Background: an optimization exercise with open tools, aiming at small area. Do not read the settings as production practice.
At most, simulation tests tie the RTL to the original design; equivalence was not proved.
Some runs may be left out. An edit can pass the tests and still lose a function that they never use.
The RTL of run 3 was laid out without a check of its function.
The clock cells of runs 9 to 11 come from the design's own scripts or RTL, not from TritonCTS.
No driver is modelled on the clock port, so clock power and skew are understated where the tree is cut down; a real chip needs a root buffer or a tree.

Fig. 1: run 1, clock wires, drivers and flops
Bar = 100 µm.
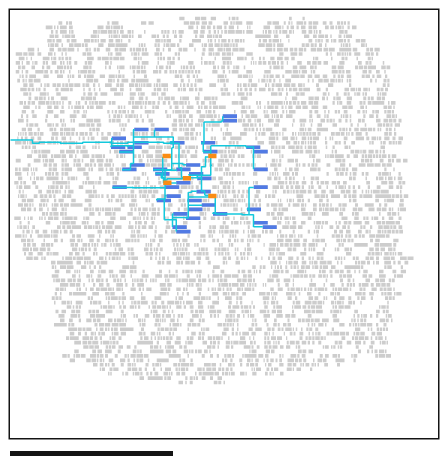
Fig. 2: run 1, close-up of the layout
Window x 51 to 81, y 182 to 212 µm. Cells in grey, sequential cells in the stronger grey; small squares are vias.
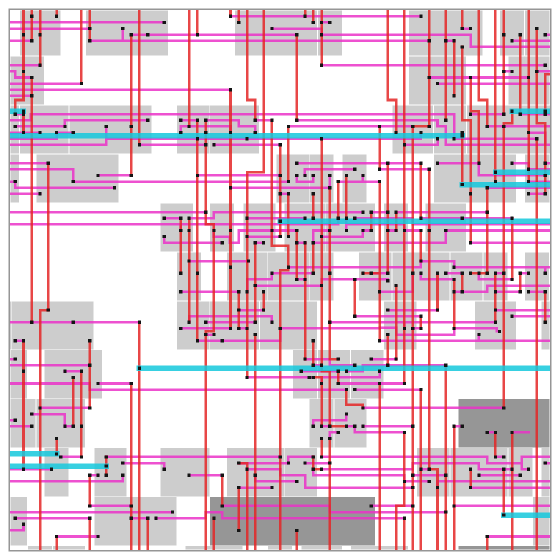
Fig. 3: run 1, the clock network
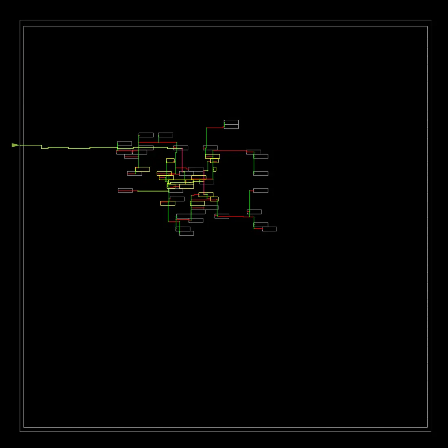
File: flow/run.sh
#!/bin/bash
# synth_recipe.tcl (not shown) runs the flow's synth.tcl, then flattens the netlist and writes it again
# the make line also repeats each setting of config.mk as NAME=value (left out here)
make -C /OpenROAD-flow-scripts/flow DESIGN_CONFIG=/design/flow/config.mk WORK_HOME=/design/flow/orfs CLKGATE_MAP_FILE= SYNTH_SCRIPT=/design/flow/synth_recipe.tcl finish
File: flow/config.mk
export PLATFORM = sky130hd
export DESIGN_NAME = upcounter
export DESIGN_NICKNAME = upcounter
export VERILOG_FILES = /design/flow/design.v
export SDC_FILE = /design/flow/constraint.sdc
export NUM_CORES = 4
export LEC_CHECK = 0
export CAP_MARGIN = 20
export CORE_MARGIN = 2
export CORE_UTILIZATION = 40
export CTS_BUF_LIST = sky130_fd_sc_hd__clkbuf_8
export SLEW_MARGIN = 20
File: flow/constraint.sdc
create_clock -name core_clock -period 120.0 [get_ports {i_clk}]
set_input_delay 24.0000 -clock core_clock [delete_from_list [all_inputs] [get_ports {i_clk}]]
set_output_delay 24.0000 -clock core_clock [all_outputs]
set_load 0.01 [all_outputs]
File: flow/design.v
`timescale 1ns / 1ps
module clock_divider #(
    parameter HALF_PERIOD = 5_000
    )(
    input i_clk, i_reset,
    output o_clk,
    output o_tick   
    );
    localparam CW = (HALF_PERIOD > 2) ? $clog2(HALF_PERIOD) : 1;
    reg [CW-1:0] r_counter;
    reg r_clk;
    assign o_clk = r_clk;
    assign o_tick = (r_counter == HALF_PERIOD - 1) && !r_clk;
    always @(posedge i_clk or posedge i_reset) begin
        if(i_reset) begin
            r_clk <= 0;
            r_counter <= 0;
        end
        else begin
            if(r_counter == HALF_PERIOD - 1) begin
                r_counter <= 0;
                r_clk <= ~r_clk;
            end
            else begin
                r_counter <= r_counter + 1;
            end
        end
    end
endmodule
`timescale 1ns / 1ps
module clock_digit_divider #(
    parameter HALF_PERIOD = 5_000_000
    )(
    input i_clk, i_reset,
    output o_clk,
    output o_tick   
    );
    localparam CW = (HALF_PERIOD > 2) ? $clog2(HALF_PERIOD) : 1;
    reg [CW-1:0] r_counter;
    reg r_clk;
    assign o_clk = r_clk;
    assign o_tick = (r_counter == HALF_PERIOD - 1) && !r_clk;
    always @(posedge i_clk or posedge i_reset) begin
        if(i_reset) begin
            r_clk <= 0;
            r_counter <= 0;
        end
        else begin
            if(r_counter == HALF_PERIOD - 1) begin
                r_counter <= 0;
                r_clk <= ~r_clk;
            end
            else begin
                r_counter <= r_counter + 1;
            end
        end
    end
endmodule
`timescale 1ns / 1ps
module counter_fnd(
    input i_clk, i_reset,
    input i_en,
    output [1:0] o_counter
    );
    reg r_clk;
    reg [1:0] r_counter;
    assign o_counter = r_counter;
    always @(posedge i_clk or posedge i_reset) begin
        if(i_reset) begin
            r_counter <= 0;
            r_clk <= 0;
        end
        else if (i_en) begin
            r_counter <= r_counter + 1;
        end
    end
endmodule
`timescale 1ns / 1ps
module counter_data(
    input i_clk, i_reset,
    input i_en,
    output [31:0] o_counter
    );
    reg r_clk;
    reg [31:0] r_counter;
    assign o_counter = r_counter;
    always @(posedge i_clk or posedge i_reset) begin
        if (i_reset) begin
            r_clk <= 0;
            r_counter <= 0;
        end
        else if (i_en) begin
            if(r_counter == 10_000 - 1) begin
                r_counter <= 0;
                r_clk <= ~r_clk;
            end
            else begin
                r_counter <= r_counter + 1;
            end
        end
    end
endmodule
`timescale 1ns / 1ps
module decoder_2x4(
    input [1:0] i_digit,
    output [3:0] o_digit
    );
    reg [3:0] r_digit;
    assign o_digit = r_digit;
    always @(*) begin
        r_digit = 4'b1111;
        case(i_digit)
            2'b00 : r_digit = 4'b1110;
            2'b01 : r_digit = 4'b1101;
            2'b10 : r_digit = 4'b1011;
            2'b11 : r_digit = 4'b0111;
        endcase
    end
endmodule
`timescale 1ns / 1ps
module digit_divider(
    input [31:0] i_value,
    output [3:0] o_four, o_three, o_two, o_one
);
    assign o_four = i_value/1000%10;
    assign o_three = i_value/100%10;
    assign o_two = i_value/10%10;
    assign o_one = i_value%10;
endmodule
`timescale 1ns / 1ps
module mux_4x1(
    input [1:0] i_digit,
    input [3:0] i_four, i_three, i_two, i_one,
    output [3:0] o_value
    );
    reg [3:0] r_value;
    assign o_value = r_value;
    always @(*) begin
        case (i_digit)
            2'b00 : r_value = i_one;
            2'b01 : r_value = i_two;
            2'b10 : r_value = i_three;
            2'b11 : r_value = i_four;
        endcase
    end
endmodule
`timescale 1ns / 1ps
module BCDtoFND_decoder(
    input [3:0] i_value,
    input i_En,
    output [7:0] o_font
    );
    reg [7:0] r_font;
    assign o_font = r_font;
    always @(*) begin
        if (i_En) begin
            r_font = 8'hff;
        end
        else begin
            r_font = 8'hff;
            case (i_value)
                4'h0 : r_font = 8'hc0;
                4'h1 : r_font = 8'hf9;
                4'h2 : r_font = 8'ha4;
                4'h3 : r_font = 8'hb0;
                4'h4 : r_font = 8'h99;
                4'h5 : r_font = 8'h92;
                4'h6 : r_font = 8'h82;
                4'h7 : r_font = 8'hf8;
                4'h8 : r_font = 8'h80;
                4'h9 : r_font = 8'h90;
                4'ha : r_font = 8'h7f;
            endcase
        end
    end
endmodule
`timescale 1ns / 1ps
module upcounter #(
    parameter SCAN_HALF_PERIOD = 2,
    parameter COUNT_HALF_PERIOD = 16
    )(
    input i_clk, i_reset,
    output [7:0] o_font,
    output [3:0] o_digit
    );
    wire w_clk, w_digit_clk, w_tick, w_digit_tick;
    wire [1:0] w_cnt_digit;
    wire [31:0] w_value;
    wire [3:0] w_four, w_three, w_two, w_one, w_BCD;
    clock_divider #(.HALF_PERIOD(SCAN_HALF_PERIOD)) clk_div(
        .i_clk(i_clk),
        .i_reset(i_reset),
        .o_clk(w_clk),
        .o_tick(w_tick)
    );
    counter_fnd clk_fnd(
        .i_clk(i_clk),
        .i_en(w_tick),
        .i_reset(i_reset),
        .o_counter(w_cnt_digit)
    );
    decoder_2x4 decoder2x4(
        .i_digit(w_cnt_digit),
        .o_digit(o_digit)
    );
    clock_digit_divider #(.HALF_PERIOD(COUNT_HALF_PERIOD)) clk_digit_div(
        .i_clk(i_clk),
        .i_reset(i_reset),
        .o_clk(w_digit_clk),
        .o_tick(w_digit_tick)
    );
    counter_data cnt_data(
        .i_clk(i_clk),
        .i_en(w_digit_tick),
        .i_reset(i_reset),
        .o_counter(w_value)
    );
    digit_divider digit_data(
        .i_value(w_value),
        .o_four(w_four),
        .o_three(w_three),
        .o_two(w_two),
        .o_one(w_one)
    );
    mux_4x1 mux_1(
        .i_digit(w_cnt_digit),
        .i_four(w_four),
        .i_three(w_three),
        .i_two(w_two),
        .i_one(w_one),
        .o_value(w_BCD)
    );
    BCDtoFND_decoder BCD(
        .i_value(w_BCD),
        .i_En(i_reset),
        .o_font(o_font)
    );
endmodule
==> flow_summary.ini, run 1 <==
[outcome]
outcome = complete, no violations

[final_layout]
largest_class = multi-input combinational cells
n_all_inverters = 132
buf_share_pct = 1.382
fillCellCount = 6895
final_cells = 4633
top_regs = cnt_data.r_counter x32, clk_digit_div.r_counter x4, clk_fnd.r_counter x2
top_register = cnt_data.r_counter
largest_reg_flops = 32

[synthesis]
synth-xor-area-share_pct = 9.277
ys.flop_type = dfrtp_1
yosys-top-cells-area = ha_1 (11%), xnor2_1 (6.1%), a21oi_1 (5.5%)
synth_top_area_share_pct = 10.97
synth_most_common_cell = nor2_1
yosys.area_share.simple_pct = 31.49

[sta]
setup_viol_count_final = 0
max_freq_mhz = 9.565
slew-limit-headroom_pct = 27.01
timing.final.crit_share_pct = 87.13
drv_slew = 0
finalSetupTns_ns = 0

[setup_path]
crit_end = o_font[4]
rr_worst_depth = 6
cp-end-kind = output port
rr_startpoint = cnt_data.r_counter[18]
path_class = flip-flop to output port

[grt]
globalRouteMet2Util_pct = 38.34
grt_max_degree = 49
met3_usage_pct = 1.408

[drt]
routed-via-count = 29060
wl_mm = 84.77
dr.pass1.iters = 9
drc = 0
wl_met1_mm = 40.74

[place]
gp_congestion = 0.9488
hpwl_mm = 67.41

[clock_network]
cts_resized = 0
cts.clk_slew.worst_paths_ns = 0.09
max-clock-path-buffers = 2

[floorplan]
die_area_um2 = 68780
initial_core_util_pct = 40.51

[run]
maxCapViolations = 0

[min_path]
hp-start = clk_div.r_counter
hold_path_depth = 1
## Picture notes: Fig. 1
- clock-net drivers: orange (count 5)
- flip-flops: blue (count 41)
- clock wires: cyan (length 702 µm)
- routed clock nets: 6
Worst-Skew Late Latency: 0.30 ns

## Picture notes: Fig. 2
- M2: red
- M3: cyan
- M1: magenta
- cells with their middle in the window: 63
- netlist names of flops here include: `cnt_data.r_counter` (2)
- most frequent: a21oi_1 (9), ha_1 (8), nor2_1 (7)
- sequential cells in the window: 2

## Picture notes: Fig. 3
Setup Skew: 0.01061 ns
seq_cells: 41
clock buffer count from CTS: 5
Clock Sink Count: 41

==> run 2, diff against run 1 <==
==> flow/design.v (replaced) <==
`timescale 1ns / 1ps
module upcounter (
    input i_clk, i_reset,
    output [7:0] o_font,
    output [3:0] o_digit
    );
    reg [1:0] q;
    reg [1:0] s;
    reg h;
    reg [3:0] d0, d1, d2, d3;
    wire q_is1 = ~q[1] & q[0];
    wire q_is3 = q[1] & ~q[0];
    wire s_adv = q_is1;
    wire tick = q_is3 & (s == 2'd0) & h;
    wire c0 = tick;
    wire c1 = c0 & d0[3] & d0[0];
    wire c2 = c1 & d1[3] & d1[0];
    wire c3 = c2 & d2[3] & d2[0];
    function [3:0] inc10(input [3:0] x);
        inc10 = (x[3] & x[0]) ? 4'd0 : x + 4'd1;
    endfunction
    always @(posedge i_clk or posedge i_reset) begin
        if (i_reset) begin
            q <= 2'b00;
            s <= 2'd0;
            h <= 1'b0;
            d0 <= 4'd0; d1 <= 4'd0; d2 <= 4'd0; d3 <= 4'd0;
        end else begin
            q <= {q[0], ~q[1]};
            if (s_adv) begin
                s <= s + 2'd1;
                if (s == 2'd3) h <= ~h;
            end
            if (c0) d0 <= inc10(d0);
            if (c1) d1 <= inc10(d1);
            if (c2) d2 <= inc10(d2);
            if (c3) d3 <= inc10(d3);
        end
    end
    reg [3:0] sel;
    always @(*) begin
        case (s)
            2'd0: sel = d0;
            2'd1: sel = d1;
            2'd2: sel = d2;
            default: sel = d3;
        endcase
    end
    reg [6:0] seg;
    always @(*) begin
        case (sel)
            4'd0: seg = 7'h40;
            4'd1: seg = 7'h79;
            4'd2: seg = 7'h24;
            4'd3: seg = 7'h30;
            4'd4: seg = 7'h19;
            4'd5: seg = 7'h12;
            4'd6: seg = 7'h02;
            4'd7: seg = 7'h78;
            4'd8: seg = 7'h00;
            default: seg = 7'h10;
        endcase
    end
    assign o_font = {1'b1, seg[6], seg[5:0] | {6{i_reset}}};
    assign o_digit = ~(4'b0001 << s);
endmodule
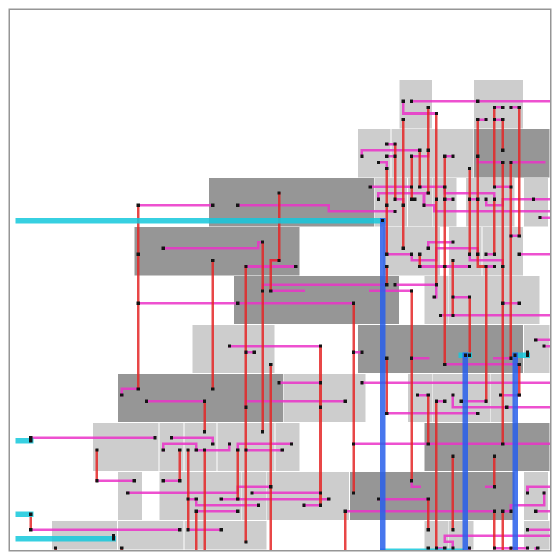
Fig. 4. Close-up of the layout (run 2).
Window x 0 to 30, y 31 to 61 µm. Cells in grey, sequential cells in the stronger grey; small squares are vias.

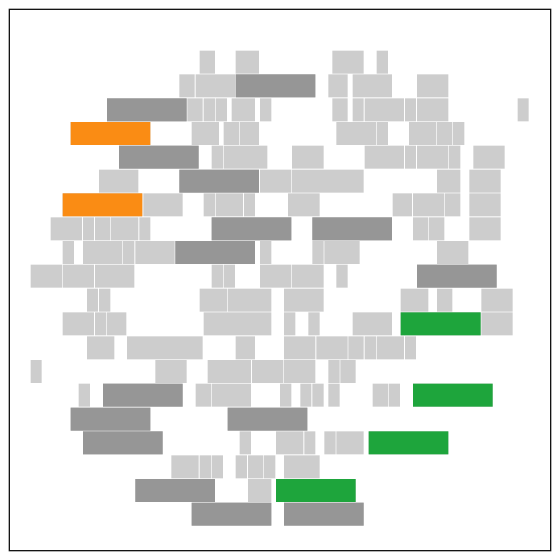
Fig. 5. Where the registers sit (run 2).
- `d1`: green (placed flops 4; where lower right)
- `s`: orange (placed flops 2)

==> run 2 against run 1 <==
Effect of this change:
- critical path type is now input pin to output port
- still clean on timing, DRC and antenna
- sequential cell count fell by 20
- critical path depth fell by 298
- critical endpoint is now o_font[0]
- via count fell by 97%
==> flow_summary.ini, run 2 <==
[outcome]
outcome = complete, no violations

[setup_path]
crit_end = o_font[0]
worst_path_most_repeated_cell = clkdlybuf4s50_1
crit_path_max_incr_delay_ns = 0.65
cp-startpoint = i_reset
cp-start-kind = input pin
rr_worst_depth = 6
path_class = input pin to output port
rr_startpoint = s[0]
cp-end-kind = output port
crit_buf_inv = 3
ff2ff_setup_slack_ns = 117.90

[synthesis]
synth_common_cells = dfrtp_1 (21), inv_1 (18), nand2_1 (17), ha_1 (13)
synth_top_area_share_pct = 39.44
yosys-top-cells-area = dfrtp_1 (39%), ha_1 (12%), mux2i_1 (6.0%)
synth_top_family_by_area = simple AND/OR/NAND/NOR gates
synth-xor-area-share_pct = 5.915
ys.flop_type = dfrtp_1
yosys.area_share.simple_pct = 17.93
synth_most_common_cell = dfrtp_1

[clock_network]
cts.clk_slew.worst_paths_ns = 0.07
cts-htree-levels = 1
cts_resized = 0
postCtsSetupBuffers = 0
tritoncts = yes
cts_buffers = 3
insertion_delay_ns = 0.25
clock_sinks = 21
max-clock-path-buffers = 2
cts_root_buf = clkbuf_8

[drt]
wl_met2_mm = 1.080
highest_layer = met4
wl_met1_mm = 1.106
wl_mm = 2.383
drc = 0
dr.pass1.iters = 4
antenna_left = 0
drt_iter0_markers = 47
route.met3.wl_um = 108
routed-via-count = 970

[grt]
grt_max_degree = 27
first_global_vias = 968
globalRouteMet2Util_pct = 23.16
met3_usage_pct = 2.484
grt_use_total_pct = 15.32
overflow = 0

[min_path]
hp-start = q[0]
hp-class = flip-flop to flip-flop
hold_path_depth = 0

[final_layout]
fin_area_um2 = 1541
final_cells = 193
layout_commonest_cell = dfrtp_1
largest_class = multi-input combinational cells
fillCellCount = 307
n_all_inverters = 18
clock_area_share_pct = 2.922
multi_input_gates = 94
nFlopsAndLatches = 21
buf_share_pct = 7.792
syn_to_final_growth_pct = 15.68
seq_area_um2 = 525.5
clockBufferCount = 3
signal_buffers = 12
final_nets = 165

[floorplan]
num_rows = 20
taps = 44
die_area_um2 = 3809
core_area_um2 = 3103
fp.dieW_um = 61.72
initial_core_util_pct = 42.94

[sta]
timing.final.crit_share_pct = 41.53
slew-limit-headroom_pct = 42.50
hold_violations = 0
max_freq_mhz = 20.07
setup_viol_count_final = 0
drv_slew = 0
worstMarginPinSlew_ns = 0.8615
finClkSkew_ns = 0.002184
finalSetupTns_ns = 0

[run]
maxCapViolations = 0

[place]
gp_congestion = 0.8090
hpwl_mm = 1.875
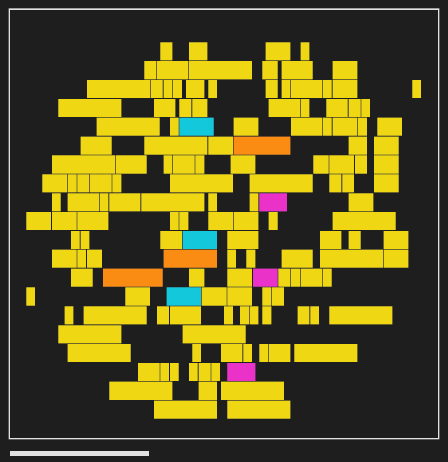
Fig. 6. Sizing map (run 2).
Bar = 20 µm.
- x2: magenta (cells 3; share 2.0%)
- x1 and smaller: yellow (cells 140; share 94%)
- x3 and x4: orange (cells 3; share 2.0%)
- x6 and larger: cyan (cells 3; share 2.0%)

==> run 3, diff against run 2 <==
--- a/flow/design.v
+++ b/flow/design.v
@@ -17,7 +17,10 @@
     wire c2 = c1 & d1[3] & d1[0];
     wire c3 = c2 & d2[3] & d2[0];
     function [3:0] inc10(input [3:0] x);
-        inc10 = (x[3] & x[0]) ? 4'd0 : x + 4'd1;
+        inc10 = {x[3] ^ (x[0] & (x[3] | (x[1] & x[2]))),
+                 x[2] ^ (x[0] & x[1]),
+                 x[1] ^ (x[0] & ~x[3]),
+                 ~x[0]};
     endfunction
     always @(posedge i_clk or posedge i_reset) begin
         if (i_reset) begin
@@ -28,8 +31,8 @@
         end else begin
             q <= {q[0], ~q[1]};
             if (s_adv) begin
-                s <= s + 2'd1;
-                if (s == 2'd3) h <= ~h;
+                s <= {s[1] ^ s[0], ~s[0]};
+                if (s[1] & s[0]) h <= ~h;
             end
             if (c0) d0 <= inc10(d0);
             if (c1) d1 <= inc10(d1);
==> flow/flow/run.sh (new file) <==
#!/bin/bash
# Own layout flow: the standard ORFS flow, with
#  - the standard synthesis passes and register names, but an area-oriented ABC script
#    and no half/full-adder extraction (my_synth.tcl, area.abc);
#  - minimum-size port buffers;
#  - a small clock tree.
# Each tool's full output goes to orfs/logs (ORFS) and to flow_*.log here.
set -euo pipefail
W=$(pwd)
F=$W/flow
bash standard.sh \
  ADDER_MAP_FILE= \
  SYNTH_SCRIPT=$F/my_synth.tcl \
  MY_ABC_SCRIPT=$F/area.abc \
  "BUFFER_PORTS_ARGS=-buffer_cell sky130_fd_sc_hd__buf_1" \
  "CTS_ARGS=-sink_clustering_enable -repair_clock_nets -buf_list sky130_fd_sc_hd__clkbuf_4 -root_buf sky130_fd_sc_hd__clkbuf_4 -sink_clustering_size 30 -sink_clustering_max_diameter 300 -dont_use_dummy_load" \
  finish > $W/flow_make.log 2>&1
==> flow/flow/area.abc (new file) <==
strash
&get -n
&deepsyn -T 30
&put
dch -f
map -a
topo
==> flow/flow/my_synth.tcl (new file) <==
proc synth {args} { yosys synth -nofsm -noshare {*}$args }
proc abc {args} {
  set i [lsearch -exact $args -script]
  if { $i >= 0 } { lset args [expr { $i + 1 }] $::env(MY_ABC_SCRIPT) }
  set j [lsearch -exact $args -D]
  if { $j >= 0 } { set args [lreplace $args $j [expr { $j + 1 }]] }
  yosys abc {*}$args
}
source $::env(SCRIPTS_DIR)/synth.tcl
# left out here: clear keep_hierarchy, flatten, clean up, hide names made inside functions, write 1_2_yosys.v
==> flow/standard.sh (new file) <==
#!/bin/bash
# synth_recipe.tcl (not shown) runs the flow's synth.tcl, then flattens the netlist and writes it again
# the make line also repeats each setting of config.mk as NAME=value (left out here)
make -C /OpenROAD-flow-scripts/flow DESIGN_CONFIG=/design/flow/config.mk WORK_HOME=/design/flow/orfs CLKGATE_MAP_FILE= SYNTH_SCRIPT=/design/flow/synth_recipe.tcl "${@:-finish}"
--- a/flow/config.mk
+++ b/flow/config.mk
@@ -8,5 +8,4 @@
 export CAP_MARGIN = 20
 export CORE_MARGIN = 2
 export CORE_UTILIZATION = 40
-export CTS_BUF_LIST = sky130_fd_sc_hd__clkbuf_8
 export SLEW_MARGIN = 20
removed: flow/run.sh
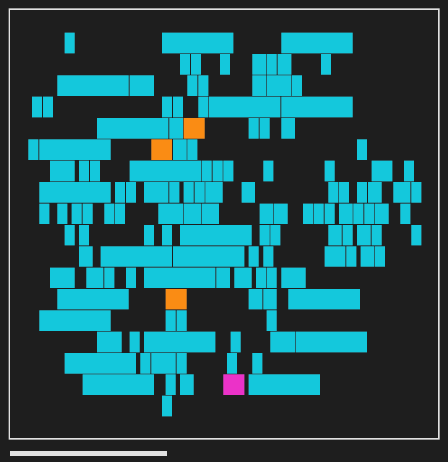
Fig. 7. Sizing map (run 3).
Bar = 20 µm.
- x3 and x4: orange (cells 3; share 2.2%)
- x2: magenta (cells 1; share 0.72%)
- x1 and smaller: cyan (cells 135; share 97%)

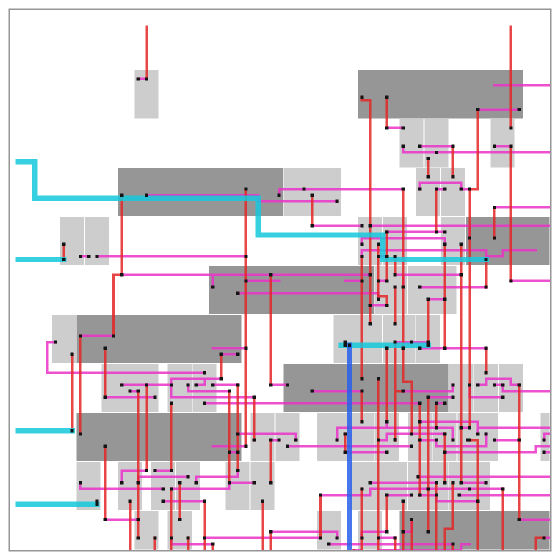
Fig. 8. Close-up of the layout (run 3).
Window x 0 to 30, y 25 to 55 µm. Cells in grey, sequential cells in the stronger grey; small squares are vias.
- M1: magenta
- M4: blue
- M3: cyan
- M2: red
- most frequent: nor2_1 (12), clkinv_1 (9), dfrtp_1 (8)
- cells with their middle in the window: 52
- netlist names of flops here include: `d2` (4), `d3` (2), `s` (2)
- sequential cells in the window: 8

==> run 3 against run 2 <==
Effect of this change:
- critical path type unchanged
- critical endpoint is now o_font[1]
- routed wire length decreased by 23%
- register-to-register slack got worse by 0.43 ns
- synthesized cell count fell by 7.4%
- cell area is 27% lower
- hold slack gained 0.024 ns
- non-clock buffer count did not move
- critical path depth up 1
==> flow_summary.ini, run 3 <==
[outcome]
outcome = complete, no violations

[min_path]
hp-start = q[0]
hp-class = flip-flop to flip-flop

[drt]
drt_iter0_markers = 9
dr.pass1.iters = 3
routed-via-count = 818
drc = 0
antenna_left = 0
wl_mm = 1.844
wl_met1_um = 889
highest_layer = met4
wl_met2_um = 866

[synthesis]
synth-xor-area-share_pct = 8.578
synth_top_family_by_area = simple AND/OR/NAND/NOR gates
synth_common_cells = nor2_1 (26), dfrtp_1 (21), clkinv_1 (20), nand2_1 (17), nand3_1 (8)
yosys.area_share.simple_pct = 23.65
yosys-top-cells-area = dfrtp_1 (51%), nor2_1 (9.6%), clkinv_1 (7.4%)
synth_top_area_share_pct = 51.47

[final_layout]
clock_area_share_pct = 2.013
syn_to_final_growth_pct = 9.559
final_nets = 143
n_all_inverters = 20
largest_class = flip-flops and latches
nFlopsAndLatches = 21
fin_area_um2 = 1119
final_cells = 169
buf_share_pct = 4.027

[sta]
slew-limit-headroom_pct = 40.26
finalSetupTns_ns = 0
worstMarginPinSlew_ns = 0.8905
setup_viol_count_final = 0
finClkSkew_ns = 0.01605
drv_slew = 0
hold_violations = 0

[clock_network]
insertion_delay_ns = 0.30
cts_resized = 0
cts_buffers = 3
postCtsSetupBuffers = 0
max-clock-path-buffers = 2
cts-htree-levels = 1
cts_root_buf = clkbuf_4
clock_sinks = 21
tritoncts = yes

[setup_path]
crit_end = o_font[1]
cp-start-kind = input pin
cp-startpoint = i_reset
rr_worst_depth = 16
path_class = input pin to output port
ff2ff_setup_slack_ns = 117.47
rr_startpoint = s[1]

[place]
hpwl_mm = 1.438
gp_congestion = 0.8170

[floorplan]
num_rows = 18
fp.dieW_um = 54.52
core_area_um2 = 2455
taps = 30
initial_core_util_pct = 41.59

[run]
maxCapViolations = 0

[grt]
globalRouteMet2Util_pct = 24.10
first_global_vias = 739
met3_usage_pct = 3.279
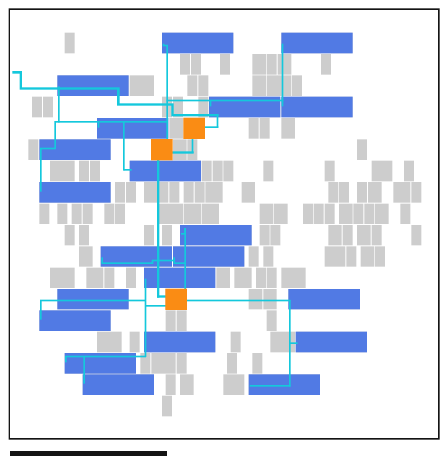
Fig. 9. Clock wires, drivers and flops (run 3).
Bar = 20 µm.
- flip-flops: blue (count 21)
- clock-net drivers: orange (count 3)
- clock wires: cyan (length 235 µm)
- routed clock nets: 4

Fig. 10: run 3, the clock network
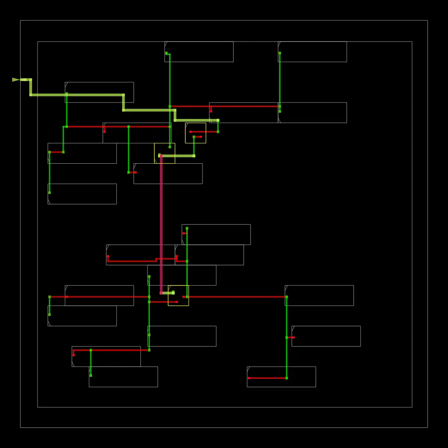

==> run 4, diff against run 3 <==
==> flow/design.v (replaced) <==
`timescale 1ns / 1ps
module upcounter (
    input i_clk, i_reset,
    output [7:0] o_font,
    output [3:0] o_digit
    );
    reg [1:0] q;
    reg [1:0] s;
    reg h;
    reg [15:0] r;
    wire q_is1 = ~q[1] & q[0];           
    wire q_is3 = q[1] & ~q[0];           
    wire upd = q_is3 & h;                
    wire [3:0] a = {r[1], r[2], r[3], r[4]};
    wire ea = upd & (s == 2'd0);         
    wire [3:0] b = {r[13], r[14], r[15], r[0]};
    wire a9 = a[3] & a[0];
    wire z8 = ~|r[8:1];                  
    wire z12 = z8 & ~|r[12:9];           
    wire eb = upd & ((s == 2'd0) & a9 | (s == 2'd1) & z8 | (s == 2'd2) & z12);
    function [3:0] inc10(input [3:0] x, input e);
        inc10 = {x[3] ^ (e & x[0] & (x[3] | (x[1] & x[2]))),
                 x[2] ^ (e & x[0] & x[1]),
                 x[1] ^ (e & x[0] & ~x[3]),
                 x[0] ^ e};
    endfunction
    wire [3:0] na = inc10(a, ea);
    wire [3:0] nb = inc10(b, eb);
    always @(posedge i_clk or posedge i_reset) begin
        if (i_reset) begin
            q <= 2'b00;
            s <= 2'd0;
            h <= 1'b0;
            r <= 16'd0;
        end else begin
            q <= {q[0], ~q[1]};
            if (q_is1) begin
                s <= {s[1] ^ s[0], ~s[0]};
                if (s[1] & s[0]) h <= ~h;
            end
            r <= {nb[2], nb[3], r[12:5], na[0], na[1], na[2], na[3], nb[0], nb[1]};
        end
    end
    reg [3:0] sel;
    always @(*) begin
        case (q)    
            2'b00: sel = {r[2], r[3], r[4], r[5]};    
            2'b01: sel = {r[3], r[4], r[5], r[6]};    
            2'b11: sel = {r[0], r[1], r[2], r[3]};    
            default: sel = {r[1], r[2], r[3], r[4]};  
        endcase
    end
    reg [6:0] seg;
    always @(*) begin
        case (sel)
            4'd0: seg = 7'h40;
            4'd1: seg = 7'h79;
            4'd2: seg = 7'h24;
            4'd3: seg = 7'h30;
            4'd4: seg = 7'h19;
            4'd5: seg = 7'h12;
            4'd6: seg = 7'h02;
            4'd7: seg = 7'h78;
            4'd8: seg = 7'h00;
            default: seg = 7'h10;
        endcase
    end
    assign o_font = {1'b1, seg[6], seg[5:0] | {6{i_reset}}};
    assign o_digit = ~(4'b0001 << s);
endmodule
--- a/flow/flow/run.sh
+++ b/flow/flow/run.sh
@@ -14,4 +14,5 @@
   MY_ABC_SCRIPT=$F/area.abc \
   "BUFFER_PORTS_ARGS=-buffer_cell sky130_fd_sc_hd__buf_1" \
   "CTS_ARGS=-sink_clustering_enable -repair_clock_nets -buf_list sky130_fd_sc_hd__clkbuf_4 -root_buf sky130_fd_sc_hd__clkbuf_4 -sink_clustering_size 30 -sink_clustering_max_diameter 300 -dont_use_dummy_load" \
+  POST_CTS_TCL=$F/post_cts.tcl \
   finish > $W/flow_make.log 2>&1
==> flow/flow/area.abc (replaced) <==
strash
&get -n
&deepsyn -T 30
&put
dch -f
amap
topo
==> flow/flow/post_cts.tcl (new file) <==
# After CTS: drop a root clock buffer that only drives other clock buffers, and let the
# clock port drive those buffers (at most 3 pins) directly. The leaf buffers stay balanced.
set block [ord::get_db_block]
set clknet [$block findNet i_clk]
set roots {}
foreach it [$clknet getITerms] {
  set inst [$it getInst]
  if { [string match "sky130_fd_sc_hd__clkbuf*" [[$inst getMaster] getName]] } {
    lappend roots $inst
  }
}
if { [llength $roots] == 1 } {
  set inst [lindex $roots 0]
  set onet [[$inst findITerm X] getNet]
  set loads {}
  set all_bufs 1
  foreach lt [$onet getITerms] {
    set li [$lt getInst]
    if { $li == $inst } { continue }
    if { ![string match "sky130_fd_sc_hd__clkbuf*" [[$li getMaster] getName]] } { set all_bufs 0 }
    lappend loads $lt
  }
  if { $all_bufs && [llength $loads] >= 1 && [llength $loads] <= 3 } {
    puts "post_cts: removing root clock buffer [$inst getName], port drives [llength $loads] buffers"
    foreach lt $loads {
      $lt disconnect
      $lt connect $clknet
    }
    [$inst findITerm A] disconnect
    [$inst findITerm X] disconnect
    odb::dbInst_destroy $inst
    odb::dbNet_destroy $onet
  }
}
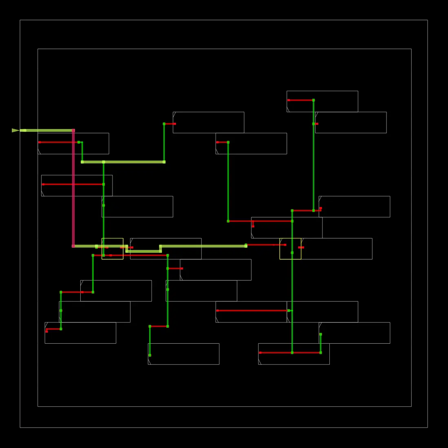
Fig. 11. The clock network (run 4).
seq_cells: 21
Worst-Skew Late Latency: 0.17 ns
Setup Skew: 0.008912 ns
clock buffers: 2

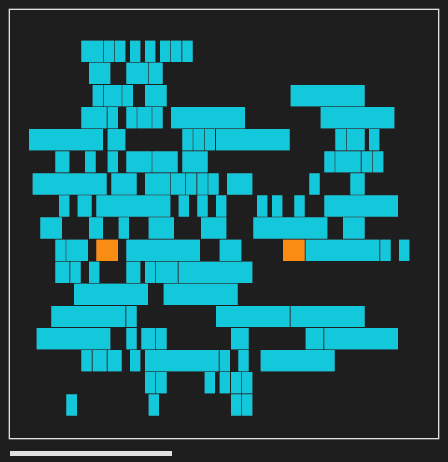
Fig. 12. Sizing map (run 4).
Bar = 20 µm.
- x1 and smaller: cyan (cells 114; share 98%)
- x3 and x4: orange (cells 2; share 1.7%)
Area Overhead vs Synth: 9.234%
Final WS setup: 70.44 ns
Signal buffers: 12

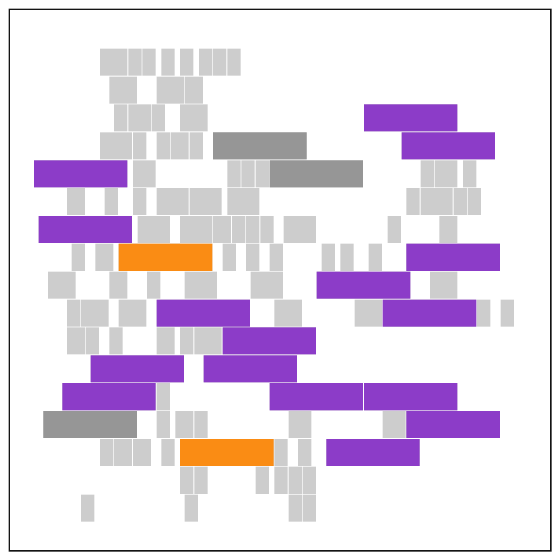
Fig. 13. Where the registers sit (run 4).
- `r`: purple (placed flops 16)
- `s`: orange (placed flops 2)
- not coloured: 3
Seq area share: 50.72%
Post-Route Utilization: 46.39%
FF+latch area: 525.5 µm²

==> run 4 against run 3 <==
Effect of this change:
- die area decreased by 6.6%
- synthesized cell count decreased by 18%
- still clean
- routed wire length decreased by 8.0%
- worst setup slack got worse by 0.16 ns
- non-clock buffer count unchanged
==> flow_summary.ini, run 4 <==
[synthesis]
ys.flop_type = dfrtp_1
synth_top_family_by_area = compound AO/OA/AOI/OAI gates
synth-seq-area-share_pct = 55.41
synth_top_area_share_pct = 55.41
synth_common_cells = clkinv_1 (21), dfrtp_1 (21), nor2_1 (13), nand2_1 (10), a21oi_1 (5)
synth-xor-area-share_pct = 0
yosys.area_share.simple_pct = 13.59
synth.distinct_cells = 25

[final_layout]
fin_area_um2 = 1036
final_cells = 144
top_regs = r x16, q x2, s x2
top_register = r
multi_input_gates = 60
largest_class = flip-flops and latches
largest_reg_flops = 16
n_all_inverters = 21
final_nets = 120
clock_area_share_pct = 1.449

[grt]
grt_use_total_pct = 14.25
globalRouteMet2Util_pct = 21.25
first_global_vias = 671
met3_usage_pct = 3.429
overflow = 0
grt-busiest-layer = met2

[min_path]
hp-class = flip-flop to flip-flop
hold_path_depth = 0
hp-start = r[9]

[setup_path]
cp-end-kind = output port
crit_path_max_incr_delay_ns = 0.64
rr_startpoint = h
path_class = input pin to output port
ff2ff_setup_slack_ns = 117.70
cp-startpoint = i_reset
crit_end = o_font[1]

[sta]
slew-limit-headroom_pct = 44.72
drv_slew = 0
hold_violations = 0
timing.final.crit_share_pct = 41.30
worstMarginPinSlew_ns = 0.8241
setup_viol_count_final = 0
finalSetupTns_ns = 0

[outcome]
outcome = complete, no violations

[drt]
wl_per_cell_um = 11.78
highest_layer = met4
route.met3.wl_um = 88
wl_met2_um = 784
wl_mm = 1.697
dr.pass1.iters = 4
antenna_left = 0
drc = 0
drt_iter0_markers = 9
wl_met1_um = 809
routed-via-count = 770

[floorplan]
num_rows = 17
ios = 14
fp.dieW_um = 52.70
core_area_um2 = 2233
die_area_um2 = 2777
initial_core_util_pct = 42.47

[clock_network]
cts.clk_slew.worst_paths_ns = 0.10
clock_sinks = 21

[run]
maxCapViolations = 0

[place]
hpwl_mm = 1.284
numPortBuffers = 12
==> run 5, diff against run 4 <==
==> flow/flow/area.abc (replaced) <==
strash
&get -n
&deepsyn -T 30
&put
&get -n
&dch -f
&nf -a -R 1000
&put
topo
--- a/flow/config.mk
+++ b/flow/config.mk
@@ -6,6 +6,6 @@
 export NUM_CORES = 4
 export LEC_CHECK = 0
 export CAP_MARGIN = 20
-export CORE_MARGIN = 2
-export CORE_UTILIZATION = 40
+export CORE_AREA = 2.5 2.5 61.5 61.5
+export DIE_AREA = 0 0 64 64
 export SLEW_MARGIN = 20
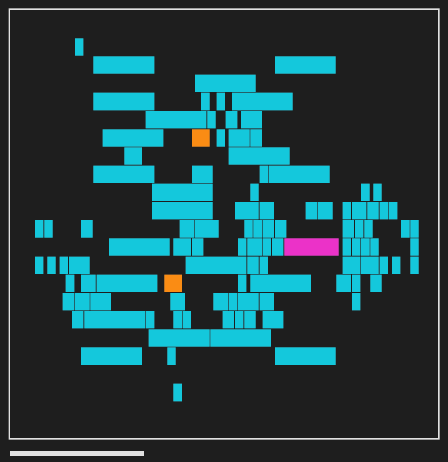
Fig. 14. Sizing map (run 5).
Bar = 20 µm.
design area: 1050 µm²
Area Overhead vs Synth: 11.72%

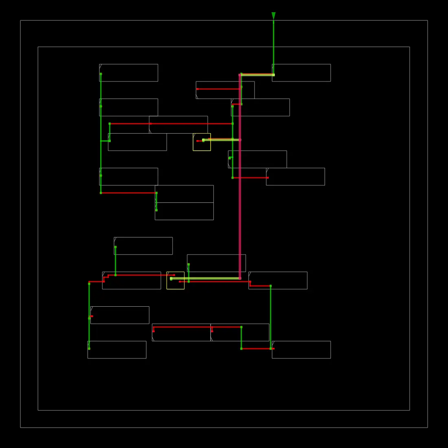
Fig. 15. The clock network (run 5).
Setup Skew: 0.01145 ns
Clock Sink Count: 21

==> run 5 against run 4 <==
Effect of this change:
- register-to-register slack improved by 0.30 ns
- non-clock buffer count did not move
- first-iteration DRC count rose to 2.6 times the previous value
- routed wire length rose by 7.4%
- sequential cell count did not move
- global-route usage fell by 4.9 points
- still clean on timing, DRC and antenna
- largest cell class unchanged
- synthesized cell count fell by 6.8%
- via count fell by 6.8%
- maximum frequency rose by 0.57%
- hold slack got worse by 0.011 ns
- utilization fell by 15 points
==> flow_summary.ini, run 5 <==
[sta]
setup_viol_count_final = 0
max_freq_mhz = 20.29
finalSetupTns_ns = 0
slew-limit-headroom_pct = 45.68
worstMarginPinSlew_ns = 0.8098
timing.final.ws_setup_ns = 70.72
timing.final.crit_share_pct = 41.06
drv_slew = 0
hold_violations = 0

[final_layout]
signal_buffers = 12
largest_class = flip-flops and latches
n_all_inverters = 7
top_register = r
fin_util_pct = 31.46
seq_share_pct = 50.06
layout_commonest_cell = dfrtp_1
clockBufferCount = 2
largest_reg_flops = 16
top_regs = r x16, q x2, s x2
final_nets = 113
final_cells = 155
clock_area_share_pct = 1.430

[setup_path]
worst_path_most_repeated_cell = buf_1
cp-startpoint = i_reset
crit_path_max_incr_delay_ns = 0.65
path_class = input pin to output port
crit_buf_inv = 3
rr_worst_depth = 9
rr_startpoint = q[1]
cp-end-kind = output port
cp-start-kind = input pin
ff2ff_setup_slack_ns = 118.00
crit_end = o_font[4]

[floorplan]
ios = 14
fp.dieW_um = 64
die_area_um2 = 4096
taps = 46

[synthesis]
synth.distinct_cells = 26
yosys-top-cells-area = dfrtp_1 (56%), nand2_1 (7.2%), xnor2_1 (3.7%)
synth-xor-area-share_pct = 6.525
synth_top_area_share_pct = 55.93
synth_most_common_cell = dfrtp_1
synth-seq-area-share_pct = 55.93
ys.flop_type = dfrtp_1
synth_common_cells = dfrtp_1 (21), nand2_1 (18), clkinv_1 (7), nor2_1 (7), nand3_1 (6)

[grt]
grt_max_degree = 25
grt_use_total_pct = 9.349
grt-busiest-layer = met2
first_global_vias = 667
overflow = 0

[drt]
wl_met1_um = 862
wl_per_cell_um = 11.76
drc = 0
routed-via-count = 718
wl_met2_um = 838
wl_mm = 1.823
route.met3.wl_um = 90
highest_layer = met4

[clock_network]
cts.clk_slew.worst_paths_ns = 0.11
insertion_delay_ns = 0.17

[place]
numPortBuffers = 12
gp_congestion = 0.7759

[min_path]
hold_path_depth = 0
hp-class = flip-flop to flip-flop
hp-start = r[7]

[outcome]
outcome = complete, no violations
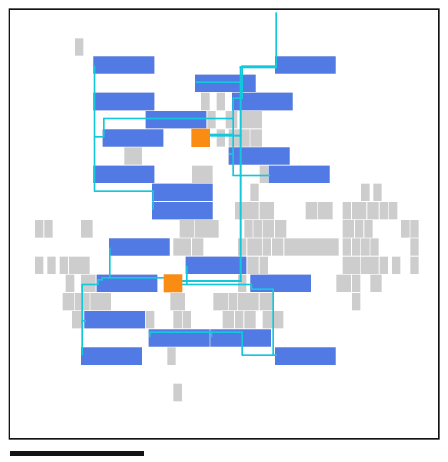
Fig. 16. Clock wires, drivers and flops (run 5).
Bar = 20 µm.
- flip-flops: blue (count 21)
- clock-net drivers: orange (count 2)
- clock wires: cyan (length 238 µm)
- routed clock nets: 3

==> run 6, diff against run 5 <==
--- a/flow/config.mk
+++ b/flow/config.mk
@@ -8,4 +8,5 @@
 export CAP_MARGIN = 20
 export CORE_AREA = 2.5 2.5 61.5 61.5
 export DIE_AREA = 0 0 64 64
+export PLACE_DENSITY = 0.9
 export SLEW_MARGIN = 20
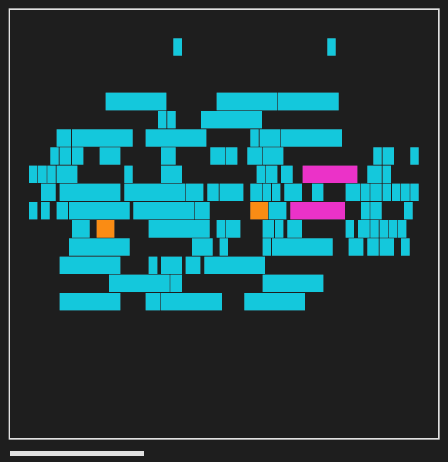
Fig. 17. Sizing map (run 6).
Bar = 20 µm.
Area Overhead vs Synth: 11.75%
Final WS setup: 70.83 ns
design area: 1047 µm²

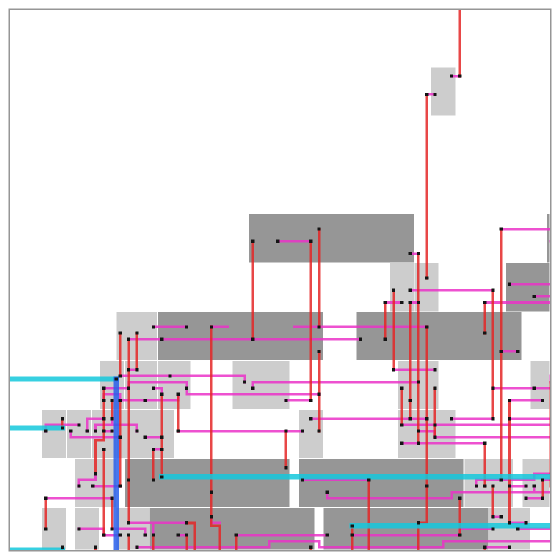
Fig. 18. Close-up of the layout (run 6).
Window x 1 to 31, y 33 to 63 µm. Cells in grey, sequential cells in the stronger grey; small squares are vias.

==> run 6 against run 5 <==
Effect of this change:
- sequential cell count unchanged
- hold slack better by 0.0082 ns
- register-to-register slack worse by 0.05 ns
- critical path depth unchanged
- cell area down 0.24%
==> flow_summary.ini, run 6 <==
[setup_path]
worst_path_most_repeated_cell = buf_1
crit_end = o_font[1]
cp-startpoint = i_reset
ff2ff_setup_slack_ns = 117.95
rr_worst_depth = 7
crit_path_max_incr_delay_ns = 0.61
cp-end-kind = output port

[sta]
drv_slew = 0
hold_violations = 0
slew-limit-headroom_pct = 49.58
max_freq_mhz = 20.34

[final_layout]
signal_buffers = 12
seq_share_pct = 50.18
nFlopsAndLatches = 21
top_register = r
fin_util_pct = 31.38
final_nets = 107
largest_class = flip-flops and latches
clock_area_share_pct = 1.434

[grt]
met3_usage_pct = 2.641
globalRouteMet2Util_pct = 13.02
first_global_vias = 610
grt-busiest-layer = met2
overflow = 0

[drt]
wl_met2_um = 666
routed-via-count = 683
wl_per_cell_um = 10.42
route.met3.wl_um = 118
dr.pass1.iters = 4
highest_layer = met4

[run]
maxCapViolations = 0

[place]
gp_congestion = 0.8321

[synthesis]
synth-xor-area-share_pct = 5.607
synth_common_cells = dfrtp_1 (21), nand2_1 (11), nor2_1 (8)
synth-seq-area-share_pct = 56.07

[floorplan]
core_area_um2 = 3337
taps = 46
initial_core_util_pct = 28.08

[min_path]
hp-start = r[10]
hp-class = flip-flop to flip-flop

[clock_network]
clock_sinks = 21

[outcome]
outcome = complete, no violations
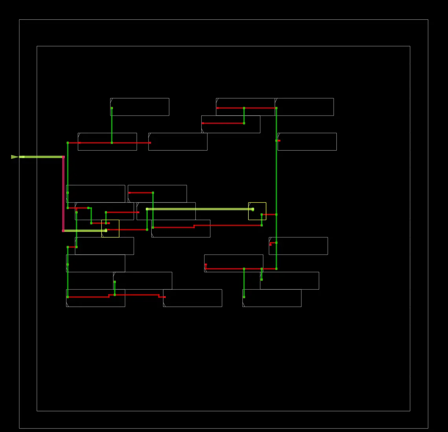
Fig. 19. The clock network (run 6).
Worst-Skew Late Latency: 0.16 ns
Setup Skew: 0.003162 ns

==> run 7: a larger rewrite; changed files in full <==
removed: flow/flow/area.abc
==> flow/design.v <==
`timescale 1ns / 1ps
module upcounter (
    input i_clk, i_reset,
    output [7:0] o_font,
    output [3:0] o_digit
    );
    reg [1:0] q;
    reg [1:0] s;
    reg h;
    reg [15:0] r;
    wire q_is1 = ~q[1] & q[0];           
    wire q_is3 = q[1] & ~q[0];           
    wire upd = q_is3 & h;                
    wire [3:0] a = {r[1], r[2], r[3], r[4]};
    wire ea = upd & (s == 2'd0);         
    wire [3:0] b = {r[13], r[14], r[15], r[0]};
    wire a9 = (a[1] & ~a[3]);                      
    wire z8 = ~|r[8:1];                  
    wire z12 = z8 & ~|r[12:9];           
    wire eb = upd & ((s == 2'd0) & a9 | (s == 2'd1) & z8 | (s == 2'd2) & z12);
    wire [3:0] na, nb;
    assign na[0] = (a[0] & ~a[1]) | (a[0] & ~ea) | (a[2] & a[3] & ea);
    assign na[1] = (a[1] & a[3]) | (a[1] & ~ea) | (a[0] & a[3] & ea);
    assign na[2] = (~a[0] & a[2]) | (a[2] & ~ea) | (~a[0] & a[3] & ea);
    assign na[3] = (~a[2] & a[3]) | (a[3] & ~ea) | (~a[2] & ea);
    assign nb[0] = (b[0] & ~b[1]) | (b[0] & ~eb) | (b[2] & b[3] & eb);
    assign nb[1] = (b[1] & b[3]) | (b[1] & ~eb) | (b[0] & b[3] & eb);
    assign nb[2] = (~b[0] & b[2]) | (b[2] & ~eb) | (~b[0] & b[3] & eb);
    assign nb[3] = (~b[2] & b[3]) | (b[3] & ~eb) | (~b[2] & eb);
    always @(posedge i_clk or posedge i_reset) begin
        if (i_reset) begin
            q <= 2'b00;
            s <= 2'd0;
            h <= 1'b0;
            r <= 16'd0;
        end else begin
            q <= {q[0], ~q[1]};
            if (q_is1) begin
                s <= {s[1] ^ s[0], ~s[0]};
                if (s[1] & s[0]) h <= ~h;
            end
            r <= {nb[2], nb[3], r[12:5], na[0], na[1], na[2], na[3], nb[0], nb[1]};
        end
    end
    reg [3:0] sel;
    always @(*) begin
        case (q)    
            2'b00: sel = {r[2], r[3], r[4], r[5]};    
            2'b01: sel = {r[3], r[4], r[5], r[6]};    
            2'b11: sel = {r[0], r[1], r[2], r[3]};    
            default: sel = {r[1], r[2], r[3], r[4]};  
        endcase
    end
    wire [6:0] seg;
    assign seg[0] = (i_reset) | (sel[0] & ~sel[2] & ~sel[3]) | (~sel[0] & ~sel[1] & ~sel[2] & sel[3]);
    assign seg[1] = (sel[0] & sel[3]) | (i_reset);
    assign seg[2] = (i_reset) | (~sel[0] & ~sel[1] & sel[2]);
    assign seg[3] = (~sel[0] & ~sel[2] & sel[3]) | (i_reset) | (sel[0] & ~sel[2] & ~sel[3]);
    assign seg[4] = (sel[0] & ~sel[1]) | (~sel[0] & ~sel[2] & sel[3]) | (i_reset) | (sel[0] & sel[2]);
    assign seg[5] = (~sel[1] & sel[2]) | (~sel[0] & ~sel[2] & sel[3]) | (i_reset);
    assign seg[6] = (~sel[0] & ~sel[2]);
    assign o_font = {1'b1, seg};
    assign o_digit = ~(4'b0001 << s);
endmodule
==> flow/flow/run.sh <==
#!/bin/bash
# Own layout flow: the standard ORFS flow, with
#  - the standard synthesis passes and register names, but an area-oriented ABC script
#    and no half/full-adder extraction (my_synth.tcl keeps the smallest of abc*.abc);
#  - minimum-size port buffers;
#  - a small clock tree: clkbuf_4 leaves driven straight from the clock port (post_cts.tcl).
# Each tool's full output goes to orfs/logs (ORFS) and to flow_*.log here.
set -euo pipefail
W=$(pwd)
F=$W/flow
bash standard.sh \
  ADDER_MAP_FILE= \
  SYNTH_SCRIPT=$F/my_synth.tcl \
  "MY_ABC_SCRIPTS=$F/abc1.abc $F/abc2.abc $F/abc3.abc" \
  "BUFFER_PORTS_ARGS=-buffer_cell sky130_fd_sc_hd__buf_1" \
  "CTS_ARGS=-sink_clustering_enable -repair_clock_nets -buf_list sky130_fd_sc_hd__clkbuf_4 -root_buf sky130_fd_sc_hd__clkbuf_4 -sink_clustering_size 30 -sink_clustering_max_diameter 300 -dont_use_dummy_load" \
  POST_CTS_TCL=$F/post_cts.tcl \
  finish > $W/flow_make.log 2>&1
==> flow/flow/abc1.abc <==
strash
dch -f
amap
topo
==> flow/flow/abc2.abc <==
strash
&get -n
&deepsyn -I 4 -J 200
&put
dch -f
amap
topo
==> flow/flow/abc3.abc <==
strash
&get -n
&deepsyn -I 4 -J 200
&put
&get -n
&dch -f
&nf -a -R 1000
&put
topo
==> flow/flow/my_synth.tcl <==
proc synth {args} { yosys synth -nofsm -noshare {*}$args }
proc abc {args} {
  set j [lsearch -exact $args -D]
  if { $j >= 0 } { set args [lreplace $args $j [expr { $j + 1 }]] }
  set lib [lindex $args [expr { [lsearch -exact $args -liberty] + 1 }]]
  set i [lsearch -exact $args -script]
  design -save my_pre_abc
  set best_area 1e18
  set best_script ""
  foreach script $::env(MY_ABC_SCRIPTS) {
    design -load my_pre_abc
    lset args [expr { $i + 1 }] $script
    yosys abc {*}$args
    yosys opt_clean
    set st [yosys tee -q -s result.string stat -liberty $lib]
    if { ![regexp {Chip area for module[^:]*:\s*([0-9.]+)} $st -> area] } { set area 1e17 }
    puts "my_synth: ABC script $script gives area $area"
    if { $area < $best_area } {
      set best_area $area
      set best_script $script
      design -save my_best_abc
    }
  }
  design -load my_best_abc
  puts "my_synth: kept ABC script $best_script, area $best_area"
}
source $::env(SCRIPTS_DIR)/synth.tcl
# left out here: clear keep_hierarchy, flatten, clean up, hide names made inside functions, write 1_2_yosys.v
==> run 7 against run 6 <==
Effect of this change:
- still clean on timing, DRC and antenna
- maximum frequency shrank 0.22%
- sequential share of layout area grew 1.5 points
- cell area shrank 2.9%
- clock skew grew 0.0093 ns
- synthesized cell count grew 16%
- routed wire length grew 10%
- area after synthesis shrank 3.2%
- count of clock-buffer cells in the layout is the same
- non-clock buffer count is the same
==> flow_summary.ini, run 7 <==
[outcome]
outcome = complete, no violations

[min_path]
hp-class = flip-flop to flip-flop
hold_path_depth = 0
hp-start = r[12]

[final_layout]
clock_area_share_pct = 1.476
largest_class = flip-flops and latches
fin_area_um2 = 1017
signal_buffers = 12
final_nets = 121
top_register = r
largest_reg_flops = 16
multi_input_area_um2 = 317.8
final_cells = 163
nFlopsAndLatches = 21
layout_commonest_cell = dfrtp_1
multi_input_gates = 67
syn_to_final_growth_pct = 12.14
clockBufferCount = 2
buf_share_pct = 4.428
n_all_inverters = 15
top_regs = r x16, q x2, s x2
seq_area_um2 = 525.5

[setup_path]
cp-end-kind = output port
cp-start-kind = input pin
crit_buf_inv = 3
rr_worst_depth = 7
required_ns = 96.00
crit_path_max_incr_delay_ns = 0.66
ff2ff_setup_slack_ns = 117.56
rr_startpoint = r[10]
path_class = input pin to output port
worst_path_most_repeated_cell = buf_1
cp-startpoint = i_reset
crit_end = o_font[4]

[sta]
drv_slew = 0
setup_viol_count_final = 0
worstMarginPinSlew_ns = 0.8296
max_freq_mhz = 20.29
timing.final.crit_share_pct = 41.07
finalSetupTns_ns = 0
slew-limit-headroom_pct = 44.35
hold_violations = 0

[drt]
routed-via-count = 733
highest_layer = met4
wl_met2_um = 769
dr.pass1.iters = 4
wl_per_cell_um = 10.48
drc = 0
drt_iter0_markers = 27
antenna_left = 0
wl_met1_um = 859

[synthesis]
synth_common_cells = dfrtp_1 (21), nor2_1 (20), nand2_1 (16), clkinv_1 (15), o22ai_1 (7)
synth_warnings = 1
synth_top_family_by_area = simple AND/OR/NAND/NOR gates
muxShareOfSynthArea_pct = 0
synth_most_common_cell = dfrtp_1
ys.flop_type = dfrtp_1
synth-xor-area-share_pct = 0
yosys.area_share.simple_pct = 19.59
synth_top_area_share_pct = 57.93
yosys-top-cells-area = dfrtp_1 (58%), nor2_1 (8.3%), nand2_1 (6.6%)
synth-seq-area-share_pct = 57.93
yosys.area_share.adder_pct = 0
synth.distinct_cells = 18

[grt]
grt-busiest-layer = met2
grt_max_degree = 27
overflow = 0
first_global_vias = 652
globalRouteMet2Util_pct = 14.58
met3_usage_pct = 2.641
grt_use_total_pct = 9.013

[place]
gp_congestion = 0.8144
hpwl_mm = 1.339
numPortBuffers = 12

[floorplan]
die_area_um2 = 4096
initial_core_util_pct = 27.18
core_area_um2 = 3337
taps = 46
num_rows = 21
fp.dieW_um = 64
ios = 14

[clock_network]
cts.clk_slew.worst_paths_ns = 0.10
clock_sinks = 21

[run]
maxCapViolations = 0
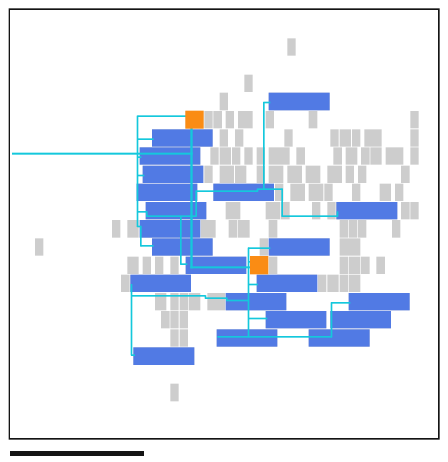
Fig. 20. Clock wires, drivers and flops (run 7).
Bar = 20 µm.
- clock-net drivers: orange (count 2)
- flip-flops: blue (count 21)
- clock wires: cyan (length 230 µm)
- routed clock nets: 3

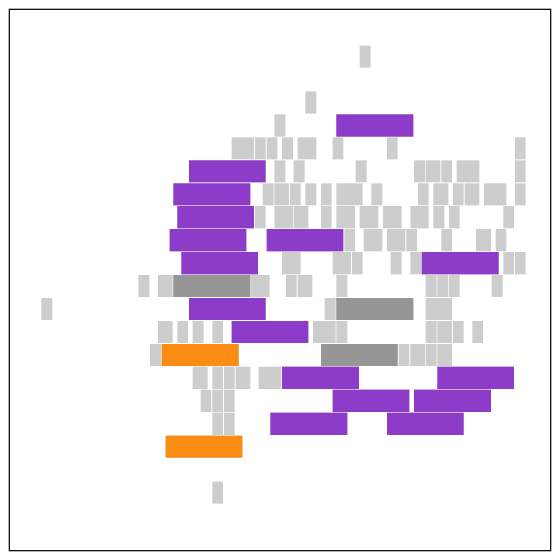
Fig. 21. Where the registers sit (run 7).
- `r`: purple (placed flops 16)
- `s`: orange (placed flops 2)
- not coloured: 3
Seq area share: 51.66%
Post-Route Utilization: 30.48%

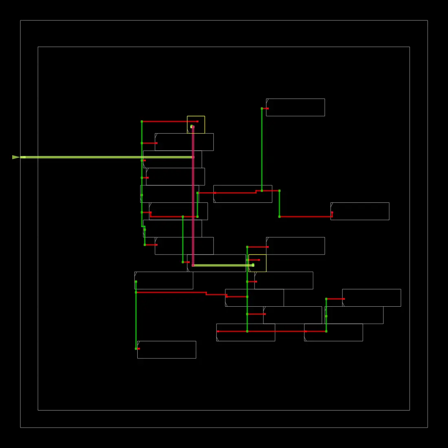
Fig. 22. The clock network (run 7).
Worst-Skew Late Latency: 0.17 ns
Setup Skew: 0.01243 ns

==> run 8, diff against run 7 <==
--- a/flow/design.v
+++ b/flow/design.v
@@ -15,8 +15,11 @@
     wire ea = upd & (s == 2'd0);         
     wire [3:0] b = {r[13], r[14], r[15], r[0]};
     wire a9 = (a[1] & ~a[3]);                      
-    wire z8 = ~|r[8:1];                  
-    wire z12 = z8 & ~|r[12:9];           
+    wire [3:0] w0 = {r[1], r[2], r[3], r[4]};
+    wire [3:0] w1 = {r[5], r[6], r[7], r[8]};
+    wire [3:0] w2 = {r[9], r[10], r[11], r[12]};
+    wire z8 = ~(((w0[3]) | (w0[0])) | ((w1[3]) | (w1[0])));          
+    wire z12 = z8 & ~(((w2[3]) | (w2[0])));            
     wire eb = upd & ((s == 2'd0) & a9 | (s == 2'd1) & z8 | (s == 2'd2) & z12);
     wire [3:0] na, nb;
     assign na[0] = (a[0] & ~a[1]) | (a[0] & ~ea) | (a[2] & a[3] & ea);
--- a/flow/flow/run.sh
+++ b/flow/flow/run.sh
@@ -11,7 +11,7 @@
 bash standard.sh \
   ADDER_MAP_FILE= \
   SYNTH_SCRIPT=$F/my_synth.tcl \
-  "MY_ABC_SCRIPTS=$F/abc1.abc $F/abc2.abc $F/abc3.abc" \
+  "MY_ABC_SCRIPTS=$(echo $F/abc*.abc)" \
   "BUFFER_PORTS_ARGS=-buffer_cell sky130_fd_sc_hd__buf_1" \
   "CTS_ARGS=-sink_clustering_enable -repair_clock_nets -buf_list sky130_fd_sc_hd__clkbuf_4 -root_buf sky130_fd_sc_hd__clkbuf_4 -sink_clustering_size 30 -sink_clustering_max_diameter 300 -dont_use_dummy_load" \
   POST_CTS_TCL=$F/post_cts.tcl \
==> flow/flow/abc2.abc (replaced) <==
strash
&get -n
&dch -f
&nf -a -R 1000
&put
topo
==> flow/flow/abc3.abc (replaced) <==
strash
&get -n
&deepsyn -I 4 -J 200
&put
dch -f
amap
topo
==> flow/flow/abc4.abc (new file) <==
strash
&get -n
&deepsyn -I 4 -J 200 -S 1
&put
dch -f
amap
topo
==> flow/flow/abc5.abc (new file) <==
strash
&get -n
&deepsyn -I 4 -J 200
&put
&get -n
&dch -f
&nf -a -R 1000
&put
topo
==> flow/flow/abc6.abc (new file) <==
strash
&get -n
&deepsyn -I 4 -J 200 -S 1
&put
&get -n
&dch -f
&nf -a -R 1000
&put
topo
==> flow/flow/abc7.abc (new file) <==
strash
&get -n
&deepsyn -I 4 -J 200 -S 2
&put
&get -n
&dch -f
&nf -a -R 1000
&put
topo
==> flow/flow/abc8.abc (new file) <==
strash
&get -n
&deepsyn -I 4 -J 200 -S 3
&put
&get -n
&dch -f
&nf -a -R 1000
&put
topo
==> run 8 against run 7 <==
Effect of this change:
- synthesized cell count fell by 12%
- routed wire length decreased by 3.0%
- sequential cell count unchanged
==> flow_summary.ini, run 8 <==
[floorplan]
fp.dieW_um = 64
num_rows = 21
ios = 14
core_area_um2 = 3337
initial_core_util_pct = 26.55

[clock_network]
insertion_delay_ns = 0.17
clock_sinks = 21

[grt]
overflow = 0
globalRouteMet2Util_pct = 15.36
grt_max_degree = 25
met3_usage_pct = 2.641
grt-busiest-layer = met2

[setup_path]
cp-startpoint = i_reset
path_class = input pin to output port
cp-end-kind = output port
crit_end = o_font[2]
required_ns = 96.00
crit_path_max_incr_delay_ns = 0.62
cp-start-kind = input pin
rr_startpoint = s[0]
crit_buf_inv = 3
worst_path_most_repeated_cell = buf_1

[final_layout]
syn_to_final_growth_pct = 12.43
signal_buffers = 12
multi_input_gates = 64
final_nets = 109
largest_reg_flops = 16
clockBufferCount = 2
clock_area_share_pct = 1.508
layout_commonest_cell = dfrtp_1
top_regs = r x16, q x2, s x2
n_all_inverters = 6
top_register = r
final_cells = 151
fillCellCount = 356
multi_input_area_um2 = 330.3

[min_path]
hp-start = r[7]
hold_path_depth = 0
hp-class = flip-flop to flip-flop

[synthesis]
yosys.area_share.adder_pct = 0
synth_warnings = 1
synth-seq-area-share_pct = 59.32
yosys.area_share.simple_pct = 17.94
synth_common_cells = dfrtp_1 (21), nand2_1 (18), a21oi_1 (14), nor2_1 (8), clkinv_1 (6)
synth.distinct_cells = 22
yosys-top-cells-area = dfrtp_1 (59%), a21oi_1 (7.9%), nand2_1 (7.6%)
synth-xor-area-share_pct = 1.977

[outcome]
outcome = complete, no violations

[place]
numPortBuffers = 12
hpwl_mm = 1.217
gp_congestion = 0.7621

[drt]
wl_met1_um = 747
drt_iter0_markers = 40
drc = 0
dr.pass1.iters = 4
highest_layer = met4
routed-via-count = 694
wl_per_cell_um = 10.97
wl_met2_um = 817
wl_mm = 1.656

[sta]
worstMarginPinSlew_ns = 0.7593
timing.final.crit_share_pct = 40.97
finalSetupTns_ns = 0
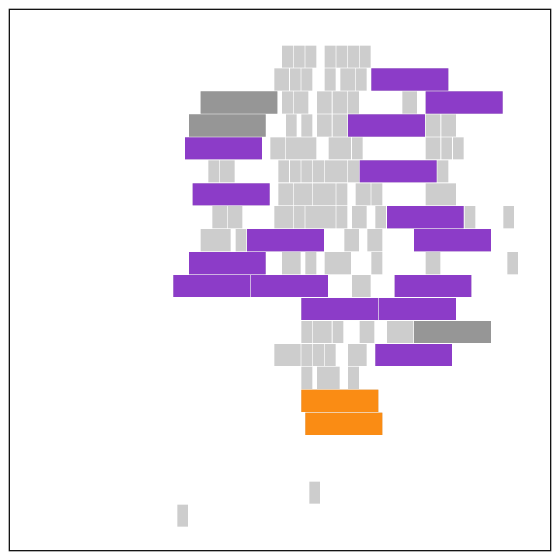
Fig. 23. Where the registers sit (run 8).
- `s`: orange (placed flops 2)
- `r`: purple (placed flops 16)
- not coloured: 3
Seq area share: 52.76%
Post-Route Utilization: 29.85%

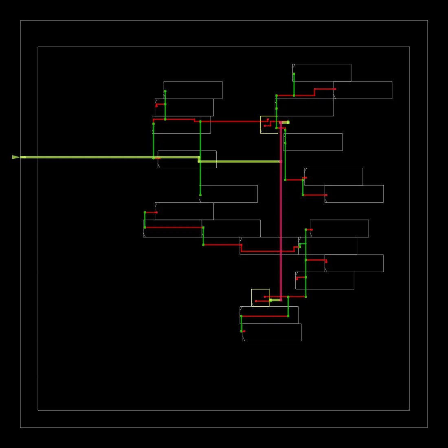
Fig. 24. The clock network (run 8).
Setup Skew: 0.009909 ns

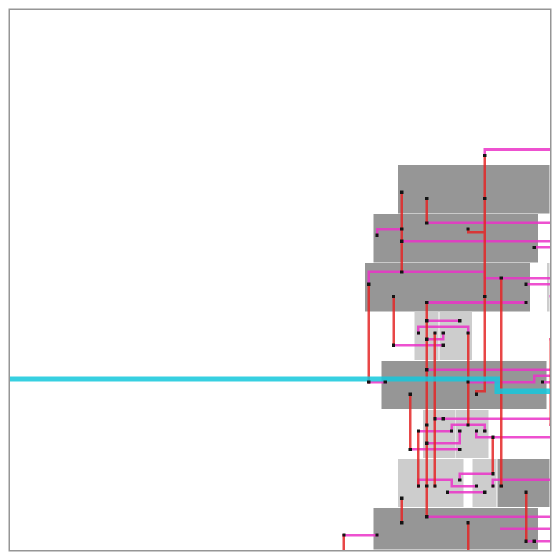
Fig. 25. Close-up of the layout (run 8).
Window x 1 to 31, y 33 to 63 µm. Cells in grey, sequential cells in the stronger grey; small squares are vias.
- M1: magenta
- M2: red
- M3: cyan
- sequential cells in the window: 5
- cells with their middle in the window: 11
- netlist names of flops here include: `r` (3), `q` (2)
- most frequent: dfrtp_1 (5), a21oi_1 (3)

==> run 9, diff against run 8 <==
==> flow/flow/post_cts.tcl (replaced) <==
# After CTS: collapse the clock tree into one buffer. The clock port drives a single
# clkbuf_8 (the tree's root, resized), which drives every register's clock pin directly,
# so all registers see the same clock arrival.
set block [ord::get_db_block]
set clknet [$block findNet i_clk]
set roots {}
foreach it [$clknet getITerms] {
  set inst [$it getInst]
  if { [string match "sky130_fd_sc_hd__clkbuf*" [[$inst getMaster] getName]] } {
    lappend roots $inst
  }
}
if { [llength $roots] == 1 } {
  set root [lindex $roots 0]
  set rnet [[$root findITerm X] getNet]
  set leaves {}
  foreach lt [$rnet getITerms] {
    set li [$lt getInst]
    if { $li == $root } { continue }
    if { [string match "sky130_fd_sc_hd__clkbuf*" [[$li getMaster] getName]] } { lappend leaves $li }
  }
  foreach leaf $leaves {
    set lnet [[$leaf findITerm X] getNet]
    foreach st [$lnet getITerms] {
      if { [$st getInst] == $leaf } { continue }
      $st disconnect
      $st connect $rnet
    }
    [$leaf findITerm A] disconnect
    [$leaf findITerm X] disconnect
    odb::dbInst_destroy $leaf
    odb::dbNet_destroy $lnet
  }
  $root swapMaster [[ord::get_db] findMaster sky130_fd_sc_hd__clkbuf_8]
  puts "post_cts: one clkbuf_8 ([$root getName]) now drives the clock of [llength [$rnet getITerms]] pins, [llength $leaves] leaf buffers removed"
  detailed_placement
  check_placement -verbose
}
==> run 9 against run 8 <==
Effect of this change:
- still clean on timing, DRC and antenna
- sequential share of layout area is 0.066 points higher
- hold slack better by 0.0036 ns
- area after synthesis unchanged
- synthesized cell count unchanged
- die area unchanged
- maximum frequency is essentially flat
- worst setup slack got worse by 0.0087 ns
- critical path depth unchanged
- cell area fell by 0.13%
- critical path type unchanged
==> flow_summary.ini, run 9 <==
[outcome]
outcome = complete, no violations

[sta]
slew-limit-headroom_pct = 48.74
worstMarginPinSlew_ns = 0.7641
max_freq_mhz = 20.34
setup_viol_count_final = 0
timing.final.ws_setup_ns = 70.83
drv_slew = 0

[synthesis]
yosys.area_share.adder_pct = 0
synth_warnings = 1
yosys.area_share.simple_pct = 17.94
yosys-top-cells-area = dfrtp_1 (59%), a21oi_1 (7.9%), nand2_1 (7.6%)
synth_common_cells = dfrtp_1 (21), nand2_1 (18), a21oi_1 (14), nor2_1 (8), clkinv_1 (6)
synth.distinct_cells = 22

[drt]
dr.pass1.iters = 4
drc = 0
wl_per_cell_um = 10.88
drt_iter0_markers = 54
route.met3.wl_um = 94

[floorplan]
ios = 14
die_area_um2 = 4096
initial_core_util_pct = 26.55
fp.dieW_um = 64
num_rows = 21
taps = 46

[final_layout]
multi_input_gates = 64
top_register = r
largest_reg_flops = 16
signal_buffers = 12
final_cells = 150
multi_input_area_um2 = 330.3
buf_share_pct = 4.528
seq_area_um2 = 525.5
top_regs = r x16, q x2, s x2
fin_util_pct = 29.81
seq_share_pct = 52.83
n_all_inverters = 6

[setup_path]
ff2ff_setup_slack_ns = 117.57
crit_path_max_incr_delay_ns = 0.62
crit_end = o_font[2]
cp-end-kind = output port
required_ns = 96.00

[grt]
globalRouteMet2Util_pct = 18.10
grt-busiest-layer = met2
met3_usage_pct = 2.641
grt_max_degree = 25
first_global_vias = 674
overflow = 0

[clock_network]
clock_sinks = 21

[min_path]
hold_path_depth = 0
hp-class = flip-flop to flip-flop
hp-start = r[7]

[place]
hpwl_mm = 1.217
gp_congestion = 0.7621
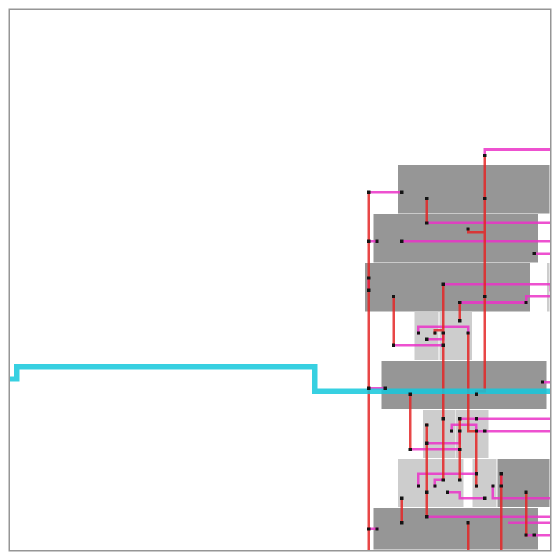
Fig. 26. Close-up of the layout (run 9).
Window x 1 to 31, y 33 to 63 µm. Cells in grey, sequential cells in the stronger grey; small squares are vias.
- M3: cyan
- M2: red
- M1: magenta
- most frequent: dfrtp_1 (5), a21oi_1 (3)
- cells with their middle in the window: 11
- sequential cells in the window: 5
- netlist names of flops here include: `r` (3), `q` (2)

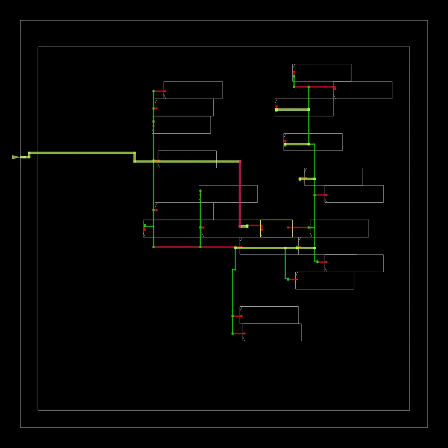
Fig. 27. The clock network (run 9).
Setup Skew: 0.001049 ns
Worst-Skew Late Latency: 0.16 ns

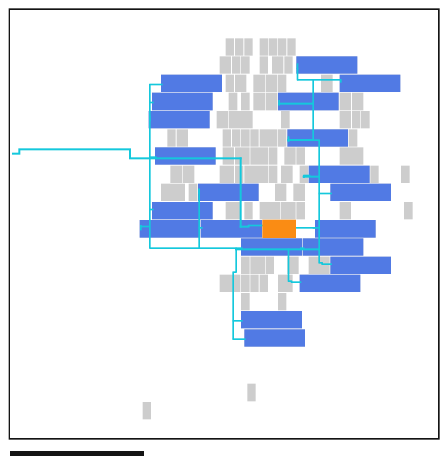
Fig. 28. Clock wires, drivers and flops (run 9).
Bar = 20 µm.

Fig. 29: run 9, sizing map
Bar = 20 µm.
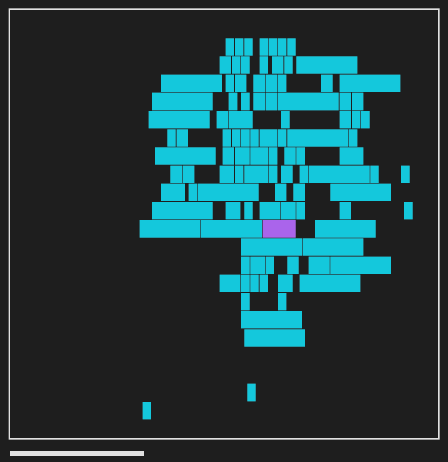

==> run 10, diff against run 9 <==
--- a/flow/design.v
+++ b/flow/design.v
@@ -12,7 +12,7 @@
     wire q_is3 = q[1] & ~q[0];           
     wire upd = q_is3 & h;                
     wire [3:0] a = {r[1], r[2], r[3], r[4]};
-    wire ea = upd & (s == 2'd0);         
+    wire ea = upd & (s == 2'b00);         
     wire [3:0] b = {r[13], r[14], r[15], r[0]};
     wire a9 = (a[1] & ~a[3]);                      
     wire [3:0] w0 = {r[1], r[2], r[3], r[4]};
@@ -20,7 +20,7 @@
     wire [3:0] w2 = {r[9], r[10], r[11], r[12]};
     wire z8 = ~(((w0[3]) | (w0[0])) | ((w1[3]) | (w1[0])));          
     wire z12 = z8 & ~(((w2[3]) | (w2[0])));            
-    wire eb = upd & ((s == 2'd0) & a9 | (s == 2'd1) & z8 | (s == 2'd2) & z12);
+    wire eb = upd & ((s == 2'b00) & a9 | (s == 2'b01) & z8 | (s == 2'b11) & z12);
     wire [3:0] na, nb;
     assign na[0] = (a[0] & ~a[1]) | (a[0] & ~ea) | (a[2] & a[3] & ea);
     assign na[1] = (a[1] & a[3]) | (a[1] & ~ea) | (a[0] & a[3] & ea);
@@ -35,12 +35,12 @@
             q <= 2'b00;
             s <= 2'd0;
             h <= 1'b0;
-            r <= 16'd0;
+            r <= 16'h0000;
         end else begin
             q <= {q[0], ~q[1]};
             if (q_is1) begin
-                s <= {s[1] ^ s[0], ~s[0]};
-                if (s[1] & s[0]) h <= ~h;
+                s <= {s[0], ~s[1]};            
+                if (s[1] & ~s[0]) h <= ~h;
             end
             r <= {nb[2], nb[3], r[12:5], na[0], na[1], na[2], na[3], nb[0], nb[1]};
         end
@@ -63,5 +63,5 @@
     assign seg[5] = (~sel[1] & sel[2]) | (~sel[0] & ~sel[2] & sel[3]) | (i_reset);
     assign seg[6] = (~sel[0] & ~sel[2]);
     assign o_font = {1'b1, seg};
-    assign o_digit = ~(4'b0001 << s);
+    assign o_digit = {~(s == 2'b10), ~(s == 2'b11), ~(s == 2'b01), ~(s == 2'b00)};
 endmodule
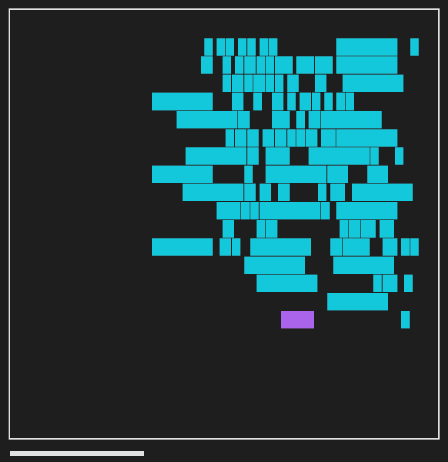
Fig. 30. Sizing map (run 10).
Bar = 20 µm.
- x6 and larger: purple (cells 1; share 0.97%)
- x1 and smaller: cyan (cells 102; share 99%)

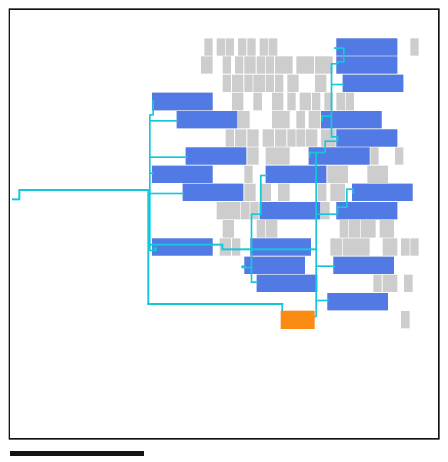
Fig. 31. Clock wires, drivers and flops (run 10).
Bar = 20 µm.
Setup Skew: 0.0009454 ns

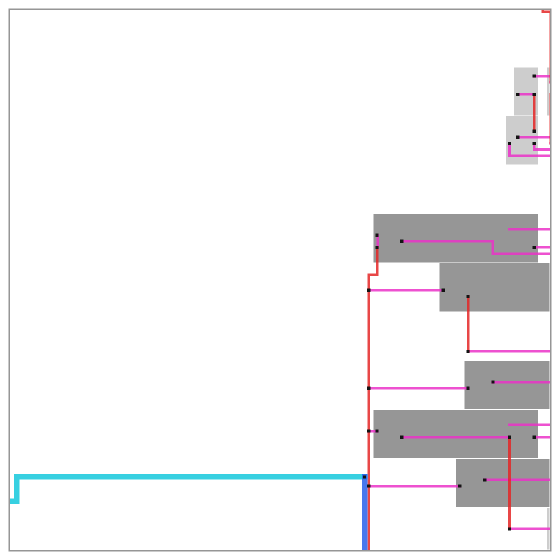
Fig. 32. Close-up of the layout (run 10).
Window x 1 to 31, y 33 to 63 µm. Cells in grey, sequential cells in the stronger grey; small squares are vias.
- M3: cyan
- M1: magenta
- M2: red
- M4: blue
- sequential cells in the window: 5
- most frequent: dfrtp_1 (5), o21ai_0 (1), buf_1 (1)
- netlist names of flops here include: `r` (5)
- cells with their middle in the window: 7

==> run 10 against run 9 <==
Effect of this change:
- synthesized cell count fell by 1.1%
- register-to-register slack improved by 0.04 ns
- non-clock buffer count did not move
- area after synthesis fell by 0.28%
- global-route usage fell by 0.48 points
- clock skew barely moved
- die area did not move
- still clean on timing, DRC and antenna
- hold slack improved by 0.0084 ns
==> flow_summary.ini, run 10 <==
[final_layout]
seq_area_um2 = 525.5
final_cells = 149
layout_commonest_cell = dfrtp_1
top_register = r
nFlopsAndLatches = 21
clock_area_share_pct = 1.387
n_all_inverters = 4
signal_buffers = 12
clockBufferCount = 1
largest_class = flip-flops and latches
fin_area_um2 = 992.2
seq_share_pct = 52.96
syn_to_final_growth_pct = 12.32
buf_share_pct = 4.540
largest_reg_flops = 16

[sta]
timing.final.ws_setup_ns = 70.83
drv_slew = 0
timing.final.crit_share_pct = 40.97
max_freq_mhz = 20.34
finalSetupTns_ns = 0
slew-limit-headroom_pct = 49.89
hold_violations = 0

[drt]
wl_per_cell_um = 10.48
wl_mm = 1.562
routed-via-count = 676
drt_iter0_markers = 127
dr.pass1.iters = 7
drc = 0

[clock_network]
insertion_delay_ns = 0.16
clock_sinks = 21
cts.clk_slew.worst_paths_ns = 0.11

[synthesis]
synth-xor-area-share_pct = 0.9915
synth_top_area_share_pct = 59.49
synth-seq-area-share_pct = 59.49
synth_most_common_cell = dfrtp_1
yosys.area_share.adder_pct = 0
muxShareOfSynthArea_pct = 1.275
yosys-top-cells-area = dfrtp_1 (59%), a21oi_1 (7.9%), nand2_1 (6.4%)
synth_common_cells = dfrtp_1 (21), nand2_1 (15), a21oi_1 (14), nor2_1 (9), nand3_1 (7)

[min_path]
hold_path_depth = 0
hp-start = r[10]
hp-class = flip-flop to flip-flop

[grt]
grt_use_total_pct = 9.716
grt_max_degree = 24
met3_usage_pct = 2.641
first_global_vias = 620
grt-busiest-layer = met2
globalRouteMet2Util_pct = 16.41

[floorplan]
core_area_um2 = 3337
initial_core_util_pct = 26.47
num_rows = 21
fp.dieW_um = 64
taps = 46

[run]
maxCapViolations = 0

[place]
numPortBuffers = 12
gp_congestion = 0.8382
hpwl_mm = 1.135

[setup_path]
cp-startpoint = i_reset
worst_path_most_repeated_cell = buf_1
crit_end = o_font[2]
rr_worst_depth = 8
rr_startpoint = q[1]
path_class = input pin to output port
cp-start-kind = input pin
crit_buf_inv = 3

[outcome]
outcome = complete, no violations
==> run 11, diff against run 10 <==
--- a/flow/flow/run.sh
+++ b/flow/flow/run.sh
@@ -3,8 +3,10 @@
 #  - the standard synthesis passes and register names, but an area-oriented ABC script
 #    and no half/full-adder extraction (my_synth.tcl keeps the smallest of abc*.abc);
 #  - minimum-size port buffers;
-#  - a small clock tree: clkbuf_4 leaves driven straight from the clock port (post_cts.tcl).
-# Each tool's full output goes to orfs/logs (ORFS) and to flow_*.log here.
+#  - a one-buffer clock tree: after CTS, post_cts.tcl collapses the tree into a single
+#    clkbuf_8 that the clock port drives and that drives every register.
+# Each ORFS step writes its tool's full output to orfs/logs/; make's own output goes to
+# flow_make.log here.
 set -euo pipefail
 W=$(pwd)
 F=$W/flow
==> run 11 against run 10 <==
Effect of this change:
- still clean
- largest cell class unchanged
- hold slack did not move
- critical endpoint unchanged
- highest routed layer unchanged
- cell area did not move
==> flow_summary.ini, run 11 <==
[final_layout]
final_nets = 107
fin_util_pct = 29.73
multi_input_area_um2 = 335.3
seq_area_um2 = 525.5
final_cells = 149
seq_share_pct = 52.96
fin_area_um2 = 992.2
layout_commonest_cell = dfrtp_1
largest_class = flip-flops and latches
buf_share_pct = 4.540
top_register = r
multi_input_gates = 65
clock_area_share_pct = 1.387
top_regs = r x16, q x2, s x2
signal_buffers = 12
syn_to_final_growth_pct = 12.32
nFlopsAndLatches = 21
fillCellCount = 346
largest_reg_flops = 16
n_all_inverters = 4

[sta]
hold_violations = 0
finalSetupTns_ns = 0
slew-limit-headroom_pct = 49.89
timing.final.ws_setup_ns = 70.83
setup_viol_count_final = 0
drv_slew = 0
worstMarginPinSlew_ns = 0.7470
layout_min_cycle_time_ns = 49.17
timing.final.crit_share_pct = 40.97
finClkSkew_ns = 0.0009454
max_freq_mhz = 20.34

[synthesis]
synth_most_common_cell = dfrtp_1
synthArstFlopShare_pct = 100.0
yosys.area_share.adder_pct = 0
synth_top_family_by_area = simple AND/OR/NAND/NOR gates
synth-xor-area-share_pct = 0.9915
ys.flop_type = dfrtp_1
yosys-top-cells-area = dfrtp_1 (59%), a21oi_1 (7.9%), nand2_1 (6.4%)
synth_top_area_share_pct = 59.49
synth_common_cells = dfrtp_1 (21), nand2_1 (15), a21oi_1 (14), nor2_1 (9), nand3_1 (7)
synth_warnings = 1
yosys.area_share.simple_pct = 19.41
synth.distinct_cells = 18
synth-seq-area-share_pct = 59.49
muxShareOfSynthArea_pct = 1.275

[setup_path]
cp-startpoint = i_reset
path_class = input pin to output port
cp-end-kind = output port
crit_end = o_font[2]
worst_path_most_repeated_cell = buf_1
rr_worst_depth = 8
crit_chain = buf_1 -> clkinv_1 -> o21ai_0 -> buf_1
crit_path_max_incr_delay_ns = 0.61
required_ns = 96.00
ff2ff_setup_slack_ns = 117.61
rr_startpoint = q[1]
cp-start-kind = input pin
crit_buf_inv = 3
arrival_ns = 25.17

[clock_network]
clock_sinks = 21
cts.clk_slew.worst_paths_ns = 0.11
insertion_delay_ns = 0.16

[floorplan]
core_area_um2 = 3337
taps = 46
die_area_um2 = 4096
ios = 14
initial_core_util_pct = 26.47
num_rows = 21
fp.dieW_um = 64

[min_path]
hp-start = r[10]
hp-class = flip-flop to flip-flop
hold_path_depth = 0

[place]
numPortBuffers = 12
gp_congestion = 0.8382
hpwl_mm = 1.135
dpl_worst_slack_ns = 70.77

[grt]
overflow = 0
grt-busiest-layer = met2
grt_max_degree = 24
grt_use_total_pct = 9.716
first_global_vias = 620
globalRouteMet2Util_pct = 16.41
met3_usage_pct = 2.641

[run]
maxCapViolations = 0

[drt]
wl_per_cell_um = 10.48
route.met3.wl_um = 143
wl_met1_um = 702
wl_mm = 1.562
wl_met2_um = 698
dr.pass1.iters = 7
drc = 0
antenna_left = 0
routed-via-count = 676
drt_iter0_markers = 127
highest_layer = met4

[outcome]
outcome = complete, no violations
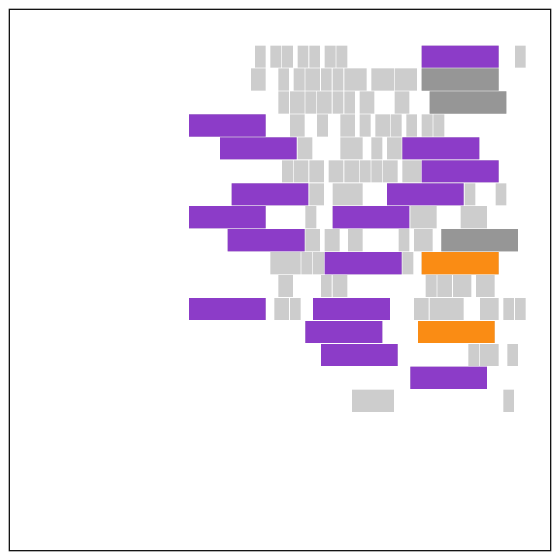
Fig. 33. Where the registers sit (run 11).
- `r`: purple (placed flops 16)
- `s`: orange (placed flops 2)

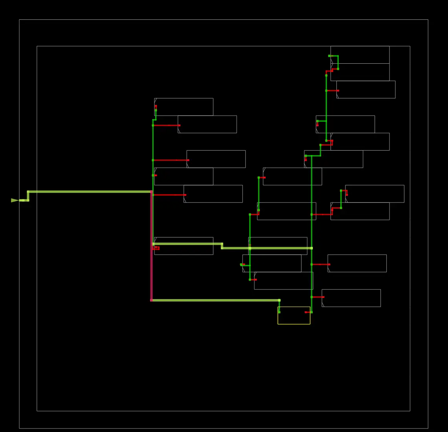
Fig. 34. The clock network (run 11).
clock buffers: 1

-- re-timing with driven ports --
The results above use ideal ports. As a check the final layouts listed here were re-extracted and re-timed, cells and wires unchanged. Step 1 assumes that a clkbuf_16 drives the clock port and a buf_2 every other input. Step 2 adds t to the input delays and takes it off the output delays; t is the mean of the earliest and latest rising clock arrival at the registers after step 1. Input paths then give back, and output paths get back, about the clock's delay inside the block. a / b / c = ideal ports / drivers / drivers and shift; a / b = the first two.
run | shift t [ns] | slack for setup (ns) | worst hold slack (ns) | worst setup path after step 2 | worst data-port slew with drivers (ns)
run 1 | 0.336 | 15.448 / 15.403 / 15.739 | 0.471 / 0.471 / 0.471 | register to output | 0.03
run 2 | 0.278 | 70.168 / 70.143 / 70.143 | 0.424 / 0.424 / 0.424 | input to output | 0.03
run 3 | 0.314 | 70.600 / 70.579 / 70.579 | 0.448 / 0.448 / 0.448 | input to output | 0.03
run 4 | 0.190 | 70.445 / 70.423 / 70.423 | 0.386 / 0.386 / 0.386 | input to output | 0.03
run 5 | 0.192 | 70.725 / 70.702 / 70.702 | 0.376 / 0.376 / 0.376 | input to output | 0.03
run 6 | 0.189 | 70.828 / 70.804 / 70.804 | 0.384 / 0.384 / 0.384 | input to output | 0.03
run 7 | 0.190 | 70.718 / 70.694 / 70.694 | 0.387 / 0.387 / 0.387 | input to output | 0.03
run 8 | 0.193 | 70.837 / 70.814 / 70.814 | 0.356 / 0.356 / 0.356 | input to output | 0.03
run 9 | 0.189 | 70.828 / 70.805 / 70.805 | 0.360 / 0.360 / 0.360 | input to output | 0.03
run 10 | 0.190 | 70.832 / 70.809 / 70.809 | 0.368 / 0.368 / 0.368 | input to output | 0.03
run 11 | 0.190 | 70.832 / 70.809 / 70.809 | 0.368 / 0.368 / 0.368 | input to output | 0.03
After both steps every run listed still meets setup and hold. The setup slack of run 2, which loses most, moves by -0.025 ns with the drivers and by -0.025 ns with both steps.
